This is an optimization exercise on Yosys and OpenROAD, whose aim is a short achievable clock period, few clock cycles and low power, not a production implementation.
The RTL was checked by simulation tests, not by an equivalence proof against the original design.
Not every run is shown, and edits may drop behaviour that the tests do not exercise.

### Sequential cells grouped by signal name, run 1

Bar = 100 µm.
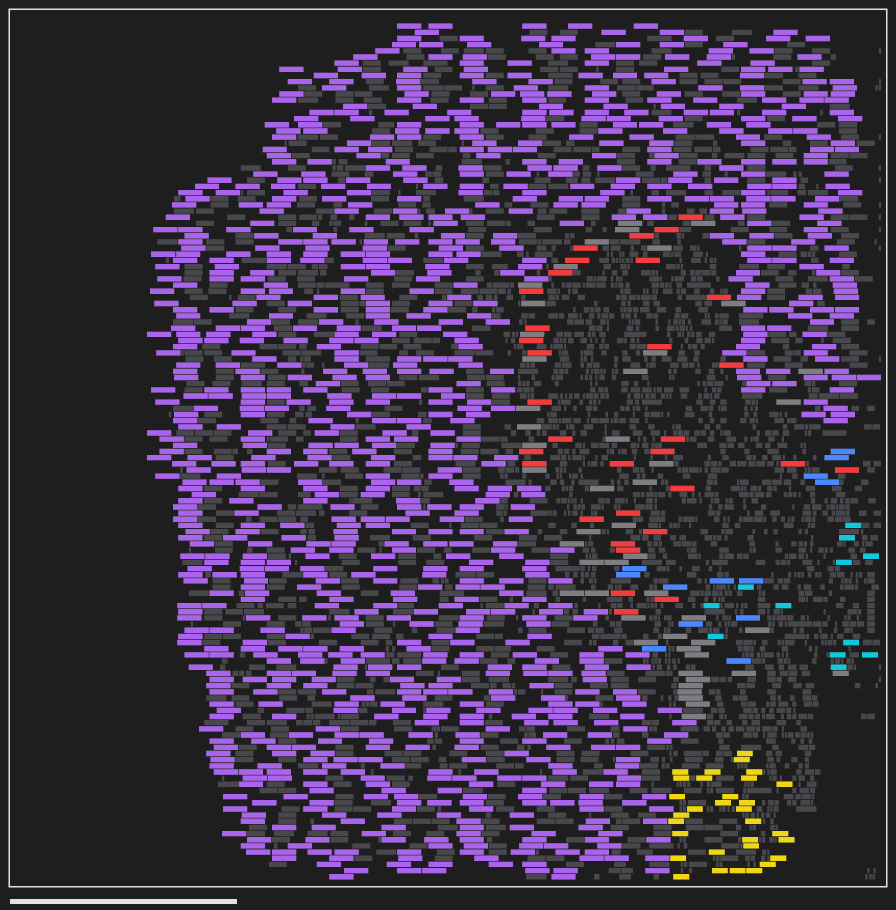
### Local utilization, run 1

The die is cut into 39 by 39 equal tiles; dark blue is low, red is high, 0 to 100% covered.
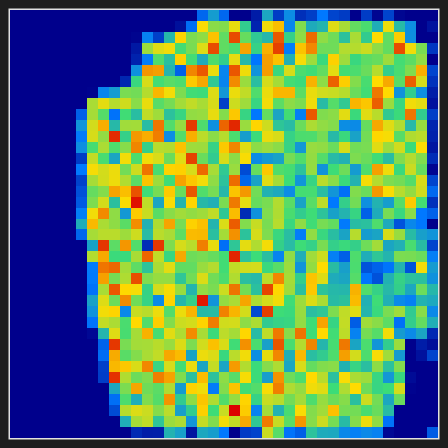
### The metal 2 layer, run 1

Bar = 100 µm.
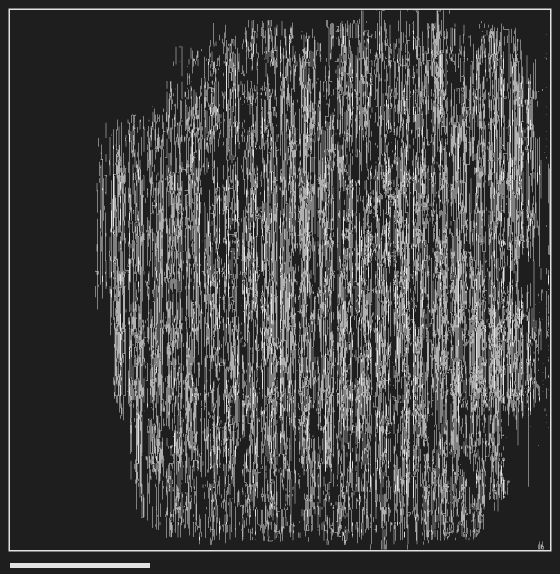
## flow/config.mk

```make
export PLATFORM = sky130hd
export DESIGN_NAME = mips_multi_cycle
export DESIGN_NICKNAME = mips_multi_cycle
export VERILOG_FILES = /design/flow/design.v
export SDC_FILE = /design/flow/constraint.sdc
export NUM_CORES = 4
export LEC_CHECK = 0
export CAP_MARGIN = 20
export CORE_MARGIN = 2
export CORE_UTILIZATION = 40
export PLACE_DENSITY = 0.6
export SLEW_MARGIN = 20
```

## flow/constraint.sdc

```tcl
create_clock -name core_clock -period 7.5 [get_ports {clk}]
set_input_delay 1.5000 -clock core_clock [delete_from_list [all_inputs] [get_ports {clk}]]
set_output_delay 1.5000 -clock core_clock [all_outputs]
set_load 0.01 [all_outputs]
```

## flow/design.v

```verilog
module reg_file (clk, rst, we, wa, wd, ra1, ra2, rd1, rd2);
  input clk, rst, we;
  input [4:0] wa, ra1, ra2;
  input [31:0] wd;
  output [31:0] rd1, rd2;
  wire [32*32-1:0] q;
  reg  [31:1] v;
  wire [31:0] val = {v, 1'b0};
  assign q[31:0] = 32'd0;
  genvar g;
  generate
    for (g = 1; g < 32; g = g + 1) begin : R
      reg [31:0] d;
      always @(posedge clk)
        if (we && wa == g) d <= wd;
      assign q[g*32 +: 32] = d;
    end
  endgenerate
  always @(posedge clk) begin
    if (rst) v <= 31'd0;
    else if (we && wa != 5'd0) v[wa] <= 1'b1;
  end
  assign rd1 = q[ra1*32 +: 32] & {32{val[ra1]}};
  assign rd2 = q[ra2*32 +: 32] & {32{val[ra2]}};
endmodule
module mips_multi_cycle (rst, clk, memwrite, memread, adr, inst, writedata);
  input rst, clk;
  output [31:0] adr, writedata;
  input [31:0] inst;
  output memread, memwrite;
  reg        xv;                  
  reg [11:0] pcn;                 
  reg [31:0] A;                   
  reg [31:0] B;                   
  reg [12:0] imm;                 
  reg        x_sub, x_and, x_or, x_slt;
  reg        x_lw, x_sw, x_beq, x_j, x_jal, x_jr, x_we;
  reg [4:0]  x_wa;
  wire [32:0] s  = {1'b0, A} + {1'b0, B ^ {32{x_sub}}} + {32'd0, x_sub};
  wire [31:0] y  = x_and ? (A & B) :
                   x_or  ? (A | B) :
                   x_slt ? {31'd0, ~s[32]} : s[31:0];
  wire [31:0] wd = x_lw ? inst : (x_jal ? {18'd0, pcn, 2'b00} : y);
  wire        we = xv & x_we;
  wire [12:0] ea  = A[12:0] + imm;                
  wire        eq  = (A == B);
  wire [10:0] tgt = x_jr ? A[12:2] :
                    x_j ? imm[10:0] :
                    (x_beq & eq) ? (pcn[10:0] + imm[10:0]) : pcn[10:0];
  wire [10:0] fa  = xv ? tgt : pcn[10:0];         
  wire        fetch = ~(xv & (x_lw | x_sw));
  wire [5:0] op = inst[31:26];
  wire [4:0] rs = inst[25:21];
  wire [4:0] rt = inst[20:16];
  wire [4:0] rd = inst[15:11];
  wire [5:0] fn = inst[5:0];
  wire is_r    = (op == 6'h00);
  wire is_addi = (op == 6'h09);
  wire is_slti = (op == 6'h0A);
  wire is_lw   = (op == 6'h23);
  wire is_sw   = (op == 6'h2B);
  wire is_beq  = (op == 6'h04);
  wire is_j    = (op == 6'h02);
  wire is_jal  = (op == 6'h03);
  wire is_jr   = (op == 6'h06);
  wire f_add = (fn == 6'h20);
  wire f_sub = (fn == 6'h23);
  wire f_or  = (fn == 6'h25);
  wire f_slt = (fn == 6'h2A);
  wire use_imm = is_addi | is_slti;
  wire [4:0] nwa = is_r ? rd : (is_jal ? 5'd31 : rt);
  wire nwe = (is_r | is_addi | is_slti | is_jal | is_lw) & (nwa != 5'd0);
  wire [31:0] rd1, rd2;
  reg_file RF(.clk(clk), .rst(rst), .we(we), .wa(x_wa), .wd(wd),
              .ra1(rs), .ra2(rt), .rd1(rd1), .rd2(rd2));
  wire [31:0] na = (we & (x_wa == rs)) ? wd : rd1;
  wire [31:0] nb = use_imm ? {{16{inst[15]}}, inst[15:0]} :
                   (we & (x_wa == rt)) ? wd : rd2;
  always @(posedge clk) begin
    if (fetch) begin
      A     <= na;
      B     <= nb;
      imm   <= inst[12:0];
      x_sub <= (is_r & (f_sub | f_slt)) | is_slti;
      x_and <= is_r & ~(f_add | f_sub | f_or | f_slt);
      x_or  <= is_r & f_or;
      x_slt <= (is_r & f_slt) | is_slti;
      x_lw  <= is_lw;
      x_sw  <= is_sw;
      x_beq <= is_beq;
      x_j   <= is_j | is_jal;
      x_jal <= is_jal;
      x_jr  <= is_jr;
      x_we  <= nwe;
      x_wa  <= nwa;
    end
    if (rst) begin
      xv  <= 1'b0;
      pcn <= 12'd0;
    end else if (fetch) begin
      xv  <= 1'b1;
      pcn <= {1'b0, fa} + 12'd1;
    end else begin
      xv  <= 1'b0;
    end
  end
  assign memwrite  = xv & x_sw;
  assign memread   = ~memwrite;
  assign adr       = {19'd0, fetch ? fa : ea[12:2], 2'b00};
  assign writedata = B;
endmodule
```

## flow/run.sh

```bash
#!/bin/bash
# synth_recipe.tcl (not shown) runs the flow's synth.tcl, then flattens the netlist and writes it again
# the make line also repeats each setting of config.mk as NAME=value (left out here)
make -C /OpenROAD-flow-scripts/flow DESIGN_CONFIG=/design/flow/config.mk WORK_HOME=/design/flow/orfs CLKGATE_MAP_FILE= SYNTH_SCRIPT=/design/flow/synth_recipe.tcl finish
```

==> impl_results.md, run 1 <==
- Commonest non-fill, non-tap cell in the layout: edfxtp_1
- Die footprint: 149,400 µm²
- Number of global-route vias before repair: 35,371
- Via/cell ratio: 6.425
- Setup TNS: 0 ps
- Setup Buffers After CTS: 0
- Multi-input gate area: 23,810 µm²
- Fill cells: 12,490
- Hold violation total from the final report: 0
- #FFs+latches synth: 1,129
- WP data required: 6000 ps
- Wire per inst: 33.60 µm
- Top post-synthesis cells by count: edfxtp_1 (1,085), mux4_2 (594), nor2_1 (171)
- Clk latency of the worst-skew pair: 780 ps
- Cell taking the most area after synthesis: edfxtp_1
- Status: timing/DRC/antenna clean
- Post-CTS sizing: 0
- Clk sink count: 1,129
- Max-slew violation count: 0
- Top cells by area, synth: edfxtp_1 (56%), mux4_2 (23%), ha_1 (2.8%), dfxtp_1 (1.5%), a21oi_1 (1.4%)
- Top cell by count, worst path: nand2_1
- Worst clock skew: 42.91 ps
- Slew headroom: 0.1751
- Layout cells sized above 1: 0.2748
Testbench counts for the RTL of run 1, summed over its fixed seeds: cycles 64,912.
About 'Sequential cells grouped by signal name':
purple -> RF.R.d  # flops 992, where all over the die
yellow -> RF.v  # flops 31, where lower right
cyan -> pcn  # flops 12
blue -> imm  # flops 13
red -> B  # flops 32
not coloured = 49
Core Util, Final: 0.4517

About 'Local utilization':
tiles over 75% full = 12%
mean over tiles = 42%
emptiest ninth of the die = upper left
nearly empty tiles = 24%
core box area: 145,600 µm²
initial core utilization: 0.4022

About 'The metal 2 layer':
main direction = vertical
longest straight run = 107 µm
grt met2 use: 0.3971
vias: 35,959
final WL: 188,100 µm

run 1: metrics by stage:
| stage | utilization | hold slack (ps) | area, µm² | setup slack [ps] |
|---|---|---|---|---|
| after floorplan | - | 447.4 | 58620 | 1545 |
| after global placement | 0.4238 | 461.4 | 61690 | 1740 |
| after detailed placement | 0.4238 | 473.5 | 61690 | 2033 |
| after CTS | 0.4514 | 489.2 | 65710 | 1216 |
| after global routing | 0.4516 | 516.7 | 65740 | 969.4 |
| final | 0.4517 | 485.7 | 65750 | 1181 |
run 1: layout make-up:
type | instances | area share
diodes | 5 | 0.0001903
clock buffers | 142 | 0.04692
clock inverters | 79 | 0.01420
inverters | 127 | 0.007288
multi-input cells | 2031 | 0.3622
flip-flops and latches | 1129 | 0.5089
well taps | 1917 | 0.03648
repair buffers | 167 | 0.02386
run 1: cells by family (layout without fill, tap and decap cells):
group | after synthesis | count (layout) | share of synthesized area
xor+xnor | 86 | 86 | 0.01287
flops | 1129 | 1129 | 0.5715
simple gates | 507 | 507 | 0.04255
compound gates | 549 | 549 | 0.06240
other cells | 1 | 26 | 0.00006405
fa+ha+maj | 131 | 131 | 0.02825
mux | 737 | 737 | 0.2544
buf+inv | 395 | 515 | 0.02797
run 1: registers in the layout, indices dropped and copies added, names as in the netlist, 5 cells and up:
name	flops
RF.R.d	992
x_wa	5
A	32
B	32
imm	13
RF.v	31
pcn	12
run 1: worst min-delay path: cells and delay by family, from the launching register on:
kind,cells,cell delay [ps]
flip-flops,1,340
AND/OR/NAND/NOR,1,70
AO/OA/AOI/OAI,1,50
run 1: path summary, 6_finish.rpt:
check           start             end  slack [ps]  cells past startpoint
max              A[2]         adr[11]        1180                     11
min          RF.v[15]        RF.v[15]         490                      2
max reg2reg     x_sub  RF.R[20].d[24]        2250                     11
min reg2reg  RF.v[15]        RF.v[15]         490                      2
run 1: metal layers:
| layer | GRT usage | wire [µm] |
|---|---|---|
| met5 | 0 | 40 |
| met4 | 0.1031 | 7943 |
| met3 | 0.05209 | 17400 |
| met2 | 0.3971 | 88940 |
| met1 | 0.3355 | 73760 |
### The clock tree on the layout, run 1

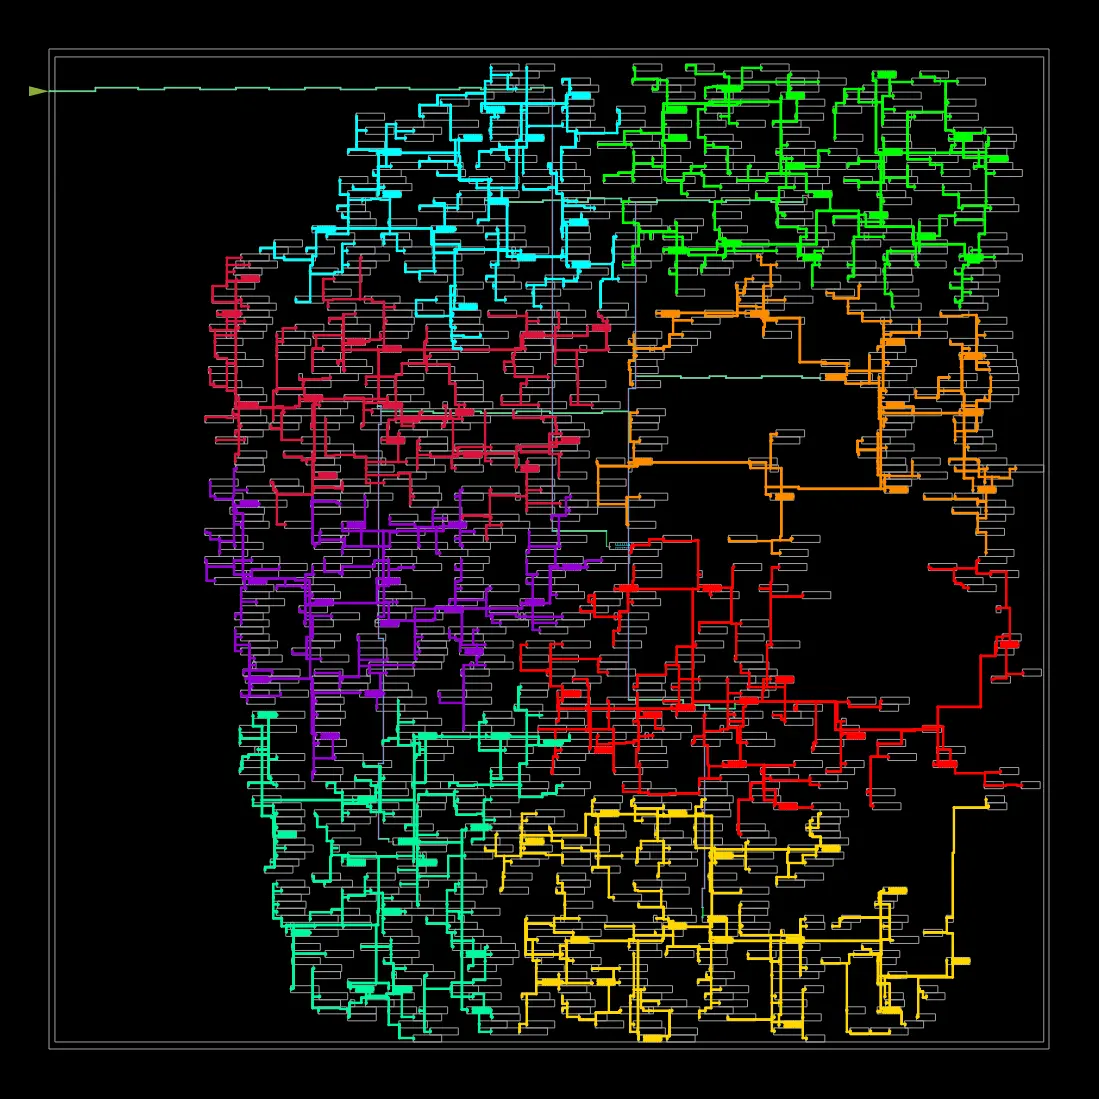

## Run 2: what changed since run 1
==> flow/design.v (replaced) <==
module reg_file (clk, rst, we, wa, wd, ra1, ra2, rd1, rd2);
  input clk, rst, we;
  input [4:0] wa, ra1, ra2;
  input [31:0] wd;
  output [31:0] rd1, rd2;
  wire [32*32-1:0] q;
  reg  [31:1] v;
  wire [31:0] val = {v, 1'b0};
  assign q[31:0] = 32'd0;
  genvar g;
  generate
    for (g = 1; g < 32; g = g + 1) begin : R
      reg [31:0] d;
      always @(posedge clk)
        if (we && wa == g) d <= wd;
      assign q[g*32 +: 32] = d;
    end
  endgenerate
  always @(posedge clk) begin
    if (rst) v <= 31'd0;
    else if (we && wa != 5'd0) v[wa] <= 1'b1;
  end
  assign rd1 = q[ra1*32 +: 32] & {32{val[ra1]}};
  assign rd2 = q[ra2*32 +: 32] & {32{val[ra2]}};
endmodule
module mips_multi_cycle (rst, clk, memwrite, memread, adr, inst, writedata);
  input rst, clk;
  output [31:0] adr, writedata;
  input [31:0] inst;
  output memread, memwrite;
  reg [10:0] adr_r;               
  reg        mc;                  
  reg        mw;                  
  reg [10:0] pcs;                 
  reg        xv;                  
  reg        x_lw;                
  reg [31:0] A;                   
  reg [31:0] B;                   
  reg        x_sub, x_and, x_or, x_slt;
  reg [4:0]  x_wa;                
  wire [32:0] s  = {1'b0, A} + {1'b0, B ^ {32{x_sub}}} + {32'd0, x_sub};
  wire [31:0] y  = x_and ? (A & B) :
                   x_or  ? (A | B) :
                   x_slt ? {31'd0, ~s[32]} : s[31:0];
  wire        we = xv | (mc & x_lw);
  wire [31:0] wd = mc ? inst : y;
  wire [5:0] op = inst[31:26];
  wire [4:0] rs = inst[25:21];
  wire [4:0] rt = inst[20:16];
  wire [4:0] rd = inst[15:11];
  wire [5:0] fn = inst[5:0];
  wire [15:0] imm = inst[15:0];
  wire is_r    = (op == 6'h00);
  wire is_addi = (op == 6'h09);
  wire is_slti = (op == 6'h0A);
  wire is_lw   = (op == 6'h23);
  wire is_sw   = (op == 6'h2B);
  wire is_beq  = (op == 6'h04);
  wire is_j    = (op == 6'h02);
  wire is_jal  = (op == 6'h03);
  wire is_jr   = (op == 6'h06);
  wire f_add = (fn == 6'h20);
  wire f_sub = (fn == 6'h23);
  wire f_or  = (fn == 6'h25);
  wire f_slt = (fn == 6'h2A);
  wire use_imm = is_addi | is_slti;
  wire [4:0] nwa = is_r ? rd : (is_jal ? 5'd31 : rt);
  wire alu_we = (is_r | is_addi | is_slti | is_jal) & (nwa != 5'd0);
  wire [31:0] rv1, rv2;
  reg_file RF(.clk(clk), .rst(rst), .we(we), .wa(x_wa), .wd(wd),
              .ra1(rs), .ra2(rt), .rd1(rv1), .rd2(rv2));
  wire hz_rs = xv & (x_wa == rs);
  wire hz_rt = xv & (x_wa == rt);
  wire [31:0] a = hz_rs ? y : rv1;
  wire [31:0] b = hz_rt ? y : rv2;
  wire [11:0] pc4 = {1'b0, adr_r} + 12'd1;
  wire [12:0] ea  = a[12:0] + imm[12:0];
  wire        eq  = (a == b);
  wire [10:0] nfa = (is_lw | is_sw) ? ea[12:2] :
                    is_jr ? a[12:2] :
                    (is_j | is_jal) ? inst[10:0] :
                    (is_beq & eq) ? (pc4[10:0] + imm[10:0]) : pc4[10:0];
  wire [31:0] na = is_jal ? 32'd0 : a;
  wire [31:0] nb = use_imm ? {{16{imm[15]}}, imm} :
                   is_jal  ? {18'd0, pc4, 2'b00} : b;
  wire go = ~mc;                  
  always @(posedge clk) begin
    if (go) begin
      A     <= na;
      B     <= nb;
      x_sub <= (is_r & (f_sub | f_slt)) | is_slti;
      x_and <= is_r & ~(f_add | f_sub | f_or | f_slt);
      x_or  <= is_r & f_or;
      x_slt <= (is_r & f_slt) | is_slti;
      x_wa  <= nwa;
      x_lw  <= is_lw & (rt != 5'd0);
      pcs   <= pc4[10:0];
    end
    if (rst) begin
      adr_r <= 11'd0;
      mc    <= 1'b0;
      mw    <= 1'b0;
      xv    <= 1'b0;
    end else if (mc) begin
      adr_r <= pcs;
      mc    <= 1'b0;
      mw    <= 1'b0;
      xv    <= 1'b0;
    end else begin
      adr_r <= nfa;
      mc    <= go & (is_lw | is_sw);
      mw    <= go & is_sw;
      xv    <= go & alu_we;
    end
  end
  assign memwrite  = mw;
  assign memread   = ~mw;
  assign adr       = {19'd0, adr_r, 2'b00};
  assign writedata = B;
endmodule
--- a/flow/config.mk
+++ b/flow/config.mk
@@ -9,4 +9,5 @@
 export CORE_MARGIN = 2
 export CORE_UTILIZATION = 40
 export PLACE_DENSITY = 0.6
+export SETUP_SLACK_MARGIN = 3
 export SLEW_MARGIN = 20
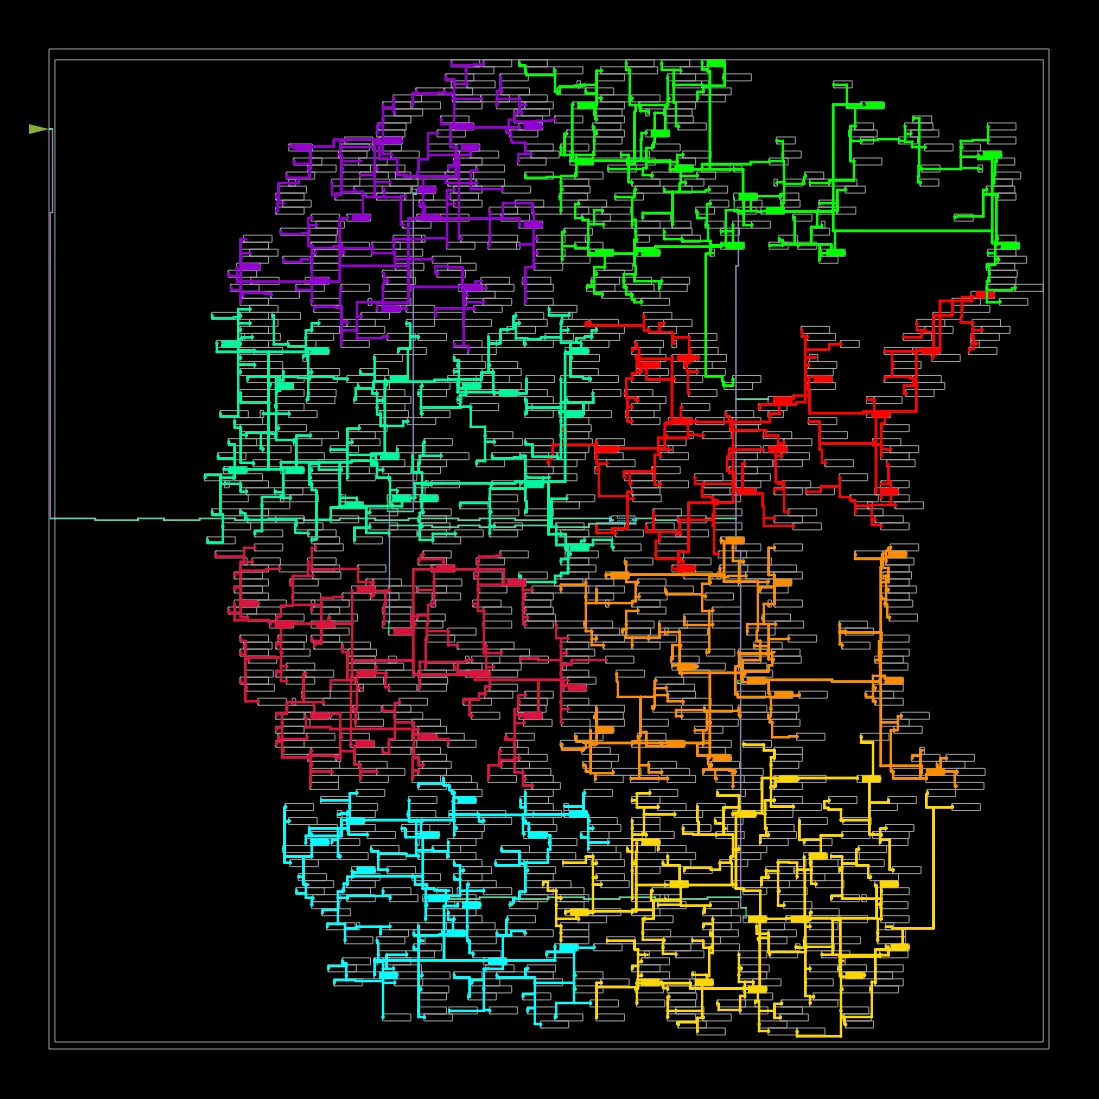
*The clock tree on the layout, run 2*
CTS buffer count: 111
H-tree depth: 3

==> run 2 against run 1 <==
Compared with the run above: still clean on timing, DRC and antenna; critical path type is now primary input to flop; critical endpoint is now adr_r[6]; flip-flop and latch count fell by 7; final area increased by 3.7%.
==> impl_results.md, run 2 <==
- Synth unique cells: 99
- Final ANT Viol Nets: 0
- Status: timing/DRC/antenna clean
- Via/cell ratio: 6.660 (+3.7%)
- Largest reg by FF count: RF.R.d
- RR Startpoint: x_sub
- Area after DPL: 62,390 µm² (+1.1%)
- Final RePlAce weighted congestion: 0.9275
- Dpl hpwl: 128,900 µm
- GRT Util Overall: 0.2762
- Vias: 40,795 (+13%)
- Setup TNS: 0 ps (unchanged)
- Slew headroom: 0.2665 (+0.09140)
- Worst hold slack: 499.6 ps (+13.91 ps)
- Number of flip-flops under the largest register name: 992 (unchanged)
- Hold violation total from the final report: 0 (unchanged)
- Die H: 387.7 µm
- WP data required: 8160 ps (+2160 ps)
- Clk sink count: 1,122 (-0.62%)
- Synth top area share: 0.5491
- Wire per inst: 34.80 µm (+3.6%)
- Dpl ws: 937.9 ps (-1095 ps)
- Clk latency of the worst-skew pair: 750 ps (-30 ps)
- Final WL: 213,100 µm (+13%)
- Layout cells sized above 1: 0.2818 (+0.006977)
- Post-route cell area: 68,190 µm² (+3.7%)
- Max-slew violation count: 0 (unchanged)
- Commonest non-fill, non-tap cell in the layout: edfxtp_1
- #FFs+latches synth: 1,122 (-0.62%)
- Regs by FF count: RF.R.d (992), A (32), B (32)
- Top post-synthesis cells by count: edfxtp_1 (1,077), mux4_2 (457), nor2_1 (287)
- CP startpoint: inst[18]
- Top cells by area, synth: edfxtp_1 (55%), mux4_2 (17%), mux2i_1 (2.7%), nor2_1 (1.8%), a21oi_1 (1.7%)
- Die footprint: 150,300 µm² (+0.58%)
- Cell taking the most area after synthesis: edfxtp_1
- Area Growth Syn to Fin: 15.79%
- Number of global-route vias before repair: 39,196 (+11%)
- Crit Path Class: primary input to flop
- Final routed DRC violation total: 0
- Final WS setup: 2371 ps (+1189 ps)
- Hold path startpoint: RF.v[12]
- Die span in x: 387.7 µm
- Post-synth EDFFs: 1,077
- CP Max Fanout: 32
- Worst clock skew: 39.45 ps (-3.463 ps)
Testbench counts for the RTL of run 2, summed over its fixed seeds: cycles 64,912.
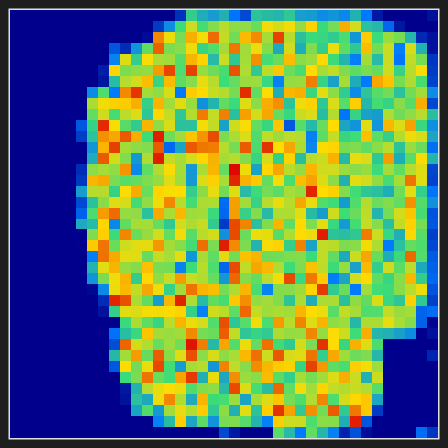
*Local utilization, run 2*
The die is cut into 39 by 39 equal tiles; dark blue is low, red is high, 0 to 100% covered.
emptiest ninth of the die = lower left
mean over tiles = 44%
fullest tile = 99%
tiles over 75% full = 15%
initial core utilization: 0.4036
Core Util, Final: 0.4674
core box area: 145,900 µm²

## run 2: cell types whose count changed after synthesis, sizes merged, moves of 66 or more
cell   previous run  this run
mux2i            79       160
nor2            171       288
nand2           112       226
a22oi             9        79
inv             125        45
mux4            594       457
buf             110       176
## run 2: cell type report
type | instances | area [µm²]
clock buffer | 134 | 2905
multi-input combinational | 2511 | 25170
tap | 1917 | 2399
timing repair buffer | 317 | 3585
fill | 12464 | 77720
inverter | 47 | 187.7
antenna | 3 | 7.507
sequential | 1122 | 33240
clock inverter | 74 | 694.4
## run 2: repair_timing
action / 4_1_cts / 5_1_grt
buffers inserted: 33 / 23
endpoints found under the hold margin: 0 / 0
pin swaps: 24 / 34
resized for setup: 188 / 68
gates cloned: 11 / 6
setup endpoints to repair: 224 / 11
## run 2: final timing paths
check / slack [ps] / cells past startpoint / end
setup / recovery: 2370 / 17 / adr_r[6]
hold / removal: 500 / 2 / RF.v[12]
setup reg to reg: 2480 / 18 / adr_r[6]
hold reg to reg: 500 / 2 / RF.v[12]
## run 2: worst max-delay path, cell delays in order
cell and delay, ps:
buf_12 250, buf_6 320, nand2b_1 240, o221ai_1 310, a21oi_1 100, a311oi_2 380, buf_4 170, o211ai_1 290
o21ba_2 350, o21ai_0 70, o211a_1 170, nor4_1 290, buf_4 210, and4_4 280, a211oi_1 90, or4_1 510
a311oi_2 220
## run 2: cell families (layout without fill, tap and decap cells)
family	after synthesis	in the layout	share of synthesized area
flops	1122	1122	0.5644
simple gates	839	839	0.06650
compound gates	770	770	0.08853
mux	708	708	0.2194
buf+inv	338	572	0.03087
xor+xnor	106	106	0.01576
fa+ha+maj	67	67	0.01449
other cells	1	24	0.00006367
## run 2: per-stage QoR
stage	cells	util
CTS	6092	0.4627
finish	6125	0.4674
detailed placement	5840	0.4276
global route	6124	0.4673
floorplan	3971	-
global placement	5838	0.4273
## run 2: metal layers
layer,vias to the layer above,part of all wire,GRT usage
met5,-,0.00014,0
met4,6,0.053,0.1232
met3,547,0.11,0.05671
met2,2757,0.46,0.4400
met1,21062,0.37,0.3658
li1,16423,-,-
### The metal 2 layer, run 2

Bar = 100 µm.
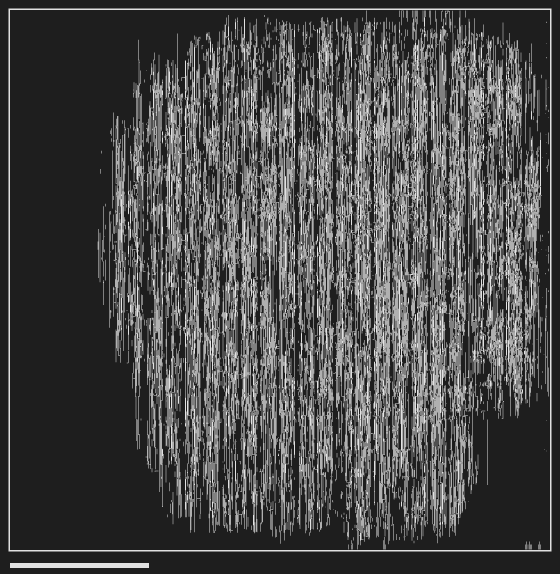

==> run 3: a larger rewrite; changed files in full <==
==> flow/design.v <==
module pfx_add #(parameter N = 32, parameter L = 5) (a, b, ci, s, co);
  input  [N-1:0] a, b;
  input          ci;
  output [N-1:0] s;
  output         co;
  wire [N-1:0] g [0:L];
  wire [N-1:0] p [0:L];
  wire [N-1:0] x = a ^ b;
  assign g[0] = (a & b) | {{(N-1){1'b0}}, x[0] & ci};
  assign p[0] = x;
  genvar k, i;
  generate
    for (k = 0; k < L; k = k + 1) begin : lvl
      for (i = 0; i < N; i = i + 1) begin : col
        if (i >= (1 << k)) begin : op
          assign g[k+1][i] = g[k][i] | (p[k][i] & g[k][i - (1 << k)]);
          assign p[k+1][i] = p[k][i] & p[k][i - (1 << k)];
        end else begin : pass
          assign g[k+1][i] = g[k][i];
          assign p[k+1][i] = p[k][i];
        end
      end
    end
  endgenerate
  assign s  = x ^ {g[L][N-2:0], ci};
  assign co = g[L][N-1];
endmodule
module reg_file (clk, rst, we, wa, wd, ra1, ra2, rd1, rd2);
  input clk, rst, we;
  input [4:0] wa, ra1, ra2;
  input [31:0] wd;
  output [31:0] rd1, rd2;
  wire [32*32-1:0] q;
  reg  [31:1] v;
  wire [31:0] val = {v, 1'b0};
  assign q[31:0] = 32'd0;
  genvar g;
  generate
    for (g = 1; g < 32; g = g + 1) begin : R
      reg [31:0] d;
      always @(posedge clk)
        if (we && wa == g) d <= wd;
      assign q[g*32 +: 32] = d;
    end
  endgenerate
  always @(posedge clk) begin
    if (rst) v <= 31'd0;
    else if (we && wa != 5'd0) v[wa] <= 1'b1;
  end
  assign rd1 = q[ra1*32 +: 32] & {32{val[ra1]}};
  assign rd2 = q[ra2*32 +: 32] & {32{val[ra2]}};
endmodule
module mips_multi_cycle (rst, clk, memwrite, memread, adr, inst, writedata);
  input rst, clk;
  output [31:0] adr, writedata;
  input [31:0] inst;
  output memread, memwrite;
  reg [10:0] seq_r;               
  reg [10:0] tgt_r;               
  reg [10:0] ea_r;                
  reg        s_seq, s_tgt, s_ea;
  reg        mc;                  
  reg        mw;                  
  wire [10:0] cur = ({11{s_seq}} & seq_r) | ({11{s_tgt}} & tgt_r) | ({11{s_ea}} & ea_r);
  reg        xv;                  
  reg        x_lw;                
  reg [31:0] A;                   
  reg [31:0] B;                   
  reg        x_sub, x_and, x_or, x_slt;
  reg [4:0]  x_wa;                
  wire [31:0] s;
  wire        co;
  pfx_add #(32, 5) ADD(.a(A), .b(B), .ci(x_sub), .s(s), .co(co));
  wire [31:0] y  = x_and ? (A & B) :
                   x_or  ? (A | B) :
                   x_slt ? {31'd0, ~co} : s;
  wire        we = xv | (mc & x_lw);
  wire [31:0] wd = mc ? inst : y;
  wire [5:0] op = inst[31:26];
  wire [4:0] rs = inst[25:21];
  wire [4:0] rt = inst[20:16];
  wire [4:0] rd = inst[15:11];
  wire [5:0] fn = inst[5:0];
  wire [15:0] imm = inst[15:0];
  wire is_r    = (op == 6'h00);
  wire is_addi = (op == 6'h09);
  wire is_slti = (op == 6'h0A);
  wire is_lw   = (op == 6'h23);
  wire is_sw   = (op == 6'h2B);
  wire is_beq  = (op == 6'h04);
  wire is_j    = (op == 6'h02);
  wire is_jal  = (op == 6'h03);
  wire is_jr   = (op == 6'h06);
  wire f_add = (fn == 6'h20);
  wire f_sub = (fn == 6'h23);
  wire f_or  = (fn == 6'h25);
  wire f_slt = (fn == 6'h2A);
  wire use_imm = is_addi | is_slti;
  wire [4:0] nwa = is_r ? rd : (is_jal ? 5'd31 : rt);
  wire alu_we = (is_r | is_addi | is_slti | is_jal) & (nwa != 5'd0);
  wire [31:0] rv1, rv2;
  reg_file RF(.clk(clk), .rst(rst), .we(we), .wa(x_wa), .wd(wd),
              .ra1(rs), .ra2(rt), .rd1(rv1), .rd2(rv2));
  wire hz_rs = xv & (x_wa == rs);
  wire hz_rt = xv & (x_wa == rt);
  wire [31:0] a = hz_rs ? y : rv1;
  wire [31:0] b = hz_rt ? y : rv2;
  wire [11:0] pc4 = {1'b0, cur} + 12'd1;
  wire [12:0] ea;
  wire [10:0] btgt;
  pfx_add #(13, 4) EA(.a(a[12:0]), .b(imm[12:0] & {13{~is_jr}}), .ci(1'b0), .s(ea), .co());
  pfx_add #(11, 4) BT(.a(pc4[10:0]), .b(imm[10:0]), .ci(1'b0), .s(btgt), .co());
  wire        eq  = (a == b);
  wire        n_ea  = is_lw | is_sw | is_jr;
  wire        n_tgt = is_j | is_jal | (is_beq & eq);
  wire [31:0] na = is_jal ? 32'd0 : a;
  wire [31:0] nb = use_imm ? {{16{imm[15]}}, imm} :
                   is_jal  ? {18'd0, pc4, 2'b00} : b;
  wire        nsub = (is_r & (f_sub | f_slt)) | is_slti;
  wire go = ~mc;                  
  always @(posedge clk) begin
    if (go) begin
      A     <= na;
      B     <= nb ^ {32{nsub}};
      x_sub <= nsub;
      x_and <= is_r & ~(f_add | f_sub | f_or | f_slt);
      x_or  <= is_r & f_or;
      x_slt <= (is_r & f_slt) | is_slti;
      x_wa  <= nwa;
      x_lw  <= is_lw & (rt != 5'd0);
      tgt_r <= (is_j | is_jal) ? inst[10:0] : btgt;
      ea_r  <= ea[12:2];
    end
    if (rst) begin
      seq_r <= 11'd0;
      s_seq <= 1'b1;
      s_tgt <= 1'b0;
      s_ea  <= 1'b0;
      mc    <= 1'b0;
      mw    <= 1'b0;
      xv    <= 1'b0;
    end else if (mc) begin
      s_seq <= 1'b1;
      s_tgt <= 1'b0;
      s_ea  <= 1'b0;
      mc    <= 1'b0;
      mw    <= 1'b0;
      xv    <= 1'b0;
    end else begin
      seq_r <= pc4[10:0];
      s_seq <= ~(n_ea | n_tgt);
      s_tgt <= n_tgt;
      s_ea  <= n_ea;
      mc    <= is_lw | is_sw;
      mw    <= is_sw;
      xv    <= alu_we;
    end
  end
  assign memwrite  = mw;
  assign memread   = ~mw;
  assign adr       = {19'd0, cur, 2'b00};
  assign writedata = B;             
endmodule
==> flow/config.mk <==
export PLATFORM = sky130hd
export DESIGN_NAME = mips_multi_cycle
export DESIGN_NICKNAME = mips_multi_cycle
export VERILOG_FILES = /design/flow/design.v
export SDC_FILE = /design/flow/constraint.sdc
export NUM_CORES = 4
export LEC_CHECK = 0
export CAP_MARGIN = 20
export CORE_MARGIN = 2
export CORE_UTILIZATION = 40
export PLACE_DENSITY = 0.6
export SETUP_SLACK_MARGIN = 4
export SLEW_MARGIN = 20
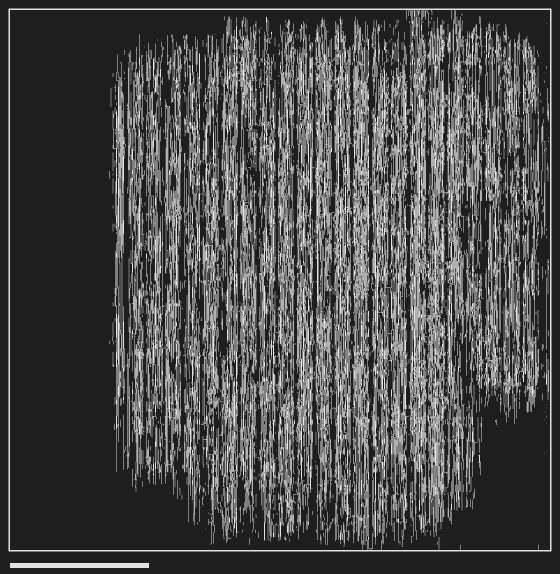
*The metal 2 layer, run 3*
Bar = 100 µm.
longest straight run = 127 µm
wire length on this layer = 103 mm
share of all routed wire = 46%
main direction = vertical
final WL: 223,700 µm
vias: 41,765
grt met2 use: 0.4565

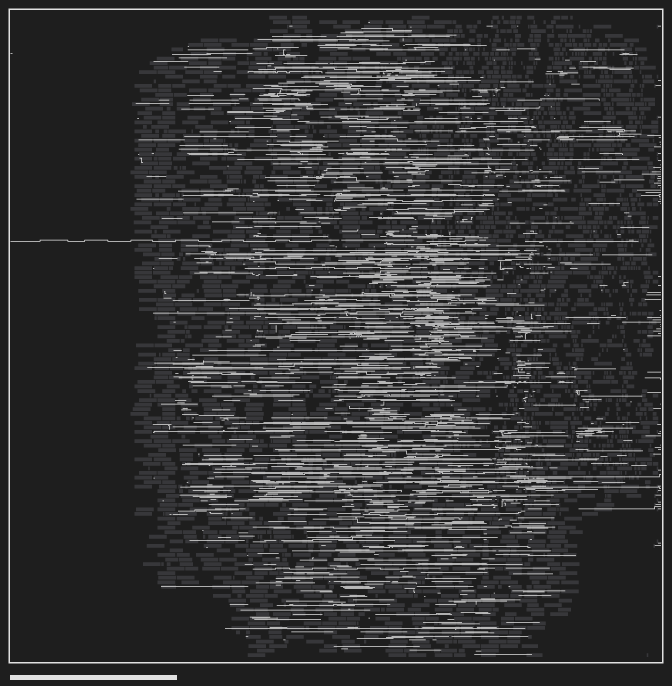
*M3 wires, run 3*
Bar = 100 µm.
nets with wire on the layer = 647
main direction = horizontal
share of all routed wire = 12%
grt met3 use: 0.06687

==> run 3 against run 2 <==
Compared with the run above: still clean; synthesized cell count hardly changed; count of clock-buffer cells in the layout fell by 3; worst hold slack got worse by 38 ps; clock skew is 3.0 ps higher; via count up 2.4%; first-iteration DRC count increased by 8.6%; sequential share of layout area shrank 2.3 points; wire length grew 4.9%; setup slack better by 640 ps; critical path type unchanged; highest routed layer unchanged.
==> impl_results.md, run 3 <==
- Die span in x: 389.4 µm (+0.43%)
- Die H: 389.4 µm (+0.43%)
- Core box area: 147,700 µm² (+1.2%)
- Final WS setup: 3010 ps (+639.6 ps)
- Adder-cell area share of the yosys netlist: 0.02186 (+0.007373)
- CP Max Fanout: 19 (-41%)
- Die footprint: 151,600 µm² (+0.86%)
- Status: timing/DRC/antenna clean
- Slew headroom: 0.2259 (-0.04065)
- Commonest non-fill, non-tap cell in the layout: edfxtp_1
- Regs by FF count: RF.R.d (992), A (32), B (32)
- Cell taking the most area after synthesis: edfxtp_1
- Hold violation total from the final report: 0 (unchanged)
- Worst clock skew: 42.49 ps (+3.042 ps)
- Final RePlAce weighted congestion: 0.9240 (-0.38%)
- Max-slew violation count: 0 (unchanged)
- Largest reg by FF count: RF.R.d
- CTS buffer count: 115 (+3.6%)
- H-tree depth: 3 (unchanged)
- Top post-synthesis cells by count: edfxtp_1 (1,088), mux4_2 (461), nor2_1 (243)
- Top cells by area, synth: edfxtp_1 (55%), mux4_2 (17%), mux2i_1 (2.2%), ha_1 (2.1%), mux2_2 (1.8%)
- Final routed DRC violation total: 0 (unchanged)
- Fill cells: 12,263 (-1.6%)
- Crit Path Class: primary input to flop
- Initial core utilization: 0.4023 (-0.001304)
- Synth Area in Simple Gates: 0.06034 (-0.006156)
- Layout cells sized above 1: 0.3476 (+0.06582)
- Dpl hpwl: 125,000 µm (-3.1%)
- WP data required: 8000 ps (-160 ps)
- Post-synth EDFFs: 1,088 (+1.0%)
- Setup TNS: 0 ps (unchanged)
- Synth unique cells: 89 (-10%)
- Area Growth Syn to Fin: 21.86%
- ANT cells: 0 (-3)
- Synth top area share: 0.5500 (+0.0008183)
- Wire per inst: 35.55 µm (+2.2%)
- #FFs+latches synth: 1,136 (+1.2%)
- Number of global-route vias before repair: 39,370 (+0.44%)
Testbench counts for the RTL of run 3, summed over its fixed seeds: cycles 64,912.
[run 3: changes by cell type after synthesis, sizes merged, moves of 26 or more]
cell / delta
ha: +34
inv: +67
nand3: -26
mux2i: -28
nor2: -45
a21oi: -26
[run 3: layout make-up]
| type | count | area share |
|---|---|---|
| Inverter | 113 | 0.006257 |
| Clock inverter | 80 | 0.01345 |
| Sequential cell | 1136 | 0.4648 |
| Timing Repair Buffer | 459 | 0.07449 |
| Tap cell | 1930 | 0.03336 |
| Clock buffer | 131 | 0.04088 |
| Multi-Input combinational cell | 2441 | 0.3667 |
| Timing Repair inverter | 1 | 0.00006913 |
[run 3: metal layers]
metal / vias to the layer above / track usage / share of wire
li1: 16663 / - / -
met1: 21507 / 0.3620 / 0.36
met2: 2923 / 0.4565 / 0.46
met3: 664 / 0.06687 / 0.12
met4: 8 / 0.1381 / 0.064
met5: - / 0 / 0.00027
[run 3: kinds of logic (layout without fill, tap and decap cells)]
logic type / Yosys count / count (layout)
adder cells (fa/ha/maj): 102 / 102
XOR/XNOR: 104 / 104
multiplexers: 688 / 692
buffers and inverters: 413 / 784
AND/OR/NAND/NOR: 756 / 759
AO/OA/AOI/OAI: 753 / 763
other: 1 / 21
flip-flops: 1136 / 1136
[run 3: critical path, stage by stage]
cell and delay (ps):
buf_16 160, buf_4 330, mux2_2 370, a22oi_1 240
o21ai_0 210, a221oi_4 480, o22ai_2 180, ha_1 430
inv_1 120, o21ai_2 200, and3_4 220, a31oi_1 110
a211o_1 280, xnor2_1 130
[run 3: what timing repair did]
item,4_1_cts,5_1_grt
hold endpoints to repair,0,0
buffers inserted,101,95
pin swaps,69,102
gates cloned,31,20
setup endpoints to repair,913,797
hold buffers,0,0
resized for setup,353,266
[run 3: final timing paths]
kind	to	cells after the start	startpoint	slack, ps
worst max-delay path	ea_r[10]	14	inst[22]	3010
worst min-delay path	seq_r[10]	2	seq_r[10]	460
worst max register to register	ea_r[7]	13	x_or	3070
worst min register to register	seq_r[10]	2	seq_r[10]	460
[run 3: through the flow]
step / hold WS [ps] / util / cells
after CTS: 461.9 / 0.4745 / 6175
after global placement: 450.1 / 0.4251 / 5829
after floorplan: 440.3 / - / 3973
final: 461.7 / 0.4903 / 6291
after detailed placement: 452.0 / 0.4256 / 5832
after global routing: 483.4 / 0.4903 / 6291
## Run 4: files that changed since run 3, shown whole
==> flow/design.v <==
module pfx_add #(parameter N = 32, parameter L = 5) (a, b, ci, s, co);
  input  [N-1:0] a, b;
  input          ci;
  output [N-1:0] s;
  output         co;
  wire [N-1:0] g [0:L];
  wire [N-1:0] p [0:L];
  wire [N-1:0] x = a ^ b;
  assign g[0] = (a & b) | {{(N-1){1'b0}}, x[0] & ci};
  assign p[0] = x;
  genvar k, i;
  generate
    for (k = 0; k < L; k = k + 1) begin : lvl
      for (i = 0; i < N; i = i + 1) begin : col
        if (i >= (1 << k)) begin : op
          assign g[k+1][i] = g[k][i] | (p[k][i] & g[k][i - (1 << k)]);
          assign p[k+1][i] = p[k][i] & p[k][i - (1 << k)];
        end else begin : pass
          assign g[k+1][i] = g[k][i];
          assign p[k+1][i] = p[k][i];
        end
      end
    end
  endgenerate
  assign s  = x ^ {g[L][N-2:0], ci};
  assign co = g[L][N-1];
endmodule
module reg_file (clk, rst, we, wa, wd, ra1, ra2, k1, k2, rd1, rd2);
  input clk, rst, we;
  input [4:0] wa, ra1, ra2;
  input k1, k2;
  input [31:0] wd;
  output [31:0] rd1, rd2;
  reg [31:0] rd1, rd2;
  wire [32*32-1:0] q;
  assign q[31:0] = 32'd0;
  genvar g;
  generate
    for (g = 1; g < 32; g = g + 1) begin : R
      reg [31:0] d;
      always @(posedge clk)
        if (rst) d <= 32'd0;
        else if (we && wa == g) d <= wd;
      assign q[g*32 +: 32] = d;
    end
  endgenerate
  integer i;
  always @(*) begin
    rd1 = 32'd0;
    rd2 = 32'd0;
    for (i = 1; i < 32; i = i + 1) begin
      rd1 = rd1 | (q[i*32 +: 32] & {32{ra1 == i && !k1}});
      rd2 = rd2 | (q[i*32 +: 32] & {32{ra2 == i && !k2}});
    end
  end
endmodule
module mips_multi_cycle (rst, clk, memwrite, memread, adr, inst, writedata);
  input rst, clk;
  output [31:0] adr, writedata;
  input [31:0] inst;
  output memread, memwrite;
  reg [31:0] A;                   
  reg [31:0] B;                   
  reg        x_sub, x_and, x_or, x_slt;
  reg [4:0]  x_wa;                
  reg [7:0]  eqp;                 
  reg [10:0] ea_hi;               
  reg [3:0]  ea_lo;               
  reg        ea_c;                
  reg [10:0] br_off;              
  reg [10:0] j_tgt;               
  reg        xv;                  
  reg        s_lw;                
  reg        s_mem;               
  reg        mw;                  
  reg        s_ea;                
  reg        s_j;                 
  reg        s_beq;               
  reg        s_seq;               
  reg [11:0] pcn;                 
  wire [31:0] s;
  wire        co;
  pfx_add #(32, 5) ADD(.a(A), .b(B), .ci(x_sub), .s(s), .co(co));
  wire [31:0] y  = x_and ? (A & B) :
                   x_or  ? (A | B) :
                   x_slt ? {31'd0, ~co} : s;
  wire        we = xv | s_lw;
  wire [31:0] wd = s_mem ? inst : y;
  wire [6:0] ea_h0, ea_h1;
  pfx_add #(7, 3) EA0(.a(A[12:6]), .b(ea_hi[10:4]), .ci(1'b0), .s(ea_h0), .co());
  pfx_add #(7, 3) EA1(.a(A[12:6]), .b(ea_hi[10:4]), .ci(1'b1), .s(ea_h1), .co());
  wire [10:0] ea = {ea_c ? ea_h1 : ea_h0, ea_lo};
  wire [10:0] btgt;
  pfx_add #(11, 4) BT(.a(pcn[10:0]), .b(br_off), .ci(1'b0), .s(btgt), .co());
  wire        eq = &eqp;
  wire        tk = s_beq & eq;
  wire [10:0] cur = ({11{s_ea}} & ea) | ({11{s_j}} & j_tgt) | ({11{tk}} & btgt) |
                    ({11{s_seq | (s_beq & ~eq)}} & pcn[10:0]);
  wire [5:0] op = inst[31:26];
  wire [4:0] rs = inst[25:21];
  wire [4:0] rt = inst[20:16];
  wire [4:0] rd = inst[15:11];
  wire [5:0] fn = inst[5:0];
  wire [15:0] imm = inst[15:0];
  wire is_r    = (op == 6'h00);
  wire is_addi = (op == 6'h09);
  wire is_slti = (op == 6'h0A);
  wire is_lw   = (op == 6'h23);
  wire is_sw   = (op == 6'h2B);
  wire is_beq  = (op == 6'h04);
  wire is_j    = (op == 6'h02);
  wire is_jal  = (op == 6'h03);
  wire is_jr   = (op == 6'h06);
  wire f_add = (fn == 6'h20);
  wire f_sub = (fn == 6'h23);
  wire f_or  = (fn == 6'h25);
  wire f_slt = (fn == 6'h2A);
  wire use_imm = is_addi | is_slti;
  wire [4:0] nwa = is_r ? rd : (is_jal ? 5'd31 : rt);
  wire alu_we = (is_r | is_addi | is_slti | is_jal) & (nwa != 5'd0);
  wire hz_rs = xv & (x_wa == rs);
  wire hz_rt = xv & (x_wa == rt);
  wire [31:0] rv1, rv2;
  reg_file RF(.clk(clk), .rst(rst), .we(we), .wa(x_wa), .wd(wd),
              .ra1(rs), .ra2(rt), .k1(hz_rs), .k2(hz_rt), .rd1(rv1), .rd2(rv2));
  wire [31:0] a = rv1 | (y & {32{hz_rs}});
  wire [31:0] b = rv2 | (y & {32{hz_rt}});
  wire [31:0] d = a ^ b;
  wire [7:0]  neqp;
  genvar gi;
  generate
    for (gi = 0; gi < 8; gi = gi + 1) begin : EQ
      assign neqp[gi] = ~|d[gi*4 +: 4];
    end
  endgenerate
  wire [12:0] off = imm[12:0] & {13{~is_jr}};
  wire [6:0]  lo = {1'b0, a[5:0]} + {1'b0, off[5:0]};
  wire [11:0] pc4 = {1'b0, cur} + 12'd1;
  wire [31:0] nb = use_imm ? {{16{imm[15]}}, imm} :
                   is_jal  ? {18'd0, pc4, 2'b00} : b;
  wire        nsub = (is_r & (f_sub | f_slt)) | is_slti;
  always @(posedge clk) begin
    A      <= is_jal ? 32'd0 : a;
    B      <= nb ^ {32{nsub}};
    x_sub  <= nsub;
    x_and  <= is_r & ~(f_add | f_sub | f_or | f_slt);
    x_or   <= is_r & f_or;
    x_slt  <= (is_r & f_slt) | is_slti;
    x_wa   <= nwa;
    eqp    <= neqp;
    ea_hi  <= off[12:2];
    ea_lo  <= lo[5:2];
    ea_c   <= lo[6];
    br_off <= imm[10:0];
    j_tgt  <= inst[10:0];
    if (rst) begin
      pcn   <= 12'd0;
      xv    <= 1'b0;
      s_lw  <= 1'b0;
      s_mem <= 1'b0;
      mw    <= 1'b0;
      s_ea  <= 1'b0;
      s_j   <= 1'b0;
      s_beq <= 1'b0;
      s_seq <= 1'b1;
    end else if (s_mem) begin
      xv    <= 1'b0;
      s_lw  <= 1'b0;
      s_mem <= 1'b0;
      mw    <= 1'b0;
      s_ea  <= 1'b0;
      s_j   <= 1'b0;
      s_beq <= 1'b0;
      s_seq <= 1'b1;
    end else begin
      pcn   <= pc4;
      xv    <= alu_we;
      s_lw  <= is_lw & (rt != 5'd0);
      s_mem <= is_lw | is_sw;
      mw    <= is_sw;
      s_ea  <= is_lw | is_sw | is_jr;
      s_j   <= is_j | is_jal;
      s_beq <= is_beq;
      s_seq <= ~(is_lw | is_sw | is_jr | is_j | is_jal | is_beq);
    end
  end
  assign memwrite  = mw;
  assign memread   = ~mw;
  assign adr       = {19'd0, cur, 2'b00};
  assign writedata = B;             
endmodule
==> flow/config.mk <==
export PLATFORM = sky130hd
export DESIGN_NAME = mips_multi_cycle
export DESIGN_NICKNAME = mips_multi_cycle
export VERILOG_FILES = /design/flow/design.v
export SDC_FILE = /design/flow/constraint.sdc
export NUM_CORES = 4
export LEC_CHECK = 0
export CAP_MARGIN = 20
export CORE_MARGIN = 2
export CORE_UTILIZATION = 60
export CTS_CLUSTER_DIAMETER = 100
export CTS_CLUSTER_SIZE = 24
export PLACE_DENSITY = 0.75
export SETUP_SLACK_MARGIN = 4
export SLEW_MARGIN = 20
==> run 4 against run 3 <==
Compared with the run above: the run now fails in global routing (5_1_grt); synthesized area shrank 7.2%; synthesized cell count rose by 71%.
==> impl_results.md, run 4 <==
- Status: did not finish
- Failing step: global routing (5_1_grt)
- Error: [ERROR GRT-0232] Routing congestion too high. Check the congestion heatmap in the GUI.
- Sequential area share after synthesis: 0.4051
- H-tree depth: 2 (-1)
- Clk sink count: 1,115
- CTS Buffer Depth: 3
- GRT Util Overall: 0.7919
- Largest net degree at the start of global routing: 204
- Final RePlAce weighted congestion: 1.195 (+29%)
- Syn_area_per_cell: 8.139 µm²
- Clk root buf: clkbuf_16
- Gate Count Post-Synth: 6,770
- Synth async-reset ratio: 0
- Top-count cell post-synth: nor2_1
- Buffers on Ports: 78
- Top post-synthesis cells by count: nor2_1 (1,133), dfxtp_1 (1,115), a211oi_1 (673)
- CTS hold repair buffers: 0 (unchanged)
- Top cells by area, synth: dfxtp_1 (41%), a211oi_1 (9.2%), nor2_1 (7.7%), a22oi_1 (6.4%), nand2_1 (3.9%)
- Cell taking the most area after synthesis: dfxtp_1
- Initial core utilization: 0.6030 (+0.2007)
- Dpl hpwl: 192,800 µm (+54%)
- Synthesized area: 55,100 µm²
- Rows: 111
- Synth unique cells: 90 (+1.1%)
- Post-synth EDFFs: 0 (-100%)
- Die span in x: 307.1 µm (-21%)
- #FFs+latches synth: 1,115 (-1.8%)
- Primary FF master, synth: dfxtp_1
- Die H: 307.1 µm (-21%)
- Synth top area share: 0.4051 (-0.1449)
- CTS buffer count: 53 (-54%)
- Top Ports: 100
- Syn. warnings: 5
- Total grt overflow: 8
Testbench counts for the RTL of run 4, summed over its fixed seeds: cycles 64,912.
-- run 4: changes by cell type after synthesis, moves of 423 or more --
| cell | delta |
|---|---|
| dfxtp_1 | +1067 |
| a211oi_1 | +647 |
| nor2_1 | +890 |
| edfxtp_1 | -1088 |
| mux4_2 | -461 |
| clkbuf_1 | +423 |
-- run 4: logic make-up after synthesis --
logic type	Yosys count	share of synthesized area
AOI/OAI and AO/OA	2266	0.2996
xor gates and xnor gates	116	0.01844
adders and majority gates	89	0.02057
buffers and inverters	808	0.05833
DFF	1115	0.4051
muxes	94	0.01767
other	1	0.00006805
and+or+nand+nor	2281	0.1803
-- run 4: how the worst max path moves through the flow --
stage | from | endpoint | slack, ps
after floorplan | inst[22] | ea_lo[3] | 3020
after global placement | inst[17] | eqp[5] | 980
after detailed placement | inst[17] | B[15] | 1030
after CTS | pcn[0] | adr[12] | 3070
-- run 4: metrics by stage --
| stage | std cells | setup WS [ps] | area [µm²] | hold WS, ps |
|---|---|---|---|---|
| floorplan | 6790 | 3018 | 56860 | 441.1 |
| global placement | 7596 | 979.2 | 58370 | 455.5 |
| detailed placement | 7601 | 1031 | 58450 | 458.4 |
| CTS | 8138 | 3069 | 69940 | 474.7 |
-- run 4: layer usage --
| metal | global-route usage | overflow |
|---|---|---|
| met5 | 0.5235 | 0 |
| met1 | 0.8188 | 1 |
| met2 | 0.8996 | 4 |
| met4 | 0.7435 | 3 |
| met3 | 0.6738 | 0 |
-- run 4: repair_timing --
| item | 4_1_cts |
|---|---|
| cloned | 60 |
| setup buffers | 415 |
| setup endpoints to repair | 896 |
| gates resized for setup | 1230 |
| pin swaps | 471 |
| hold endpoints to repair | 0 |
## Run 5: what changed since run 4
--- a/flow/design.v
+++ b/flow/design.v
@@ -31,7 +31,6 @@
   input k1, k2;
   input [31:0] wd;
   output [31:0] rd1, rd2;
-  reg [31:0] rd1, rd2;
   wire [32*32-1:0] q;
   assign q[31:0] = 32'd0;
   genvar g;
@@ -44,15 +43,8 @@
       assign q[g*32 +: 32] = d;
     end
   endgenerate
-  integer i;
-  always @(*) begin
-    rd1 = 32'd0;
-    rd2 = 32'd0;
-    for (i = 1; i < 32; i = i + 1) begin
-      rd1 = rd1 | (q[i*32 +: 32] & {32{ra1 == i && !k1}});
-      rd2 = rd2 | (q[i*32 +: 32] & {32{ra2 == i && !k2}});
-    end
-  end
+  assign rd1 = k1 ? 32'd0 : q[ra1*32 +: 32];
+  assign rd2 = k2 ? 32'd0 : q[ra2*32 +: 32];
 endmodule
 module mips_multi_cycle (rst, clk, memwrite, memread, adr, inst, writedata);
   input rst, clk;
@@ -61,13 +53,13 @@
   output memread, memwrite;
   reg [31:0] A;                   
   reg [31:0] B;                   
-  reg        x_sub, x_and, x_or, x_slt;
+  reg        x_sub, x_and, x_or, x_slt, x_link;
   reg [4:0]  x_wa;                
   reg [7:0]  eqp;                 
   reg [10:0] ea_hi;               
-  reg [3:0]  ea_lo;               
+  reg [6:0]  ea_lo;               
   reg        ea_c;                
-  reg [10:0] br_off;              
+  reg [10:0] btgt;                
   reg [10:0] j_tgt;               
   reg        xv;                  
   reg        s_lw;                
@@ -81,17 +73,16 @@
   wire [31:0] s;
   wire        co;
   pfx_add #(32, 5) ADD(.a(A), .b(B), .ci(x_sub), .s(s), .co(co));
-  wire [31:0] y  = x_and ? (A & B) :
-                   x_or  ? (A | B) :
-                   x_slt ? {31'd0, ~co} : s;
+  wire [31:0] y  = x_and  ? (A & B) :
+                   x_or   ? (A | B) :
+                   x_slt  ? {31'd0, ~co} :
+                   x_link ? {18'd0, pcn, 2'b00} : s;
   wire        we = xv | s_lw;
   wire [31:0] wd = s_mem ? inst : y;
-  wire [6:0] ea_h0, ea_h1;
-  pfx_add #(7, 3) EA0(.a(A[12:6]), .b(ea_hi[10:4]), .ci(1'b0), .s(ea_h0), .co());
-  pfx_add #(7, 3) EA1(.a(A[12:6]), .b(ea_hi[10:4]), .ci(1'b1), .s(ea_h1), .co());
+  wire [3:0] ea_h0, ea_h1;
+  pfx_add #(4, 2) EA0(.a(A[12:9]), .b(ea_hi[10:7]), .ci(1'b0), .s(ea_h0), .co());
+  pfx_add #(4, 2) EA1(.a(A[12:9]), .b(ea_hi[10:7]), .ci(1'b1), .s(ea_h1), .co());
   wire [10:0] ea = {ea_c ? ea_h1 : ea_h0, ea_lo};
-  wire [10:0] btgt;
-  pfx_add #(11, 4) BT(.a(pcn[10:0]), .b(br_off), .ci(1'b0), .s(btgt), .co());
   wire        eq = &eqp;
   wire        tk = s_beq & eq;
   wire [10:0] cur = ({11{s_ea}} & ea) | ({11{s_j}} & j_tgt) | ({11{tk}} & btgt) |
@@ -134,10 +125,11 @@
     end
   endgenerate
   wire [12:0] off = imm[12:0] & {13{~is_jr}};
-  wire [6:0]  lo = {1'b0, a[5:0]} + {1'b0, off[5:0]};
+  wire [9:0]  lo = {1'b0, a[8:0]} + {1'b0, off[8:0]};
   wire [11:0] pc4 = {1'b0, cur} + 12'd1;
-  wire [31:0] nb = use_imm ? {{16{imm[15]}}, imm} :
-                   is_jal  ? {18'd0, pc4, 2'b00} : b;
+  wire [10:0] nbt;
+  pfx_add #(11, 4) BT(.a(cur), .b(imm[10:0]), .ci(1'b1), .s(nbt), .co());
+  wire [31:0] nb = use_imm ? {{16{imm[15]}}, imm} : b;
   wire        nsub = (is_r & (f_sub | f_slt)) | is_slti;
   always @(posedge clk) begin
     A      <= is_jal ? 32'd0 : a;
@@ -146,12 +138,13 @@
     x_and  <= is_r & ~(f_add | f_sub | f_or | f_slt);
     x_or   <= is_r & f_or;
     x_slt  <= (is_r & f_slt) | is_slti;
+    x_link <= is_jal;
     x_wa   <= nwa;
     eqp    <= neqp;
     ea_hi  <= off[12:2];
-    ea_lo  <= lo[5:2];
-    ea_c   <= lo[6];
-    br_off <= imm[10:0];
+    ea_lo  <= lo[8:2];
+    ea_c   <= lo[9];
+    btgt   <= nbt;
     j_tgt  <= inst[10:0];
     if (rst) begin
       pcn   <= 12'd0;
--- a/flow/config.mk
+++ b/flow/config.mk
@@ -7,9 +7,9 @@
 export LEC_CHECK = 0
 export CAP_MARGIN = 20
 export CORE_MARGIN = 2
-export CORE_UTILIZATION = 60
+export CORE_UTILIZATION = 40
 export CTS_CLUSTER_DIAMETER = 100
 export CTS_CLUSTER_SIZE = 24
-export PLACE_DENSITY = 0.75
+export PLACE_DENSITY = 0.6
 export SETUP_SLACK_MARGIN = 4
 export SLEW_MARGIN = 20
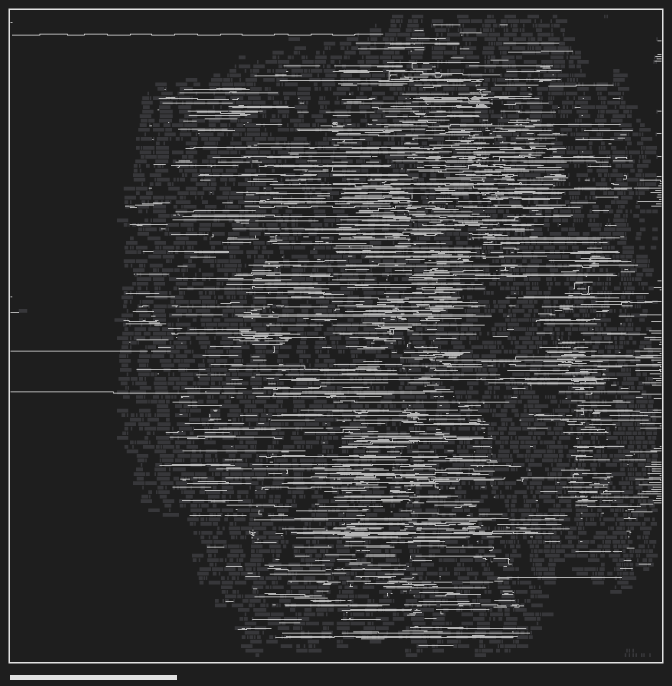
*M3 wires, run 5*
Bar = 100 µm.
wire length on this layer = 26.9 mm
share of all routed wire = 11%
longest straight run = 174 µm
vias: 52,868
final WL: 237,300 µm
grt met3 use: 0.06492

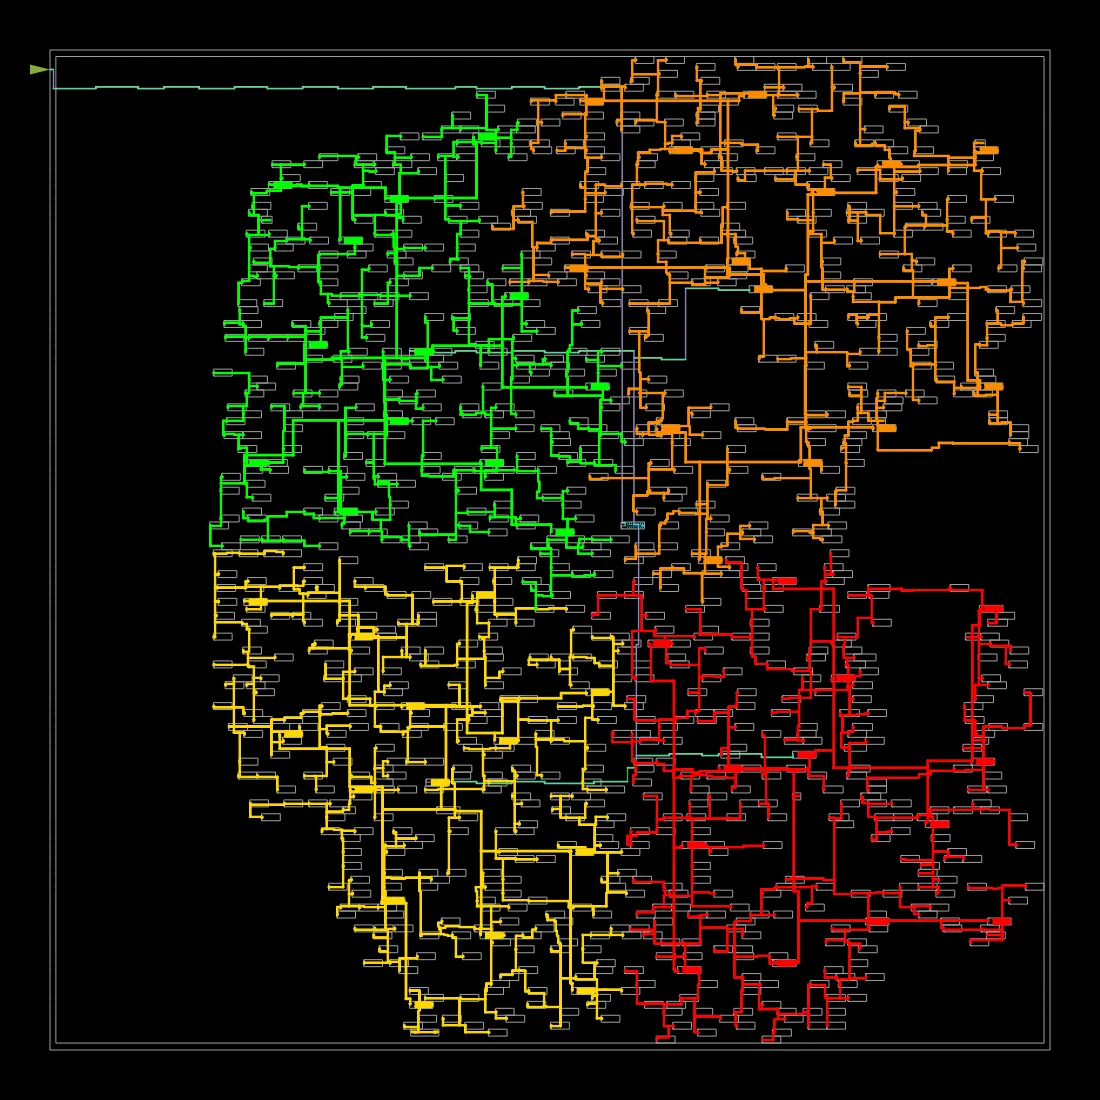
*The clock tree on the layout, run 5*
clk sink count: 1,128
H-tree depth: 2
FF+latch count: 1,128

==> run 5 against run 4 <==
Compared with the run above: the layout now fails its checks (capacitance limit, slew limit); synthesized area grew 9.0%; synthesized cell count shrank 6.3%.
==> impl_results.md, run 5 <==
- Synth unique cells: 79 (-12%)
- GRT Util Overall: 0.2885
- Clk pin slew, worst setup/hold paths: 100 ps
- Final #Nets: 6,333
- Total grt overflow: 0
- Finished Layout Cells: 8,238
- Largest net degree at the start of global routing: 198
- CTS hold repair buffers: 0 (unchanged)
- Crit Path Class: flop to primary output
- Number of global-route vias before repair: 48,547
- Synth async-reset ratio: 0 (unchanged)
- Crit share post-route: 0.5493
- Max-slew violation count: 43
- CTS Buffer Depth: 3 (unchanged)
- Layout cells sized above 1: 0.2828
- Top Ports: 100 (unchanged)
- Placed cell count: 7,899 (+3.9%)
- Top post-synthesis cells by count: nor2_1 (1,180), dfxtp_1 (1,128), a211oi_1 (829)
- Initial DRC count: 6,864
- Gate Count Post-Synth: 6,341 (-6.3%)
- Achievable frequency: 0.2427 GHz
- CP Max Fanout: 3
- Dpl hpwl: 131,800 µm (-32%)
- Top-count cell post-synth: nor2_1
- Syn. warnings: 5 (unchanged)
- Hold EP: RF.R[4].d[17]
- Die span in x: 391.5 µm (+28%)
- Sequential area share after synthesis: 0.3760 (-0.02911)
- CTS buffer count: 56 (+5.7%)
- Final RePlAce weighted congestion: 0.9535 (-20%)
- Initial core utilization: 0.4020 (-0.2010)
- Worst clock skew: 39.72 ps
- Synthesized area: 60,060 µm² (+9.0%)
- #FFs+latches synth: 1,128 (+1.2%)
- Die H: 391.5 µm (+28%)
- Primary FF master, synth: dfxtp_1
- Hold depth: 2
- Failed Checks: capacitance limit, slew limit
- Top cells by area, synth: dfxtp_1 (38%), mux4_2 (16%), a211oi_1 (10%), nor2_1 (7.4%), clkbuf_1 (2.8%)
- Max Cap Viol: 4
- Multi-input gate area: 38,170 µm²
- Clk root buf: clkbuf_16
- Worst hold slack: 474.5 ps
- Buffers on Ports: 78 (unchanged)
- Status: finished with violations
- Cell taking the most area after synthesis: dfxtp_1
- RR Endpoint: btgt[10]
- Clk latency of the worst-skew pair: 760 ps
- Core box area: 149,400 µm²
- Post-synth EDFFs: 0 (unchanged)
- Syn_area_per_cell: 9.472 µm² (+16%)
- Rows: 142 (+28%)
- Synth top area share: 0.3760 (-0.02911)
- Final ANT Viol Nets: 0
Testbench counts for the RTL of run 5, summed over its fixed seeds: cycles 64,912.
run 5: changes by cell type after synthesis, sizes merged, moves of 51 or more:
cell and change:
nand4 -111, clkbuf -108, a22oi -415, nor3 -72, mux2 +70, a222oi -77
buf +96, a211oi +155, nand2 -188, mux4 +446, a21oi -51, a221oi -144
a22o -89, mux2i +95
run 5: through the flow:
| stage | utilization | instance area (µm²) | setup WS [ps] |
|---|---|---|---|
| after floorplan | - | 60610 | 2761 |
| after global placement | 0.4145 | 61940 | 1931 |
| after detailed placement | 0.4147 | 61960 | 1917 |
| after CTS | 0.4494 | 67150 | 3387 |
| after global routing | 0.4766 | 71210 | 3315 |
| final | 0.4766 | 71210 | 3380 |
run 5: worst max-delay path, cell delays in order, from the launching register on:
cell	delay, ps
dfxtp_4	400
inv_4	40
ha_4	150
mux2i_4	160
fa_1	480
a222oi_1	330
nand2_1	150
buf_2	170
run 5: layer usage:
metal	vias to the layer above	global-route usage	wire length [µm]
met4	4	0.1294	13300
met3	708	0.06492	26900
met5	-	0	22
met2	3070	0.4405	103400
met1	26100	0.3895	93650
li1	22986	-	-
run 5: worst max-delay path by stage:
stage | to | slack, ps | cells past startpoint
3_3_place_gp | ea_lo[6] | 1930 | 13
3_5_place_dp | ea_lo[6] | 1920 | 13
6_report | adr[10] | 3380 | 7
2_1_floorplan | ea_lo[6] | 2760 | 16
5_1_grt | adr[10] | 3320 | 7
4_1_cts | adr[10] | 3390 | 7
run 5: cell type report:
cell class,instances,share of cell area
Clock buffer,58,0.02022
Sequential cell,1128,0.3177
Antenna cell,3,0.0001054
Inverter,109,0.005974
Tap cell,2016,0.03542
Multi-Input combinational cell,4451,0.5359
Clock inverter,11,0.002337
Timing Repair Buffer,462,0.08231
run 5: kinds of logic after synthesis:
logic type,after synthesis,share of synthesized area
buffers and inverters,795,0.05806
adder cells (fa/ha/maj),91,0.01946
other,1,0.00006243
flip-flops,1128,0.3760
XOR/XNOR,116,0.01692
AND/OR/NAND/NOR,1857,0.1273
multiplexers,705,0.2129
AO/OA/AOI/OAI,1648,0.1894
run 5: what timing repair did:
item | CTS | global route
buffers inserted | 118 | 77
cloned | 36 | 34
gates resized for setup | 460 | 645
pin swaps | 78 | 246
setup endpoints to repair | 773 | 680
### The metal 2 layer, run 5

Bar = 100 µm.
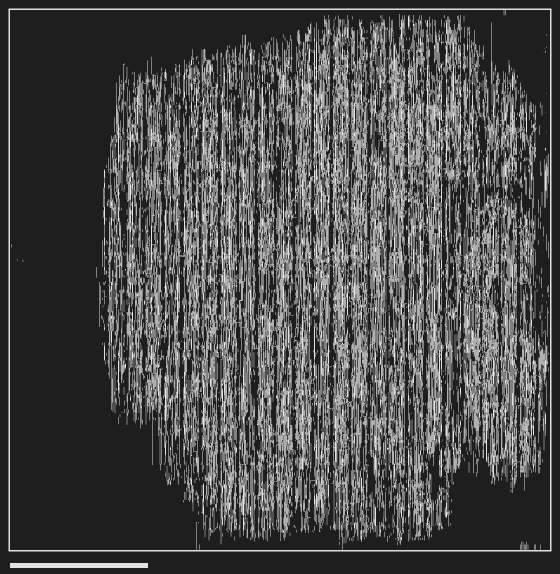

## Run 6: what changed since run 5
--- a/flow/config.mk
+++ b/flow/config.mk
@@ -13,3 +13,4 @@
 export PLACE_DENSITY = 0.6
 export SETUP_SLACK_MARGIN = 4
 export SLEW_MARGIN = 20
+export TNS_END_PERCENT = 5
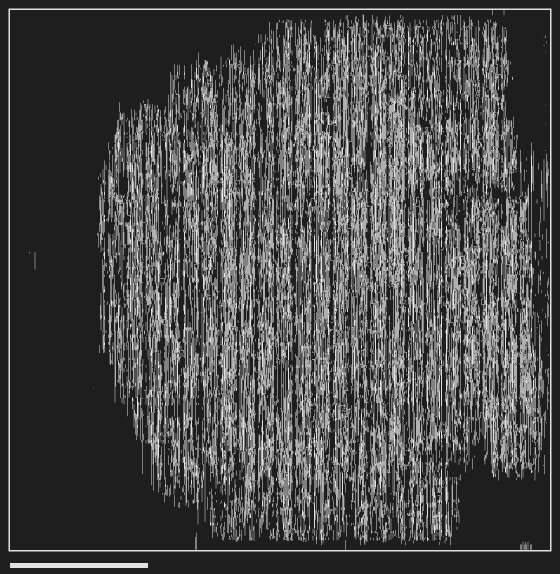
*The metal 2 layer, run 6*
Bar = 100 µm.
main direction = vertical
wire length on this layer = 100 mm
final WL: 226,200 µm
vias: 51,196
grt met2 use: 0.4404

==> run 6 against run 5 <==
Compared with the run above: the run now finishes clean; flip-flop and latch count is the same; critical endpoint unchanged; die area unchanged; first-iteration DRC count decreased by 4.9%; worst hold slack worse by 2.9 ps; register-to-register slack worse by 40 ps.
==> impl_results.md, run 6 <==
- Achievable frequency: 0.2408 GHz (-0.80%)
- Die span in x: 391.5 µm (unchanged)
- Clk root buf: clkbuf_16
- Largest family of logic cells by synthesized area: multiplexers
- Complex-gate fraction of the synthesized area: 0.1894 (unchanged)
- Post-synthesis mux area share: 0.2129 (unchanged)
- Die H: 391.5 µm (unchanged)
- Hold EP: RF.R[26].d[17]
- Synth Area in Simple Gates: 0.1273 (unchanged)
- CP Max Fanout: 3 (unchanged)
- Number of global-route vias before repair: 47,519 (-2.1%)
- Synth top area share: 0.3760 (unchanged)
- Top cells by area, synth: dfxtp_1 (38%), mux4_2 (16%), a211oi_1 (10%), nor2_1 (7.4%), clkbuf_1 (2.8%)
- Primary FF master, synth: dfxtp_1
- Final #Nets: 6,201 (-2.1%)
- Max Cap Viol: 0 (-4)
- Top post-synthesis cells by count: nor2_1 (1,180), dfxtp_1 (1,128), a211oi_1 (829)
- Crit Path Class: flop to primary output
- Core Util, Final: 0.4452 (-0.03143)
- Core box area: 149,400 µm² (unchanged)
- TritonCTS clock tree: done
- Initial core utilization: 0.4020 (unchanged)
- Gate Count Post-Synth: 6,341 (unchanged)
- Max-slew violation count: 0 (-100%)
- GRT Util Overall: 0.2833 (-0.005142)
- Top Ports: 100 (unchanged)
- Crit share post-route: 0.5537 (+0.004412)
- RR Endpoint: eqp[7]
- CTS Buffer Depth: 3 (unchanged)
- Sequential area share after synthesis: 0.3760 (unchanged)
- Synth unique cells: 79 (unchanged)
- Clk sink count: 1,128 (unchanged)
- Dpl hpwl: 132,100 µm (+0.27%)
- Clk latency of the worst-skew pair: 730 ps (-30 ps)
- WP data arrival: 2650 ps
- Cell taking the most area after synthesis: dfxtp_1
- Hold depth: 2 (unchanged)
- Synthesized area: 60,060 µm² (unchanged)
- H-tree depth: 2 (unchanged)
- Status: timing/DRC/antenna clean
- CTS buffer count: 54 (-3.6%)
- Top-count cell post-synth: nor2_1
- Multi-input gate area: 35,700 µm² (-6.5%)
- Final ANT Viol Nets: 0 (unchanged)
- Adder-cell area share of the yosys netlist: 0.01946 (unchanged)
- Total grt overflow: 0 (unchanged)
- Largest net degree at the start of global routing: 232 (+17%)
- Syn_area_per_cell: 9.472 µm² (unchanged)
- #FFs+latches synth: 1,128 (unchanged)
- Worst clock skew: 33.00 ps (-6.715 ps)
- Final RePlAce weighted congestion: 0.9702 (+1.8%)
- Buffers on Ports: 78 (unchanged)
- Syn. warnings: 5 (unchanged)
- Layout cells sized above 1: 0.1964 (-0.08649)
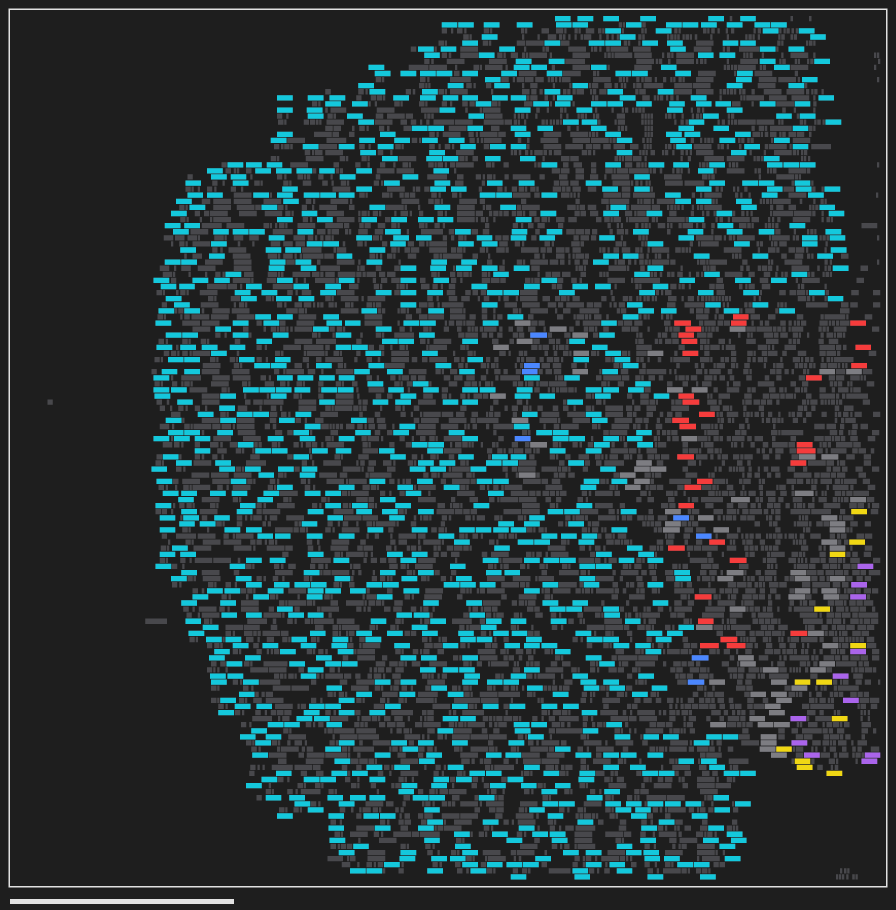
*Sequential cells grouped by signal name, run 6*
Bar = 100 µm.
cyan -> RF.R.d  # flops 992
purple -> btgt  # flops 11, where lower right
red -> B  # flops 32, where middle right
blue -> eqp  # flops 8
yellow -> pcn  # flops 12, where lower right
not coloured = 73
FF/Latch Area: 22,630 µm²
fraction of area in registers: 0.3402

## run 6: cell counts after synthesis
Identical to the previous run, type by type.
## run 6: worst max-delay path, cell delays in order, from the launching register on
cell      delay (ps)
dfxtp_4          410
inv_4             50
ha_4             150
mux2i_4          170
fa_2             470
a222oi_1         360
nand2_1          140
buf_2            170
## run 6: metal layers
metal  wire length (µm)  up-vias  GRT usage
met5                 37        -          0
met2             100400     2772     0.4404
met4              10140        6     0.1125
li1                   -    22673          -
met1              92160    25199     0.3884
met3              23510      546    0.05310
## run 6: timing repair
action	4_1_cts	5_1_grt
pin swaps	84	52
gates resized for setup	206	203
buffers inserted	66	48
hold endpoints to repair	0	0
setup endpoints to repair	767	810
cloned	13	11
hold buffers	0	0
## run 6: worst max-delay path by stage
stage | end | slack [ps] | from | depth (start not counted)
floorplan | ea_lo[6] | 2760 | inst[21] | 16
global placement | ea_c | 1970 | inst[21] | 13
detailed placement | ea_c | 1960 | inst[21] | 13
CTS | adr[11] | 3380 | A[9] | 8
global route | adr[10] | 3330 | A[9] | 7
finish | adr[10] | 3350 | A[9] | 7
## run 6: metrics by stage
stage | std cells | setup WS [ps] | hold WS, ps | cell area [µm²]
3_3_place_gp | 7894 | 1971 | 450.8 | 61920
3_5_place_dp | 7896 | 1963 | 457.7 | 61960
6_report | 8106 | 3347 | 471.6 | 66520
2_1_floorplan | 6361 | 2761 | 441.5 | 60300
5_1_grt | 8102 | 3330 | 485.5 | 66510
4_1_cts | 8041 | 3378 | 471.5 | 64970
## run 6: area by class of cell
cell class,count,area share
timing repair buffer,337,0.05543
clock inverter,7,0.001599
multi-input combinational,4446,0.5367
inverter,109,0.006301
antenna,4,0.0001505
sequential,1128,0.3402
tap,2016,0.03792
clock buffer,59,0.02171
### M3 wires, run 6

Bar = 100 µm.
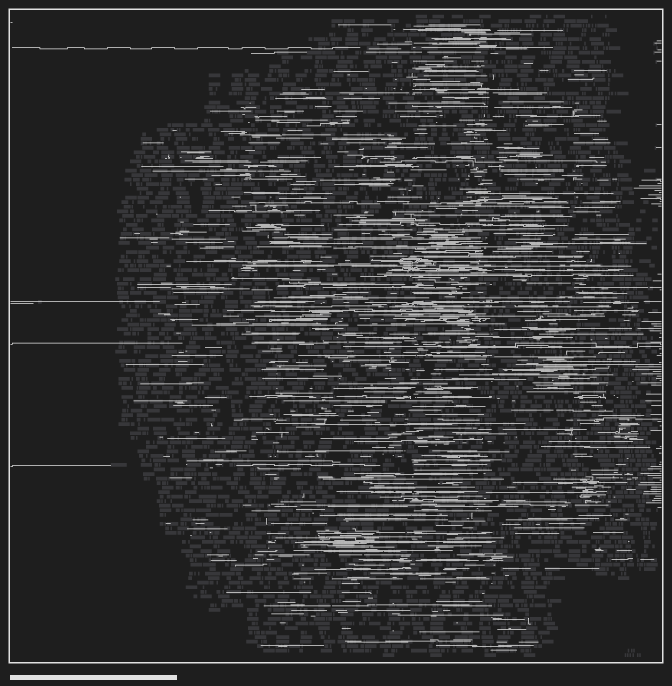

## Run 7: what changed since run 6
--- a/flow/config.mk
+++ b/flow/config.mk
@@ -11,6 +11,6 @@
 export CTS_CLUSTER_DIAMETER = 100
 export CTS_CLUSTER_SIZE = 24
 export PLACE_DENSITY = 0.6
-export SETUP_SLACK_MARGIN = 4
+export SETUP_SLACK_MARGIN = 3
 export SLEW_MARGIN = 20
 export TNS_END_PERCENT = 5
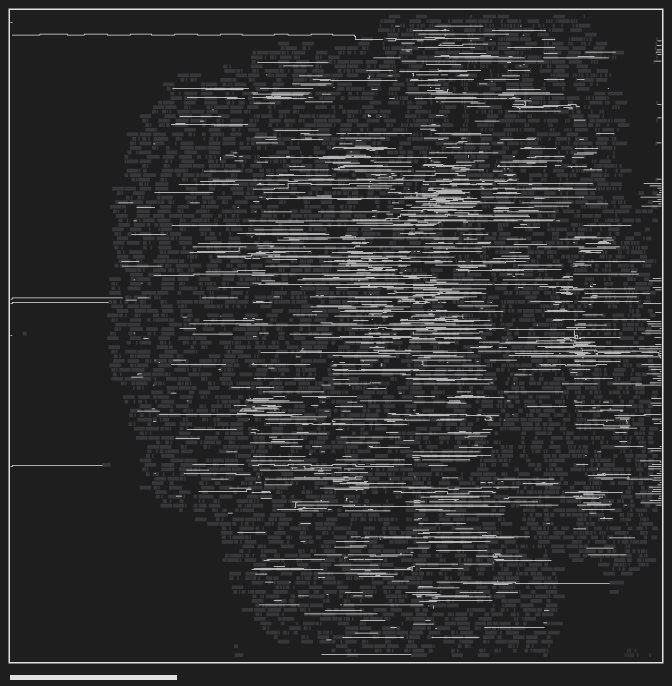
*M3 wires, run 7*
Bar = 100 µm.
longest straight run = 162 µm
main direction = horizontal
vias: 49,566
grt met3 use: 0.04363

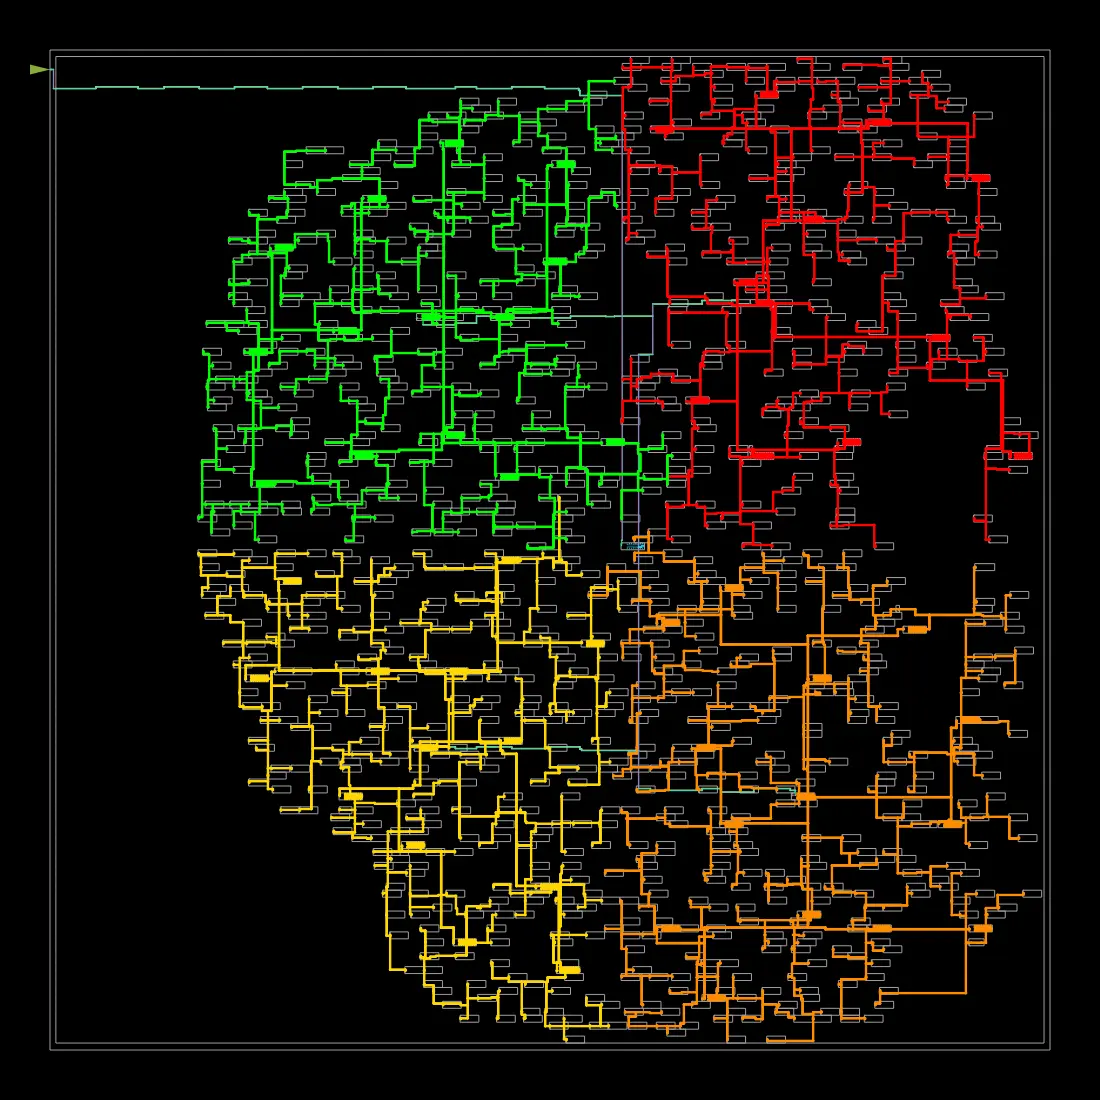
*The clock tree on the layout, run 7*
clk root buf: clkbuf_16
CTS buffer count: 54

==> run 7 against run 6 <==
Compared with the run above: cell count decreased by 1.7%; highest routed layer unchanged; critical path depth fell by 1; via count fell by 3.2%; sequential share of layout area increased by 1.5 points; synthesized area is the same; flip-flop and latch count is the same; fmax down 9.8%; die area unchanged; global-route usage is 1.3 points lower; setup slack lost 450 ps; first-iteration DRC count fell by 9.0%.
==> impl_results.md, run 7 <==
- Synthesized area: 60,060 µm² (unchanged)
- Status: timing/DRC/antenna clean
- Max incr delay on CP: 530 ps (+60 ps)
- Top cells by area, synth: dfxtp_1 (38%), mux4_2 (16%), a211oi_1 (10%), nor2_1 (7.4%), clkbuf_1 (2.8%)
- Crit share post-route: 0.6139 (+0.06023)
- Multi-input gate area: 34,610 µm² (-3.1%)
- Dpl hpwl: 131,500 µm (-0.50%)
- Hold EP: RF.R[24].d[17]
- Core Util, Final: 0.4259 (-0.01924)
- Worst path cell trace: nand4_1 -> o21ai_0 -> nand2b_1 -> a222oi_1 -> nand2_1 -> clkdlybuf4s50_1
- Worst hold slack: 475.2 ps (+3.598 ps)
- Final WL: 212,100 µm (-6.2%)
- Achievable frequency: 0.2172 GHz (-9.8%)
- Largest net degree at the start of global routing: 207 (-11%)
- TritonCTS clock tree: done
- Buffers on Ports: 78 (unchanged)
- Clk sink count: 1,128 (unchanged)
- CTS hold repair buffers: 0 (unchanged)
- Final #Nets: 6,068 (-2.1%)
- Syn_area_per_cell: 9.472 µm² (unchanged)
- Worst clock skew: 29.43 ps (-3.571 ps)
- Primary FF master, synth: dfxtp_1
- Total grt overflow: 0 (unchanged)
- WP data arrival: 3100 ps (+450 ps)
- Top Ports: 100 (unchanged)
- RR Endpoint: B[28]
- Layout cells sized above 1: 0.1445 (-0.05181)
run 7: cell counts after synthesis:
Identical to the previous run, type by type.
run 7: logic make-up (layout without fill, tap and decap cells):
kind of cell             after synthesis  in the layout  synth area share
AO/OA/AOI/OAI                       1648           1648            0.1894
XOR/XNOR                             116            116           0.01692
adder cells (fa/ha/maj)               91             91           0.01946
buffers and inverters                795            384           0.05806
flip-flops                          1128           1128            0.3760
multiplexers                         705            705            0.2129
other                                  1             21        0.00006243
AND/OR/NAND/NOR                     1857           1857            0.1273
run 7: stage by stage:
step           instances  cell area, µm²
2_1_floorplan       6361           60300
3_3_place_gp        7893           61880
3_5_place_dp        7896           61950
4_1_cts             7960           63430
5_1_grt             7966           63640
6_report            7966           63640
run 7: worst max-delay path: cells and delay by family, from the launching register on:
kind                   cells  cell delay (ps)
buffers and inverters      1              530
flip-flops                 1              340
AND/OR/NAND/NOR            3              820
AO/OA/AOI/OAI              2              690
run 7: metal layers:
metal / vias to the layer above / track usage / share of wire
li1: 22347 / - / -
met1: 24480 / 0.3772 / 0.42
met2: 2356 / 0.4245 / 0.45
met3: 379 / 0.04363 / 0.093
met4: 4 / 0.08901 / 0.036
met5: - / 0 / 0.00011
run 7: final cells by class:
cell class,instances,area share
clock inverters,5,0.0009043
inverters,109,0.006448
flip-flops and latches,1128,0.3548
multi-input cells,4438,0.5438
clock buffers,58,0.02196
well taps,2016,0.03963
repair buffers,212,0.03246
run 7: what timing repair did:
item                       in CTS  in global routing
pin swaps                       1                  1
cloned                          0                  2
gates resized for setup         4                 22
buffers inserted                1                  1
setup endpoints to repair      50                301
run 7: how the worst max path moves through the flow:
stage,start,endpoint,slack (ps),cells past startpoint
floorplan,inst[21],ea_lo[6],2760,16
global placement,inst[21],ea_c,1900,11
detailed placement,inst[21],ea_lo[6],1860,10
CTS,inst[21],ea_lo[6],2820,10
global route,eqp[6],adr[8],2720,6
finish,eqp[6],adr[12],2900,6
### Sequential cells grouped by signal name, run 7

Bar = 100 µm.
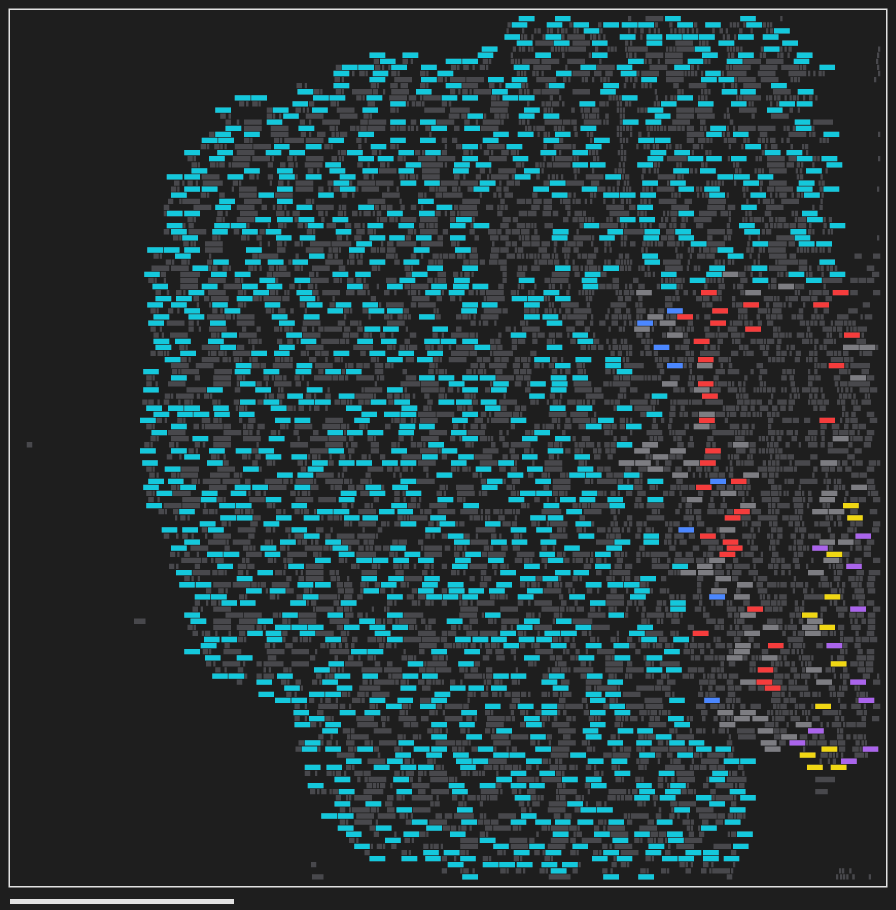

## Run 8: what changed since run 7
--- a/flow/config.mk
+++ b/flow/config.mk
@@ -11,6 +11,6 @@
 export CTS_CLUSTER_DIAMETER = 100
 export CTS_CLUSTER_SIZE = 24
 export PLACE_DENSITY = 0.6
-export SETUP_SLACK_MARGIN = 3
+export SETUP_SLACK_MARGIN = 5
 export SLEW_MARGIN = 20
 export TNS_END_PERCENT = 5
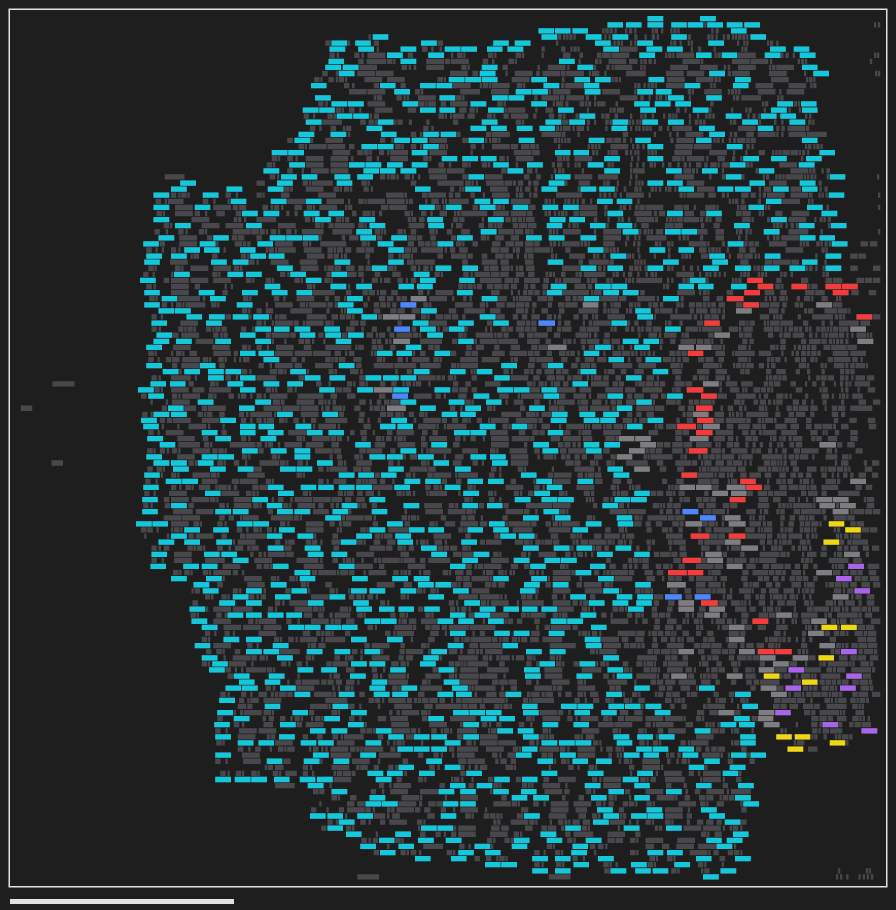
*Sequential cells grouped by signal name, run 8*
Bar = 100 µm.
cyan -> RF.R.d  # flops 992
purple -> btgt  # flops 11, where lower right
blue -> eqp  # flops 8
red -> B  # flops 32, where middle right
yellow -> pcn  # flops 12, where lower right
FF/Latch Area: 22,650 µm²
fraction of area in registers: 0.3285
Core Util, Final: 0.4613

==> run 8 against run 7 <==
Compared with the run above: still clean; sequential share of layout area decreased by 2.6 points; core utilization grew 3.5 points; fmax rose by 12%; synthesized cell count is the same; non-clock buffer count rose by 247; synthesized area unchanged; critical path type unchanged.
==> impl_results.md, run 8 <==
- First-pass GRT wire length: 336,900 µm
- Largest net degree at the start of global routing: 208 (+0.48%)
- Clk root buf: clkbuf_16
- Top cells by area, synth: dfxtp_1 (38%), mux4_2 (16%), a211oi_1 (10%), nor2_1 (7.4%), clkbuf_1 (2.8%)
- Layout cells sized above 1: 0.2266 (+0.08203)
- Hold path startpoint: RF.R[10].d[17]
- Synthesized area: 60,060 µm² (unchanged)
- Number of flip-flops under the largest register name: 992
- Die H: 391.5 µm
- Status: timing/DRC/antenna clean
- Sequential area share after synthesis: 0.3760
- TritonCTS clock tree: done
- WP data arrival: 2610 ps (-490 ps)
- Area after DPL: 62,130 µm² (+0.29%)
- Achievable frequency: 0.2432 GHz (+12%)
- Post-route cell area: 68,930 µm² (+8.3%)
- Final #Nets: 6,328 (+4.3%)
- Worst hold slack: 473.5 ps (-1.724 ps)
- Primary FF master, synth: dfxtp_1
- RR Endpoint: RF.R[25].d[31]
- Clk sink count: 1,128 (unchanged)
- Vias: 52,738 (+6.4%)
- Crit share post-route: 0.5481 (-0.06578)
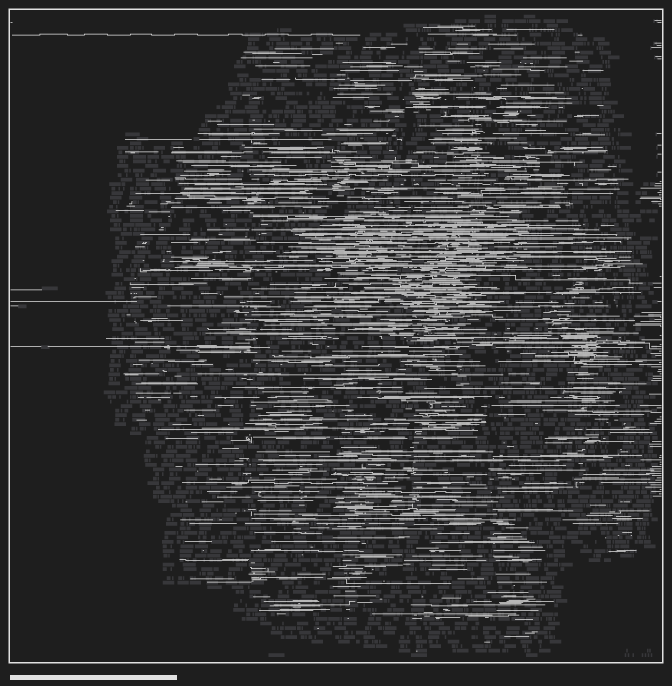
*M3 wires, run 8*
Bar = 100 µm.
longest straight run = 196 µm
nets with wire on the layer = 755
share of all routed wire = 12%
wire length on this layer = 29.8 mm
main direction = horizontal
grt met3 use: 0.07684
final WL: 239,300 µm

run 8: critical path, cell delays in order, from the launching register on:
cell,delay (ps)
dfxtp_4,400
inv_4,50
ha_4,150
mux2i_4,150
fa_1,470
a222oi_1,340
nand2_1,170
buf_2,180
run 8: worst max path at each step:
| stage | to | startpoint | cells after the start |
|---|---|---|---|
| after floorplan | ea_lo[6] | inst[21] | 16 |
| after global placement | eqp[5] | inst[21] | 10 |
| after detailed placement | ea_lo[6] | inst[21] | 14 |
| after CTS | adr[10] | A[9] | 7 |
| after global routing | adr[10] | A[9] | 7 |
| final | adr[10] | A[9] | 7 |
run 8: timing repair:
action,4_1_cts,5_1_grt
cloned,31,26
pin swaps,123,79
setup endpoints to repair,1158,1149
hold buffers,0,0
resized for setup,352,217
setup buffers,106,100
hold endpoints to repair,0,0
run 8: area by class of cell:
type                       count  area [µm²]  share of cell area
multi-input combinational   4449       36230              0.5256
sequential                  1128       22650              0.3285
timing repair buffer         459        5577             0.08091
tap                         2016        2522             0.03660
clock buffer                  58        1430             0.02075
inverter                     109       431.7            0.006263
clock inverter                 6       83.83            0.001216
timing repair inverter         1       7.507           0.0001089
run 8: per-stage QoR:
stage / worst slack, ps / cells
3_5_place_dp: 1772 / 7894
5_1_grt: 3390 / 8226
6_report: 3389 / 8226
4_1_cts: 3399 / 8095
2_1_floorplan: 2761 / 6361
3_3_place_gp: 1764 / 7893
run 8: cells by family (layout without fill, tap and decap cells):
group,count (synthesis),after routing,synth area share
multiplexers,705,709,0.2129
AND/OR/NAND/NOR,1857,1863,0.1273
flip-flops,1128,1128,0.3760
buffers and inverters,795,633,0.05806
adder cells (fa/ha/maj),91,91,0.01946
AO/OA/AOI/OAI,1648,1649,0.1894
other,1,21,0.00006243
XOR/XNOR,116,116,0.01692
run 8: per-layer routing:
layer / vias to the layer above / routed length, µm / track usage
li1: 22947 / - / -
met1: 25880 / 92650 / 0.3913
met2: 3218 / 104100 / 0.4512
met3: 689 / 29780 / 0.07684
met4: 4 / 12800 / 0.1254
met5: - / 18 / 0
### Local utilization, run 8

The die is cut into 39 by 39 equal tiles; dark blue is low, red is high, 0 to 100% covered.
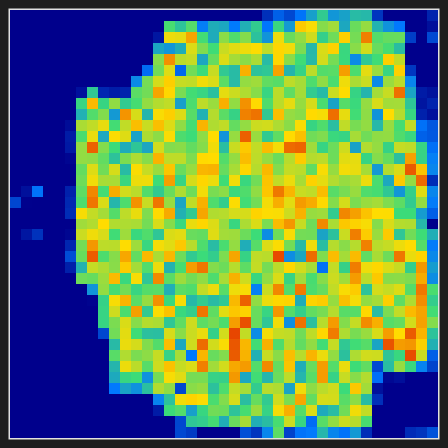

## Run 9: what changed since run 8
--- a/flow/config.mk
+++ b/flow/config.mk
@@ -9,7 +9,7 @@
 export CORE_MARGIN = 2
 export CORE_UTILIZATION = 40
 export CTS_CLUSTER_DIAMETER = 100
-export CTS_CLUSTER_SIZE = 24
+export CTS_CLUSTER_SIZE = 20
 export PLACE_DENSITY = 0.6
 export SETUP_SLACK_MARGIN = 5
 export SLEW_MARGIN = 20
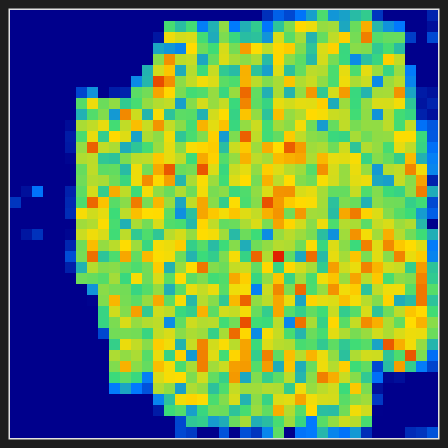
*Local utilization, run 9*
The die is cut into 39 by 39 equal tiles; dark blue is low, red is high, 0 to 100% covered.
tiles over 75% full = 12%
fullest tile = 96%
nearly empty tiles = 25%
mean over tiles = 44%
initial core utilization: 0.4020
core box area: 149,400 µm²

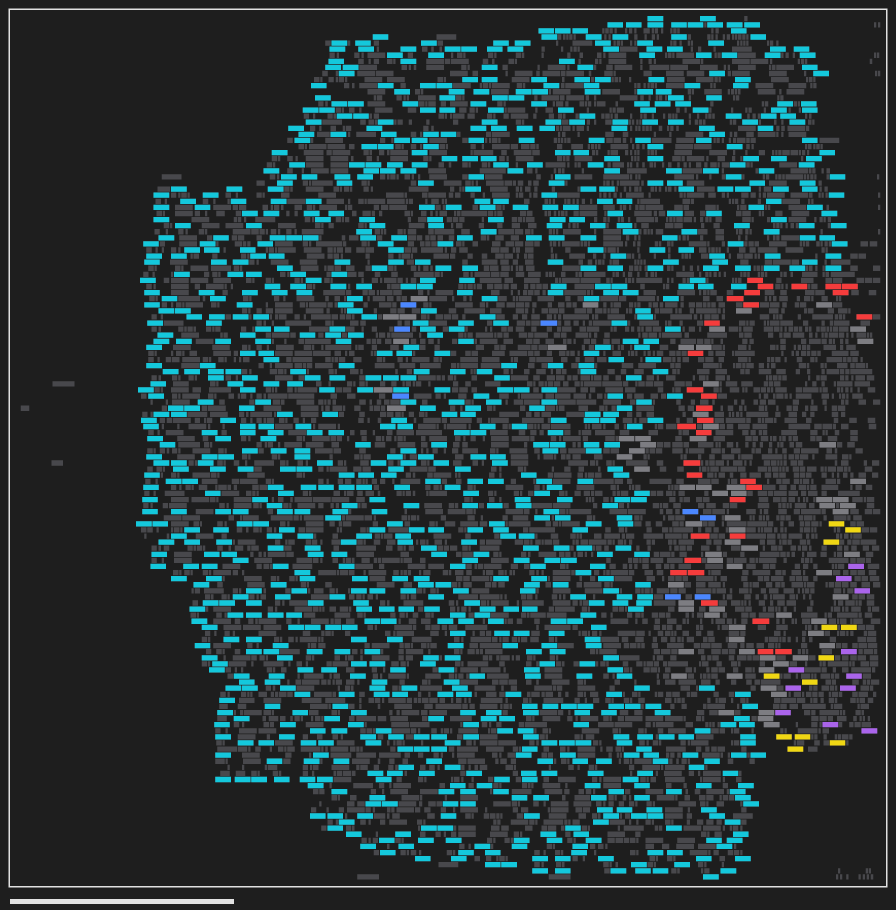
*Sequential cells grouped by signal name, run 9*
Bar = 100 µm.
yellow -> pcn  # flops 12, where lower right
purple -> btgt  # flops 11, where lower right
cyan -> RF.R.d  # flops 992
red -> B  # flops 32, where middle right
blue -> eqp  # flops 8
not coloured = 73
fraction of area in registers: 0.3268
Core Util, Final: 0.4634
FF/Latch Area: 22,630 µm²

==> run 9 against run 8 <==
Compared with the run above: global-route usage grew 0.20 points; critical path depth stayed put; synthesized area unchanged; critical path type unchanged; sequential share of layout area is 0.17 points lower; clock skew shrank 4.1 ps; still clean; worst hold slack worse by 0.59 ps; setup slack improved by 29 ps.
==> impl_results.md, run 9 <==
- Synthesized area: 60,060 µm² (unchanged)
- Final WL: 241,000 µm (+0.70%)
- RR Endpoint: RF.R[25].d[31]
- Area after DPL: 62,130 µm² (unchanged)
- Complex-gate fraction of the synthesized area: 0.1894 (unchanged)
- Post-synthesis mux area share: 0.2129 (unchanged)
- Post-CTS sizing: 341 (-3.1%)
- CTS Buffer Depth: 3
- Max-slew violation count: 0
- WP data required: 6000 ps
- Top Ports: 100
- Dpl hpwl: 135,200 µm
- GRT Util Overall: 0.2962
- Synth async-reset ratio: 0
- TritonCTS clock tree: done
- Number of flip-flops under the largest register name: 992 (unchanged)
- Final RePlAce weighted congestion: 0.9702
- Clk root buf: clkbuf_16
- Most frequent cells in the layout: nor2_1 (1,129), dfxtp_1 (1,100), a211oi_1 (785)
- Die H: 391.5 µm (unchanged)
- Setup Buffers After CTS: 95 (-10%)
- CTS buffer count: 67
- Drt first pass iters: 9
- First-pass GRT wire length: 338,300 µm (+0.41%)
- Worst clock skew: 50.03 ps
- Xor and xnor area share after synthesis: 0.01692 (unchanged)
- Vias: 52,905 (+0.32%)
- Top cells by area, synth: dfxtp_1 (38%), mux4_2 (16%), a211oi_1 (10%), nor2_1 (7.4%), clkbuf_1 (2.8%)
- Synth Area in Simple Gates: 0.1273 (unchanged)
- Buffers on Ports: 78
- Hold path startpoint: RF.R[22].d[17]
- Final #Nets: 6,319 (-0.14%)
- Clk pin slew, worst setup/hold paths: 90 ps
- RSZ-0062 raised after global routing: true
- Largest family of logic cells by synthesized area: multiplexers
- CTS hold repair buffers: 0 (unchanged)
- Adder-cell area share of the yosys netlist: 0.01946 (unchanged)
- Clk sink count: 1,128 (unchanged)
- Commonest non-fill, non-tap cell in the layout: nor2_1
- Tmin final: 4082 ps
- Layout cells sized above 1: 0.2236 (-0.002969)
- Largest net degree at the start of global routing: 208 (unchanged)
- RR Startpoint: xv
- Status: timing/DRC/antenna clean
- Crit share post-route: 0.5443 (-0.003836)
- Post-route cell area: 69,250 µm² (+0.46%)
- WP data arrival: 2580 ps (-30 ps)
- Sequential area share after synthesis: 0.3760 (unchanged)
- Achievable frequency: 0.2450 GHz (+0.71%)
- Primary FF master, synth: dfxtp_1
==> run 9: worst max-delay path by stage <==
| stage | startpoint | end | slack, ps | cells past startpoint |
|---|---|---|---|---|
| global placement | inst[21] | eqp[5] | 1760 | 10 |
| CTS | A[9] | adr[10] | 3420 | 7 |
| detailed placement | inst[21] | ea_lo[6] | 1770 | 14 |
| global route | eqp[6] | adr[12] | 3360 | 9 |
| finish | A[9] | adr[10] | 3420 | 7 |
| floorplan | inst[21] | ea_lo[6] | 2760 | 16 |
==> run 9: area by class of cell <==
type	count	area [µm²]
Antenna cell	5	12.51
Clock buffer	70	1752
Clock inverter	8	145.1
Fill cell	13874	80170
Inverter	109	429.2
Multi-Input combinational cell	4451	36320
Sequential cell	1128	22630
Tap cell	2016	2522
Timing Repair Buffer	436	5429
Timing Repair inverter	1	7.507
==> run 9: through the flow <==
| stage | utilization | std cells | worst slack (ps) | hold WS [ps] |
|---|---|---|---|---|
| final | 0.4634 | 8224 | 3418 | 472.9 |
| after global routing | 0.4634 | 8222 | 3361 | 495.2 |
| after CTS | 0.4473 | 8099 | 3417 | 470.6 |
| after detailed placement | 0.4158 | 7894 | 1772 | 459.0 |
| after global placement | 0.4156 | 7893 | 1764 | 451.3 |
| after floorplan | - | 6361 | 2761 | 441.5 |
==> run 9: critical path: stages (launching register included) <==
cell and delay (ps):
dfxtp_4 390, inv_4 50, ha_4 150, mux2i_4 150, fa_2 480, a222oi_1 320
nand2_1 160, buf_2 180
==> run 9: logic make-up (layout without fill, tap and decap cells) <==
| group | count (synthesis) | count (layout) |
|---|---|---|
| compound gates | 1648 | 1649 |
| xor+xnor | 116 | 116 |
| fa+ha+maj | 91 | 91 |
| buf+inv | 795 | 624 |
| flops | 1128 | 1128 |
| mux | 705 | 709 |
| other cells | 1 | 26 |
| simple gates | 1857 | 1865 |
==> run 9: metal layers <==
layer  share of wire  track usage  up-vias
met4           0.056       0.1495        8
li1                -            -    22960
met2            0.43       0.4476     3269
met5         0.00035            0        -
met3            0.12      0.07341      751
met1            0.39       0.3932    25917
### The clock tree on the layout, run 9

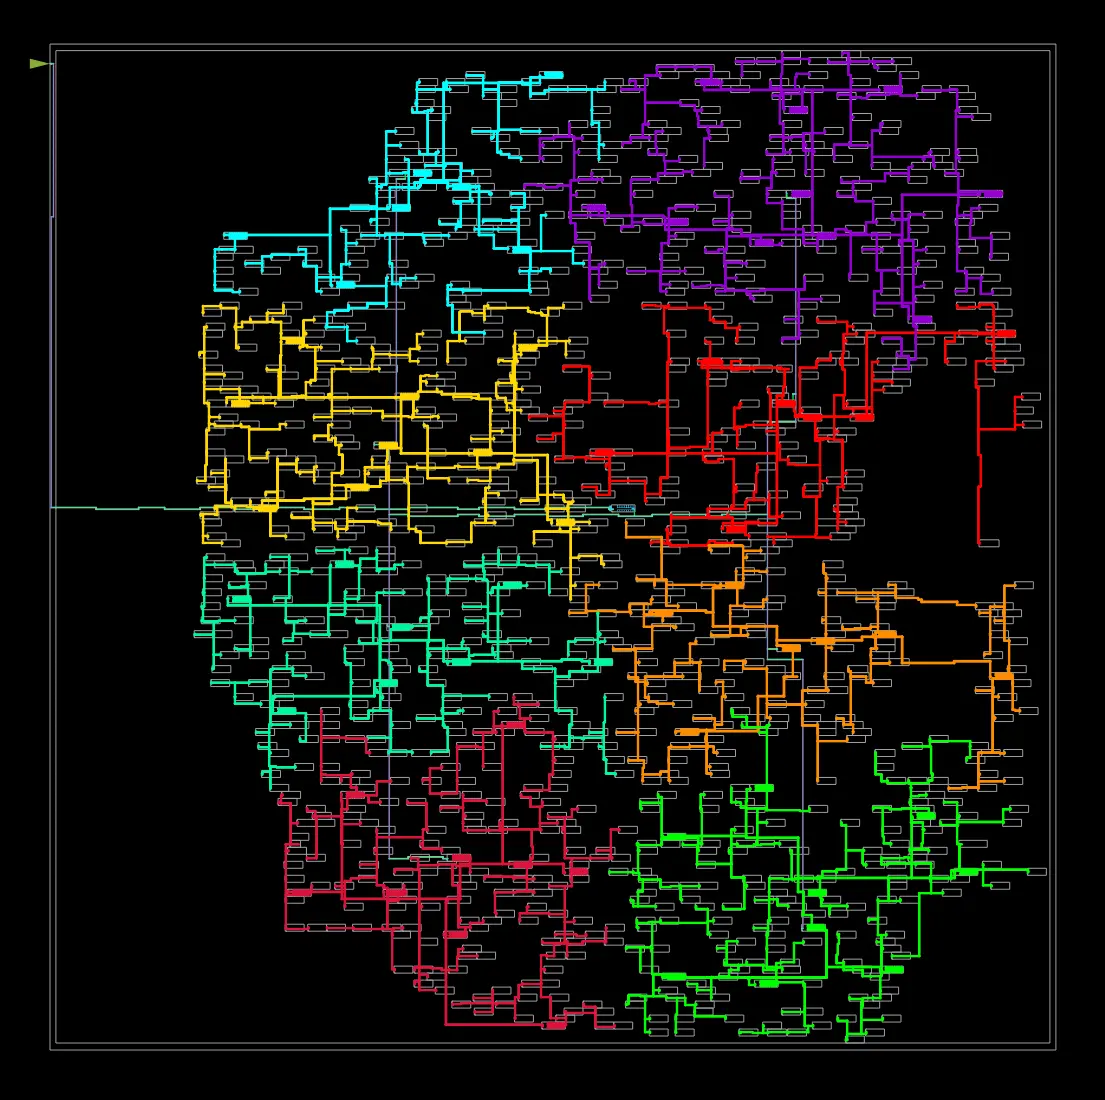

## Run 10: what changed since run 9
--- a/flow/design.v
+++ b/flow/design.v
@@ -139,13 +139,13 @@
     x_or   <= is_r & f_or;
     x_slt  <= (is_r & f_slt) | is_slti;
     x_link <= is_jal;
-    x_wa   <= nwa;
     eqp    <= neqp;
     ea_hi  <= off[12:2];
     ea_lo  <= lo[8:2];
     ea_c   <= lo[9];
     btgt   <= nbt;
     j_tgt  <= inst[10:0];
+    if (~s_mem & (alu_we | is_lw)) x_wa <= nwa;
     if (rst) begin
       pcn   <= 12'd0;
       xv    <= 1'b0;
--- a/flow/config.mk
+++ b/flow/config.mk
@@ -9,7 +9,7 @@
 export CORE_MARGIN = 2
 export CORE_UTILIZATION = 40
 export CTS_CLUSTER_DIAMETER = 100
-export CTS_CLUSTER_SIZE = 20
+export CTS_CLUSTER_SIZE = 24
 export PLACE_DENSITY = 0.6
 export SETUP_SLACK_MARGIN = 5
 export SLEW_MARGIN = 20
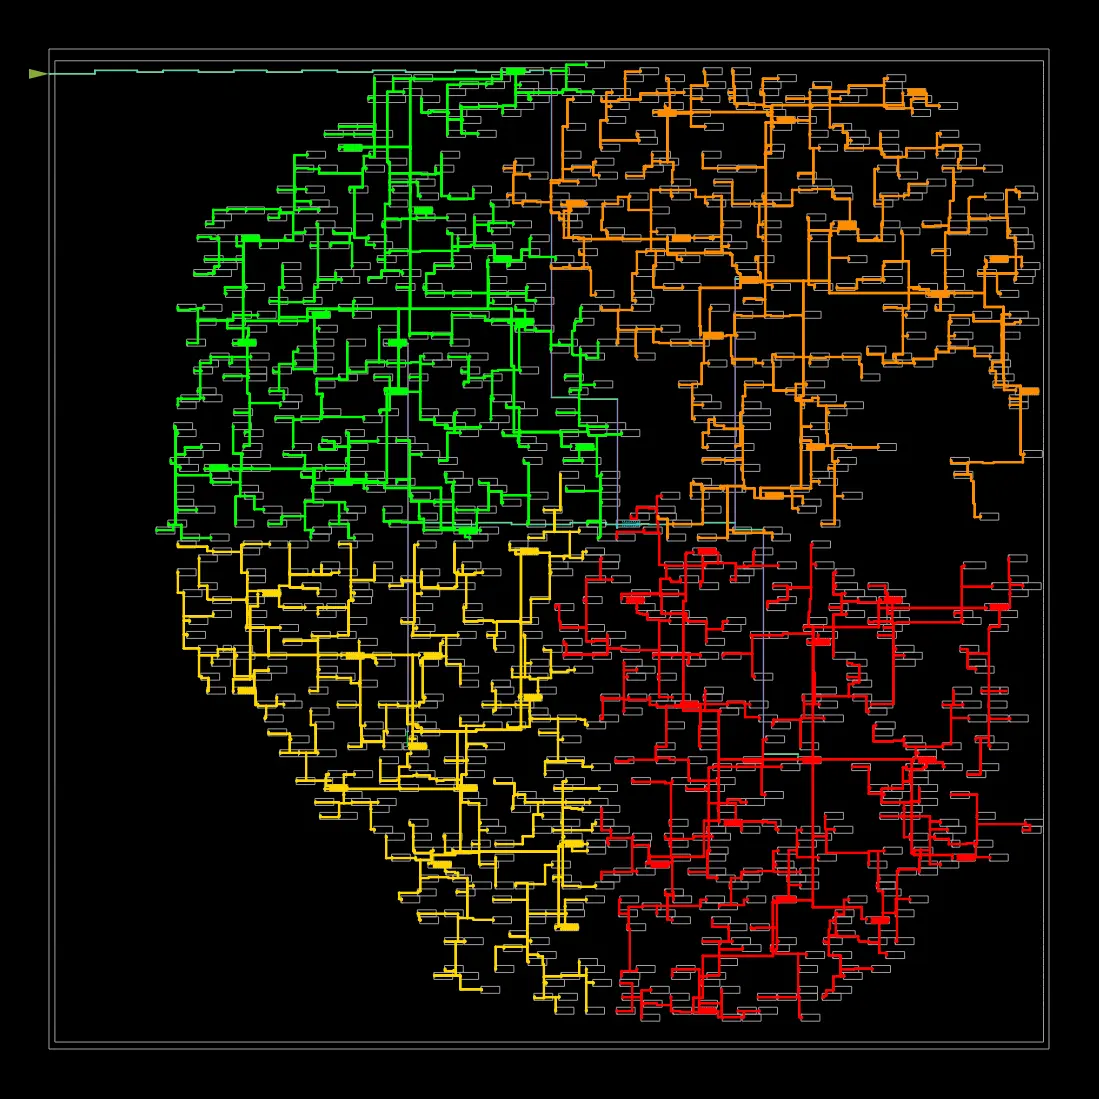
*The clock tree on the layout, run 10*

==> run 10 against run 9 <==
Compared with the run above: clock skew is 16 ps higher; register-to-register slack worse by 130 ps; synthesized area is 0.34% lower; die area is 0.33% lower; setup slack worse by 75 ps; wire length is 4.8% lower; flip-flop and latch count stayed put; non-clock buffer count is 44 lower; critical path type unchanged; critical endpoint unchanged; largest cell class unchanged.
==> impl_results.md, run 10 <==
- Largest family of logic cells by synthesized area: multiplexers
- Top Ports: 100 (unchanged)
- Die H: 390.8 µm (-0.17%)
- Status: timing/DRC/antenna clean
- Final WL: 229,400 µm (-4.8%)
- CTS buffer count: 54 (-19%)
- Layout cells sized above 1: 0.2140 (-0.009621)
- Slowest stage cell, crit path: fa_2
- Commonest non-fill, non-tap cell in the layout: dfxtp_1
- Fill cells: 13,897 (+0.17%)
- DR WL met2: 102,000 µm (-2.1%)
- Clk pin slew, worst setup/hold paths: 100 ps (about the same)
- Post-CTS sizing: 285 (-16%)
- Post-synthesis mux area share: 0.2169 (+0.003961)
- CTS Buffer Depth: 3 (unchanged)
- Worst clock skew: 65.87 ps (+15.84 ps)
- Vias: 51,387 (-2.9%)
- Final WS setup: 3343 ps (-74.55 ps)
- Xor and xnor area share after synthesis: 0.01727 (+0.0003499)
- Dpl hpwl: 136,600 µm (+1.1%)
- Worst path cell trace: inv_4 -> ha_4 -> mux2i_4 -> fa_2 -> a22o_1 -> a221oi_4 -> inv_2 -> buf_6
- Crit path capture: adr[10]
- WP data required: 6000 ps (about the same)
- RSZ-0062 raised after global routing: true
- Tmin final: 4157 ps (+74.55 ps)
- Dpl ws: 1814 ps (+42.61 ps)
- Final #Nets: 6,196 (-1.9%)
- CTS hold repair buffers: 0 (unchanged)
- CP startpoint: A[9]
Testbench counts for the RTL of run 10, summed over its fixed seeds: cycles 64,912.
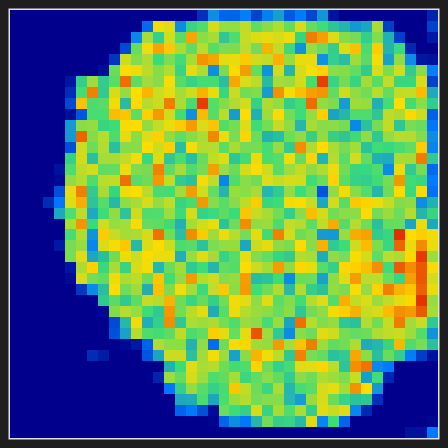
*Local utilization, run 10*
The die is cut into 39 by 39 equal tiles; dark blue is low, red is high, 0 to 100% covered.
mean over tiles = 43%
tiles over 75% full = 9.7%
emptiest ninth of the die = lower left
fullest tile = 95%
nearly empty tiles = 26%
Core Util, Final: 0.4561
core box area: 148,200 µm²
initial core utilization: 0.4039

## run 10: layer usage
metal,GRT usage,vias up
li1,-,22564
met1,0.3955,25397
met2,0.4478,2860
met3,0.05546,564
met4,0.1081,2
met5,0,-
## run 10: logic make-up after synthesis
family                   after synthesis
adder cells (fa/ha/maj)               91
XOR/XNOR                             118
flip-flops                          1128
other                                  1
AND/OR/NAND/NOR                     1813
multiplexers                         715
buffers and inverters                788
AO/OA/AOI/OAI                       1624
## run 10: layout make-up
| cell class | count | area (µm²) | share of cell area |
|---|---|---|---|
| inverter | 107 | 410.4 | 0.006071 |
| multi-input combinational | 4388 | 35880 | 0.5309 |
| clock inverter | 7 | 68.82 | 0.001018 |
| antenna | 1 | 2.502 | 0.00003702 |
| sequential | 1128 | 22680 | 0.3356 |
| timing repair buffer | 392 | 4731 | 0.06999 |
| clock buffer | 58 | 1398 | 0.02068 |
| tap | 1930 | 2415 | 0.03573 |
## run 10: metrics by stage
stage / std cells / hold slack [ps] / instance area, µm² / util
4_1_cts: 7965 / 470.1 / 66350 / 0.4477
5_1_grt: 8010 / 491.7 / 67590 / 0.4561
3_5_place_dp: 7750 / 456.5 / 61820 / 0.4172
3_3_place_gp: 7749 / 448.6 / 61790 / 0.4170
2_1_floorplan: 6298 / 442.4 / 60630 / -
6_report: 8011 / 470.5 / 67590 / 0.4561
## run 10: critical path: cells and delay by family (launching register included)
kind | cells | cell delay [ps]
multiplexers | 1 | 170
flip-flops | 1 | 400
buffers and inverters | 3 | 260
adder cells (fa/ha/maj) | 2 | 620
AO/OA/AOI/OAI | 2 | 470

==> screenshots <==
Sequential cells grouped by signal name.
Bar = 100 µm.
panel A
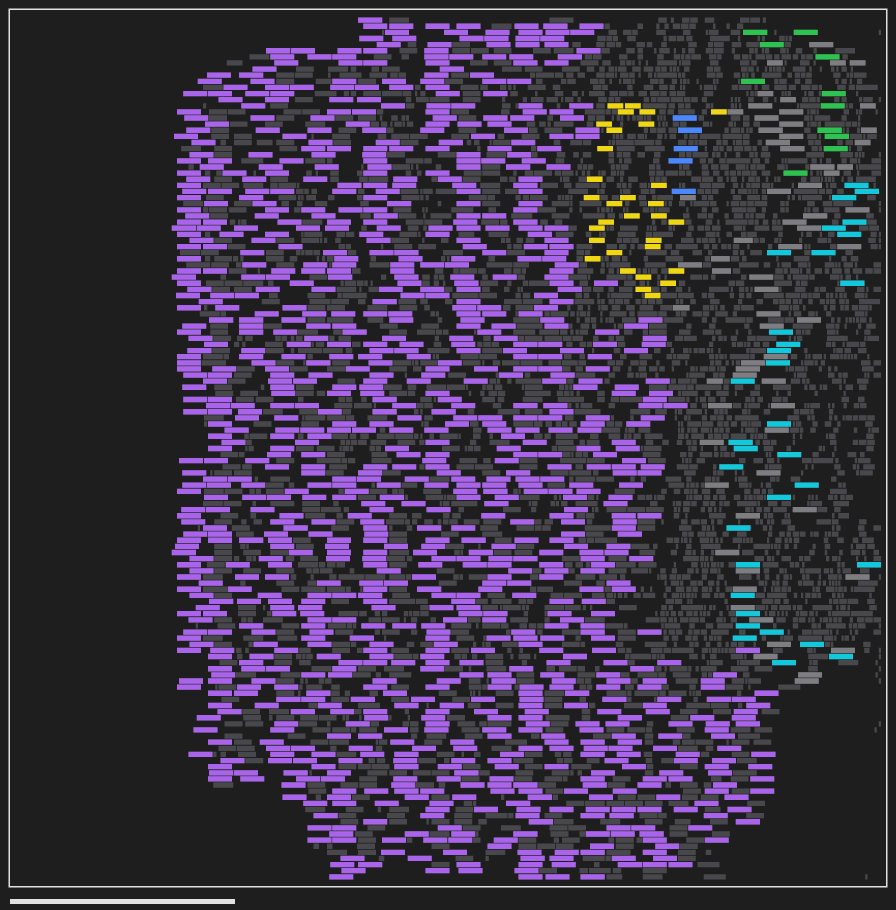
panel B
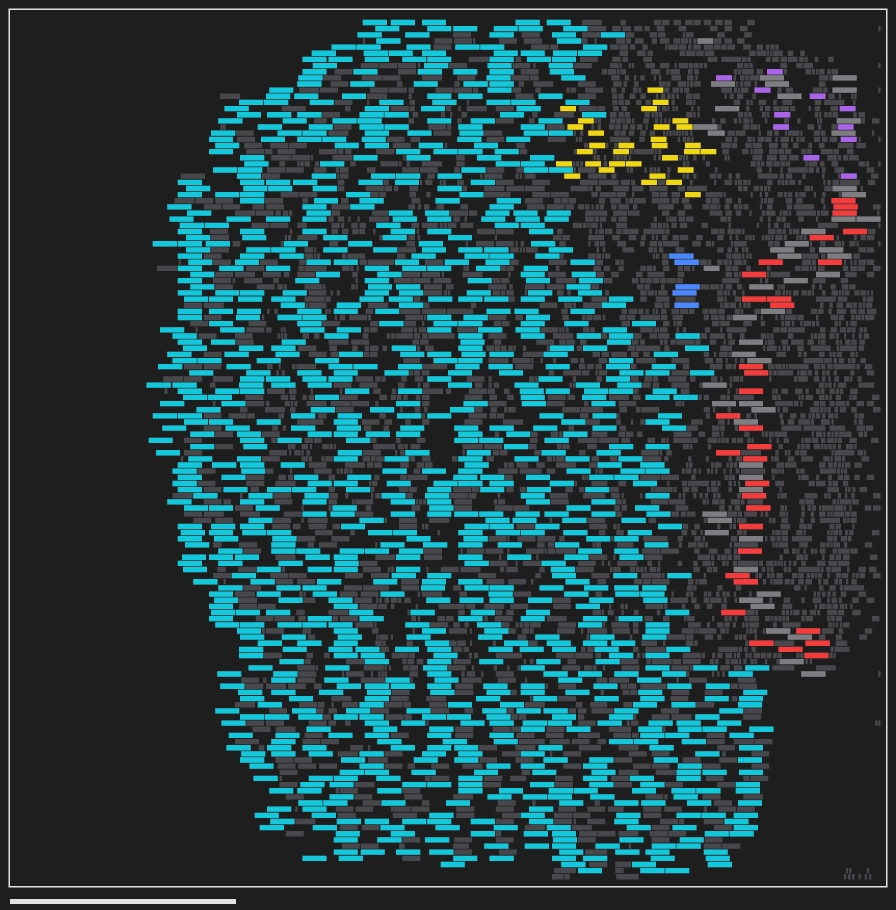
run 2 -> panel B
run 3 -> panel A

Key to panel A:
cyan -> B  # flops 32
purple -> RF.R.d  # flops 992
blue -> x_wa  # flops 5, where upper right
green -> tgt_r  # flops 11, where upper right
yellow -> RF.v  # flops 31

afterwards: timing with drivers on the ports:
Ports are ideal in the flow. The routed layouts listed here were re-timed in OpenROAD.
Step 1: set_driving_cell puts a clkbuf_16 on clk and a buf_2 on each other input, an assumption about the parent block.
Step 2 times the ports against the registers' clock, not the clock port: input delays grow and output delays shrink by t, the midpoint of the rising clock arrivals with the driver on.
a / b / c = ideal / step 1 / step 2; a / b = the first two.
run | t (ns) | setup slack, ns | slew at the worst register clock pin (ns)
run 1 | 0.843 | 1.181 / 1.094 / 1.936 | 0.07 / 0.07
run 2 | 0.810 | 2.371 / 2.212 / 1.402 | 0.07 / 0.07
run 3 | 0.825 | 3.010 / 2.594 / 1.769 | 0.07 / 0.07
run 5 | 0.822 | 3.380 / 3.255 / 2.433 | 0.11 / 0.11
run 6 | 0.800 | 3.347 / 3.201 / 2.401 | 0.11 / 0.11
run 7 | 0.782 | 2.896 / 2.811 / 2.155 | 0.11 / 0.11
run 8 | 0.807 | 3.389 / 3.257 / 2.449 | 0.11 / 0.11
run 9 | 0.779 | 3.418 / 3.186 / 2.407 | 0.10 / 0.10
run 10 | 0.797 | 3.343 / 3.133 / 2.336 | 0.11 / 0.11
The setup slack of run 3, which loses most, moves by -0.416 ns with the drivers and by -1.241 ns with both steps.
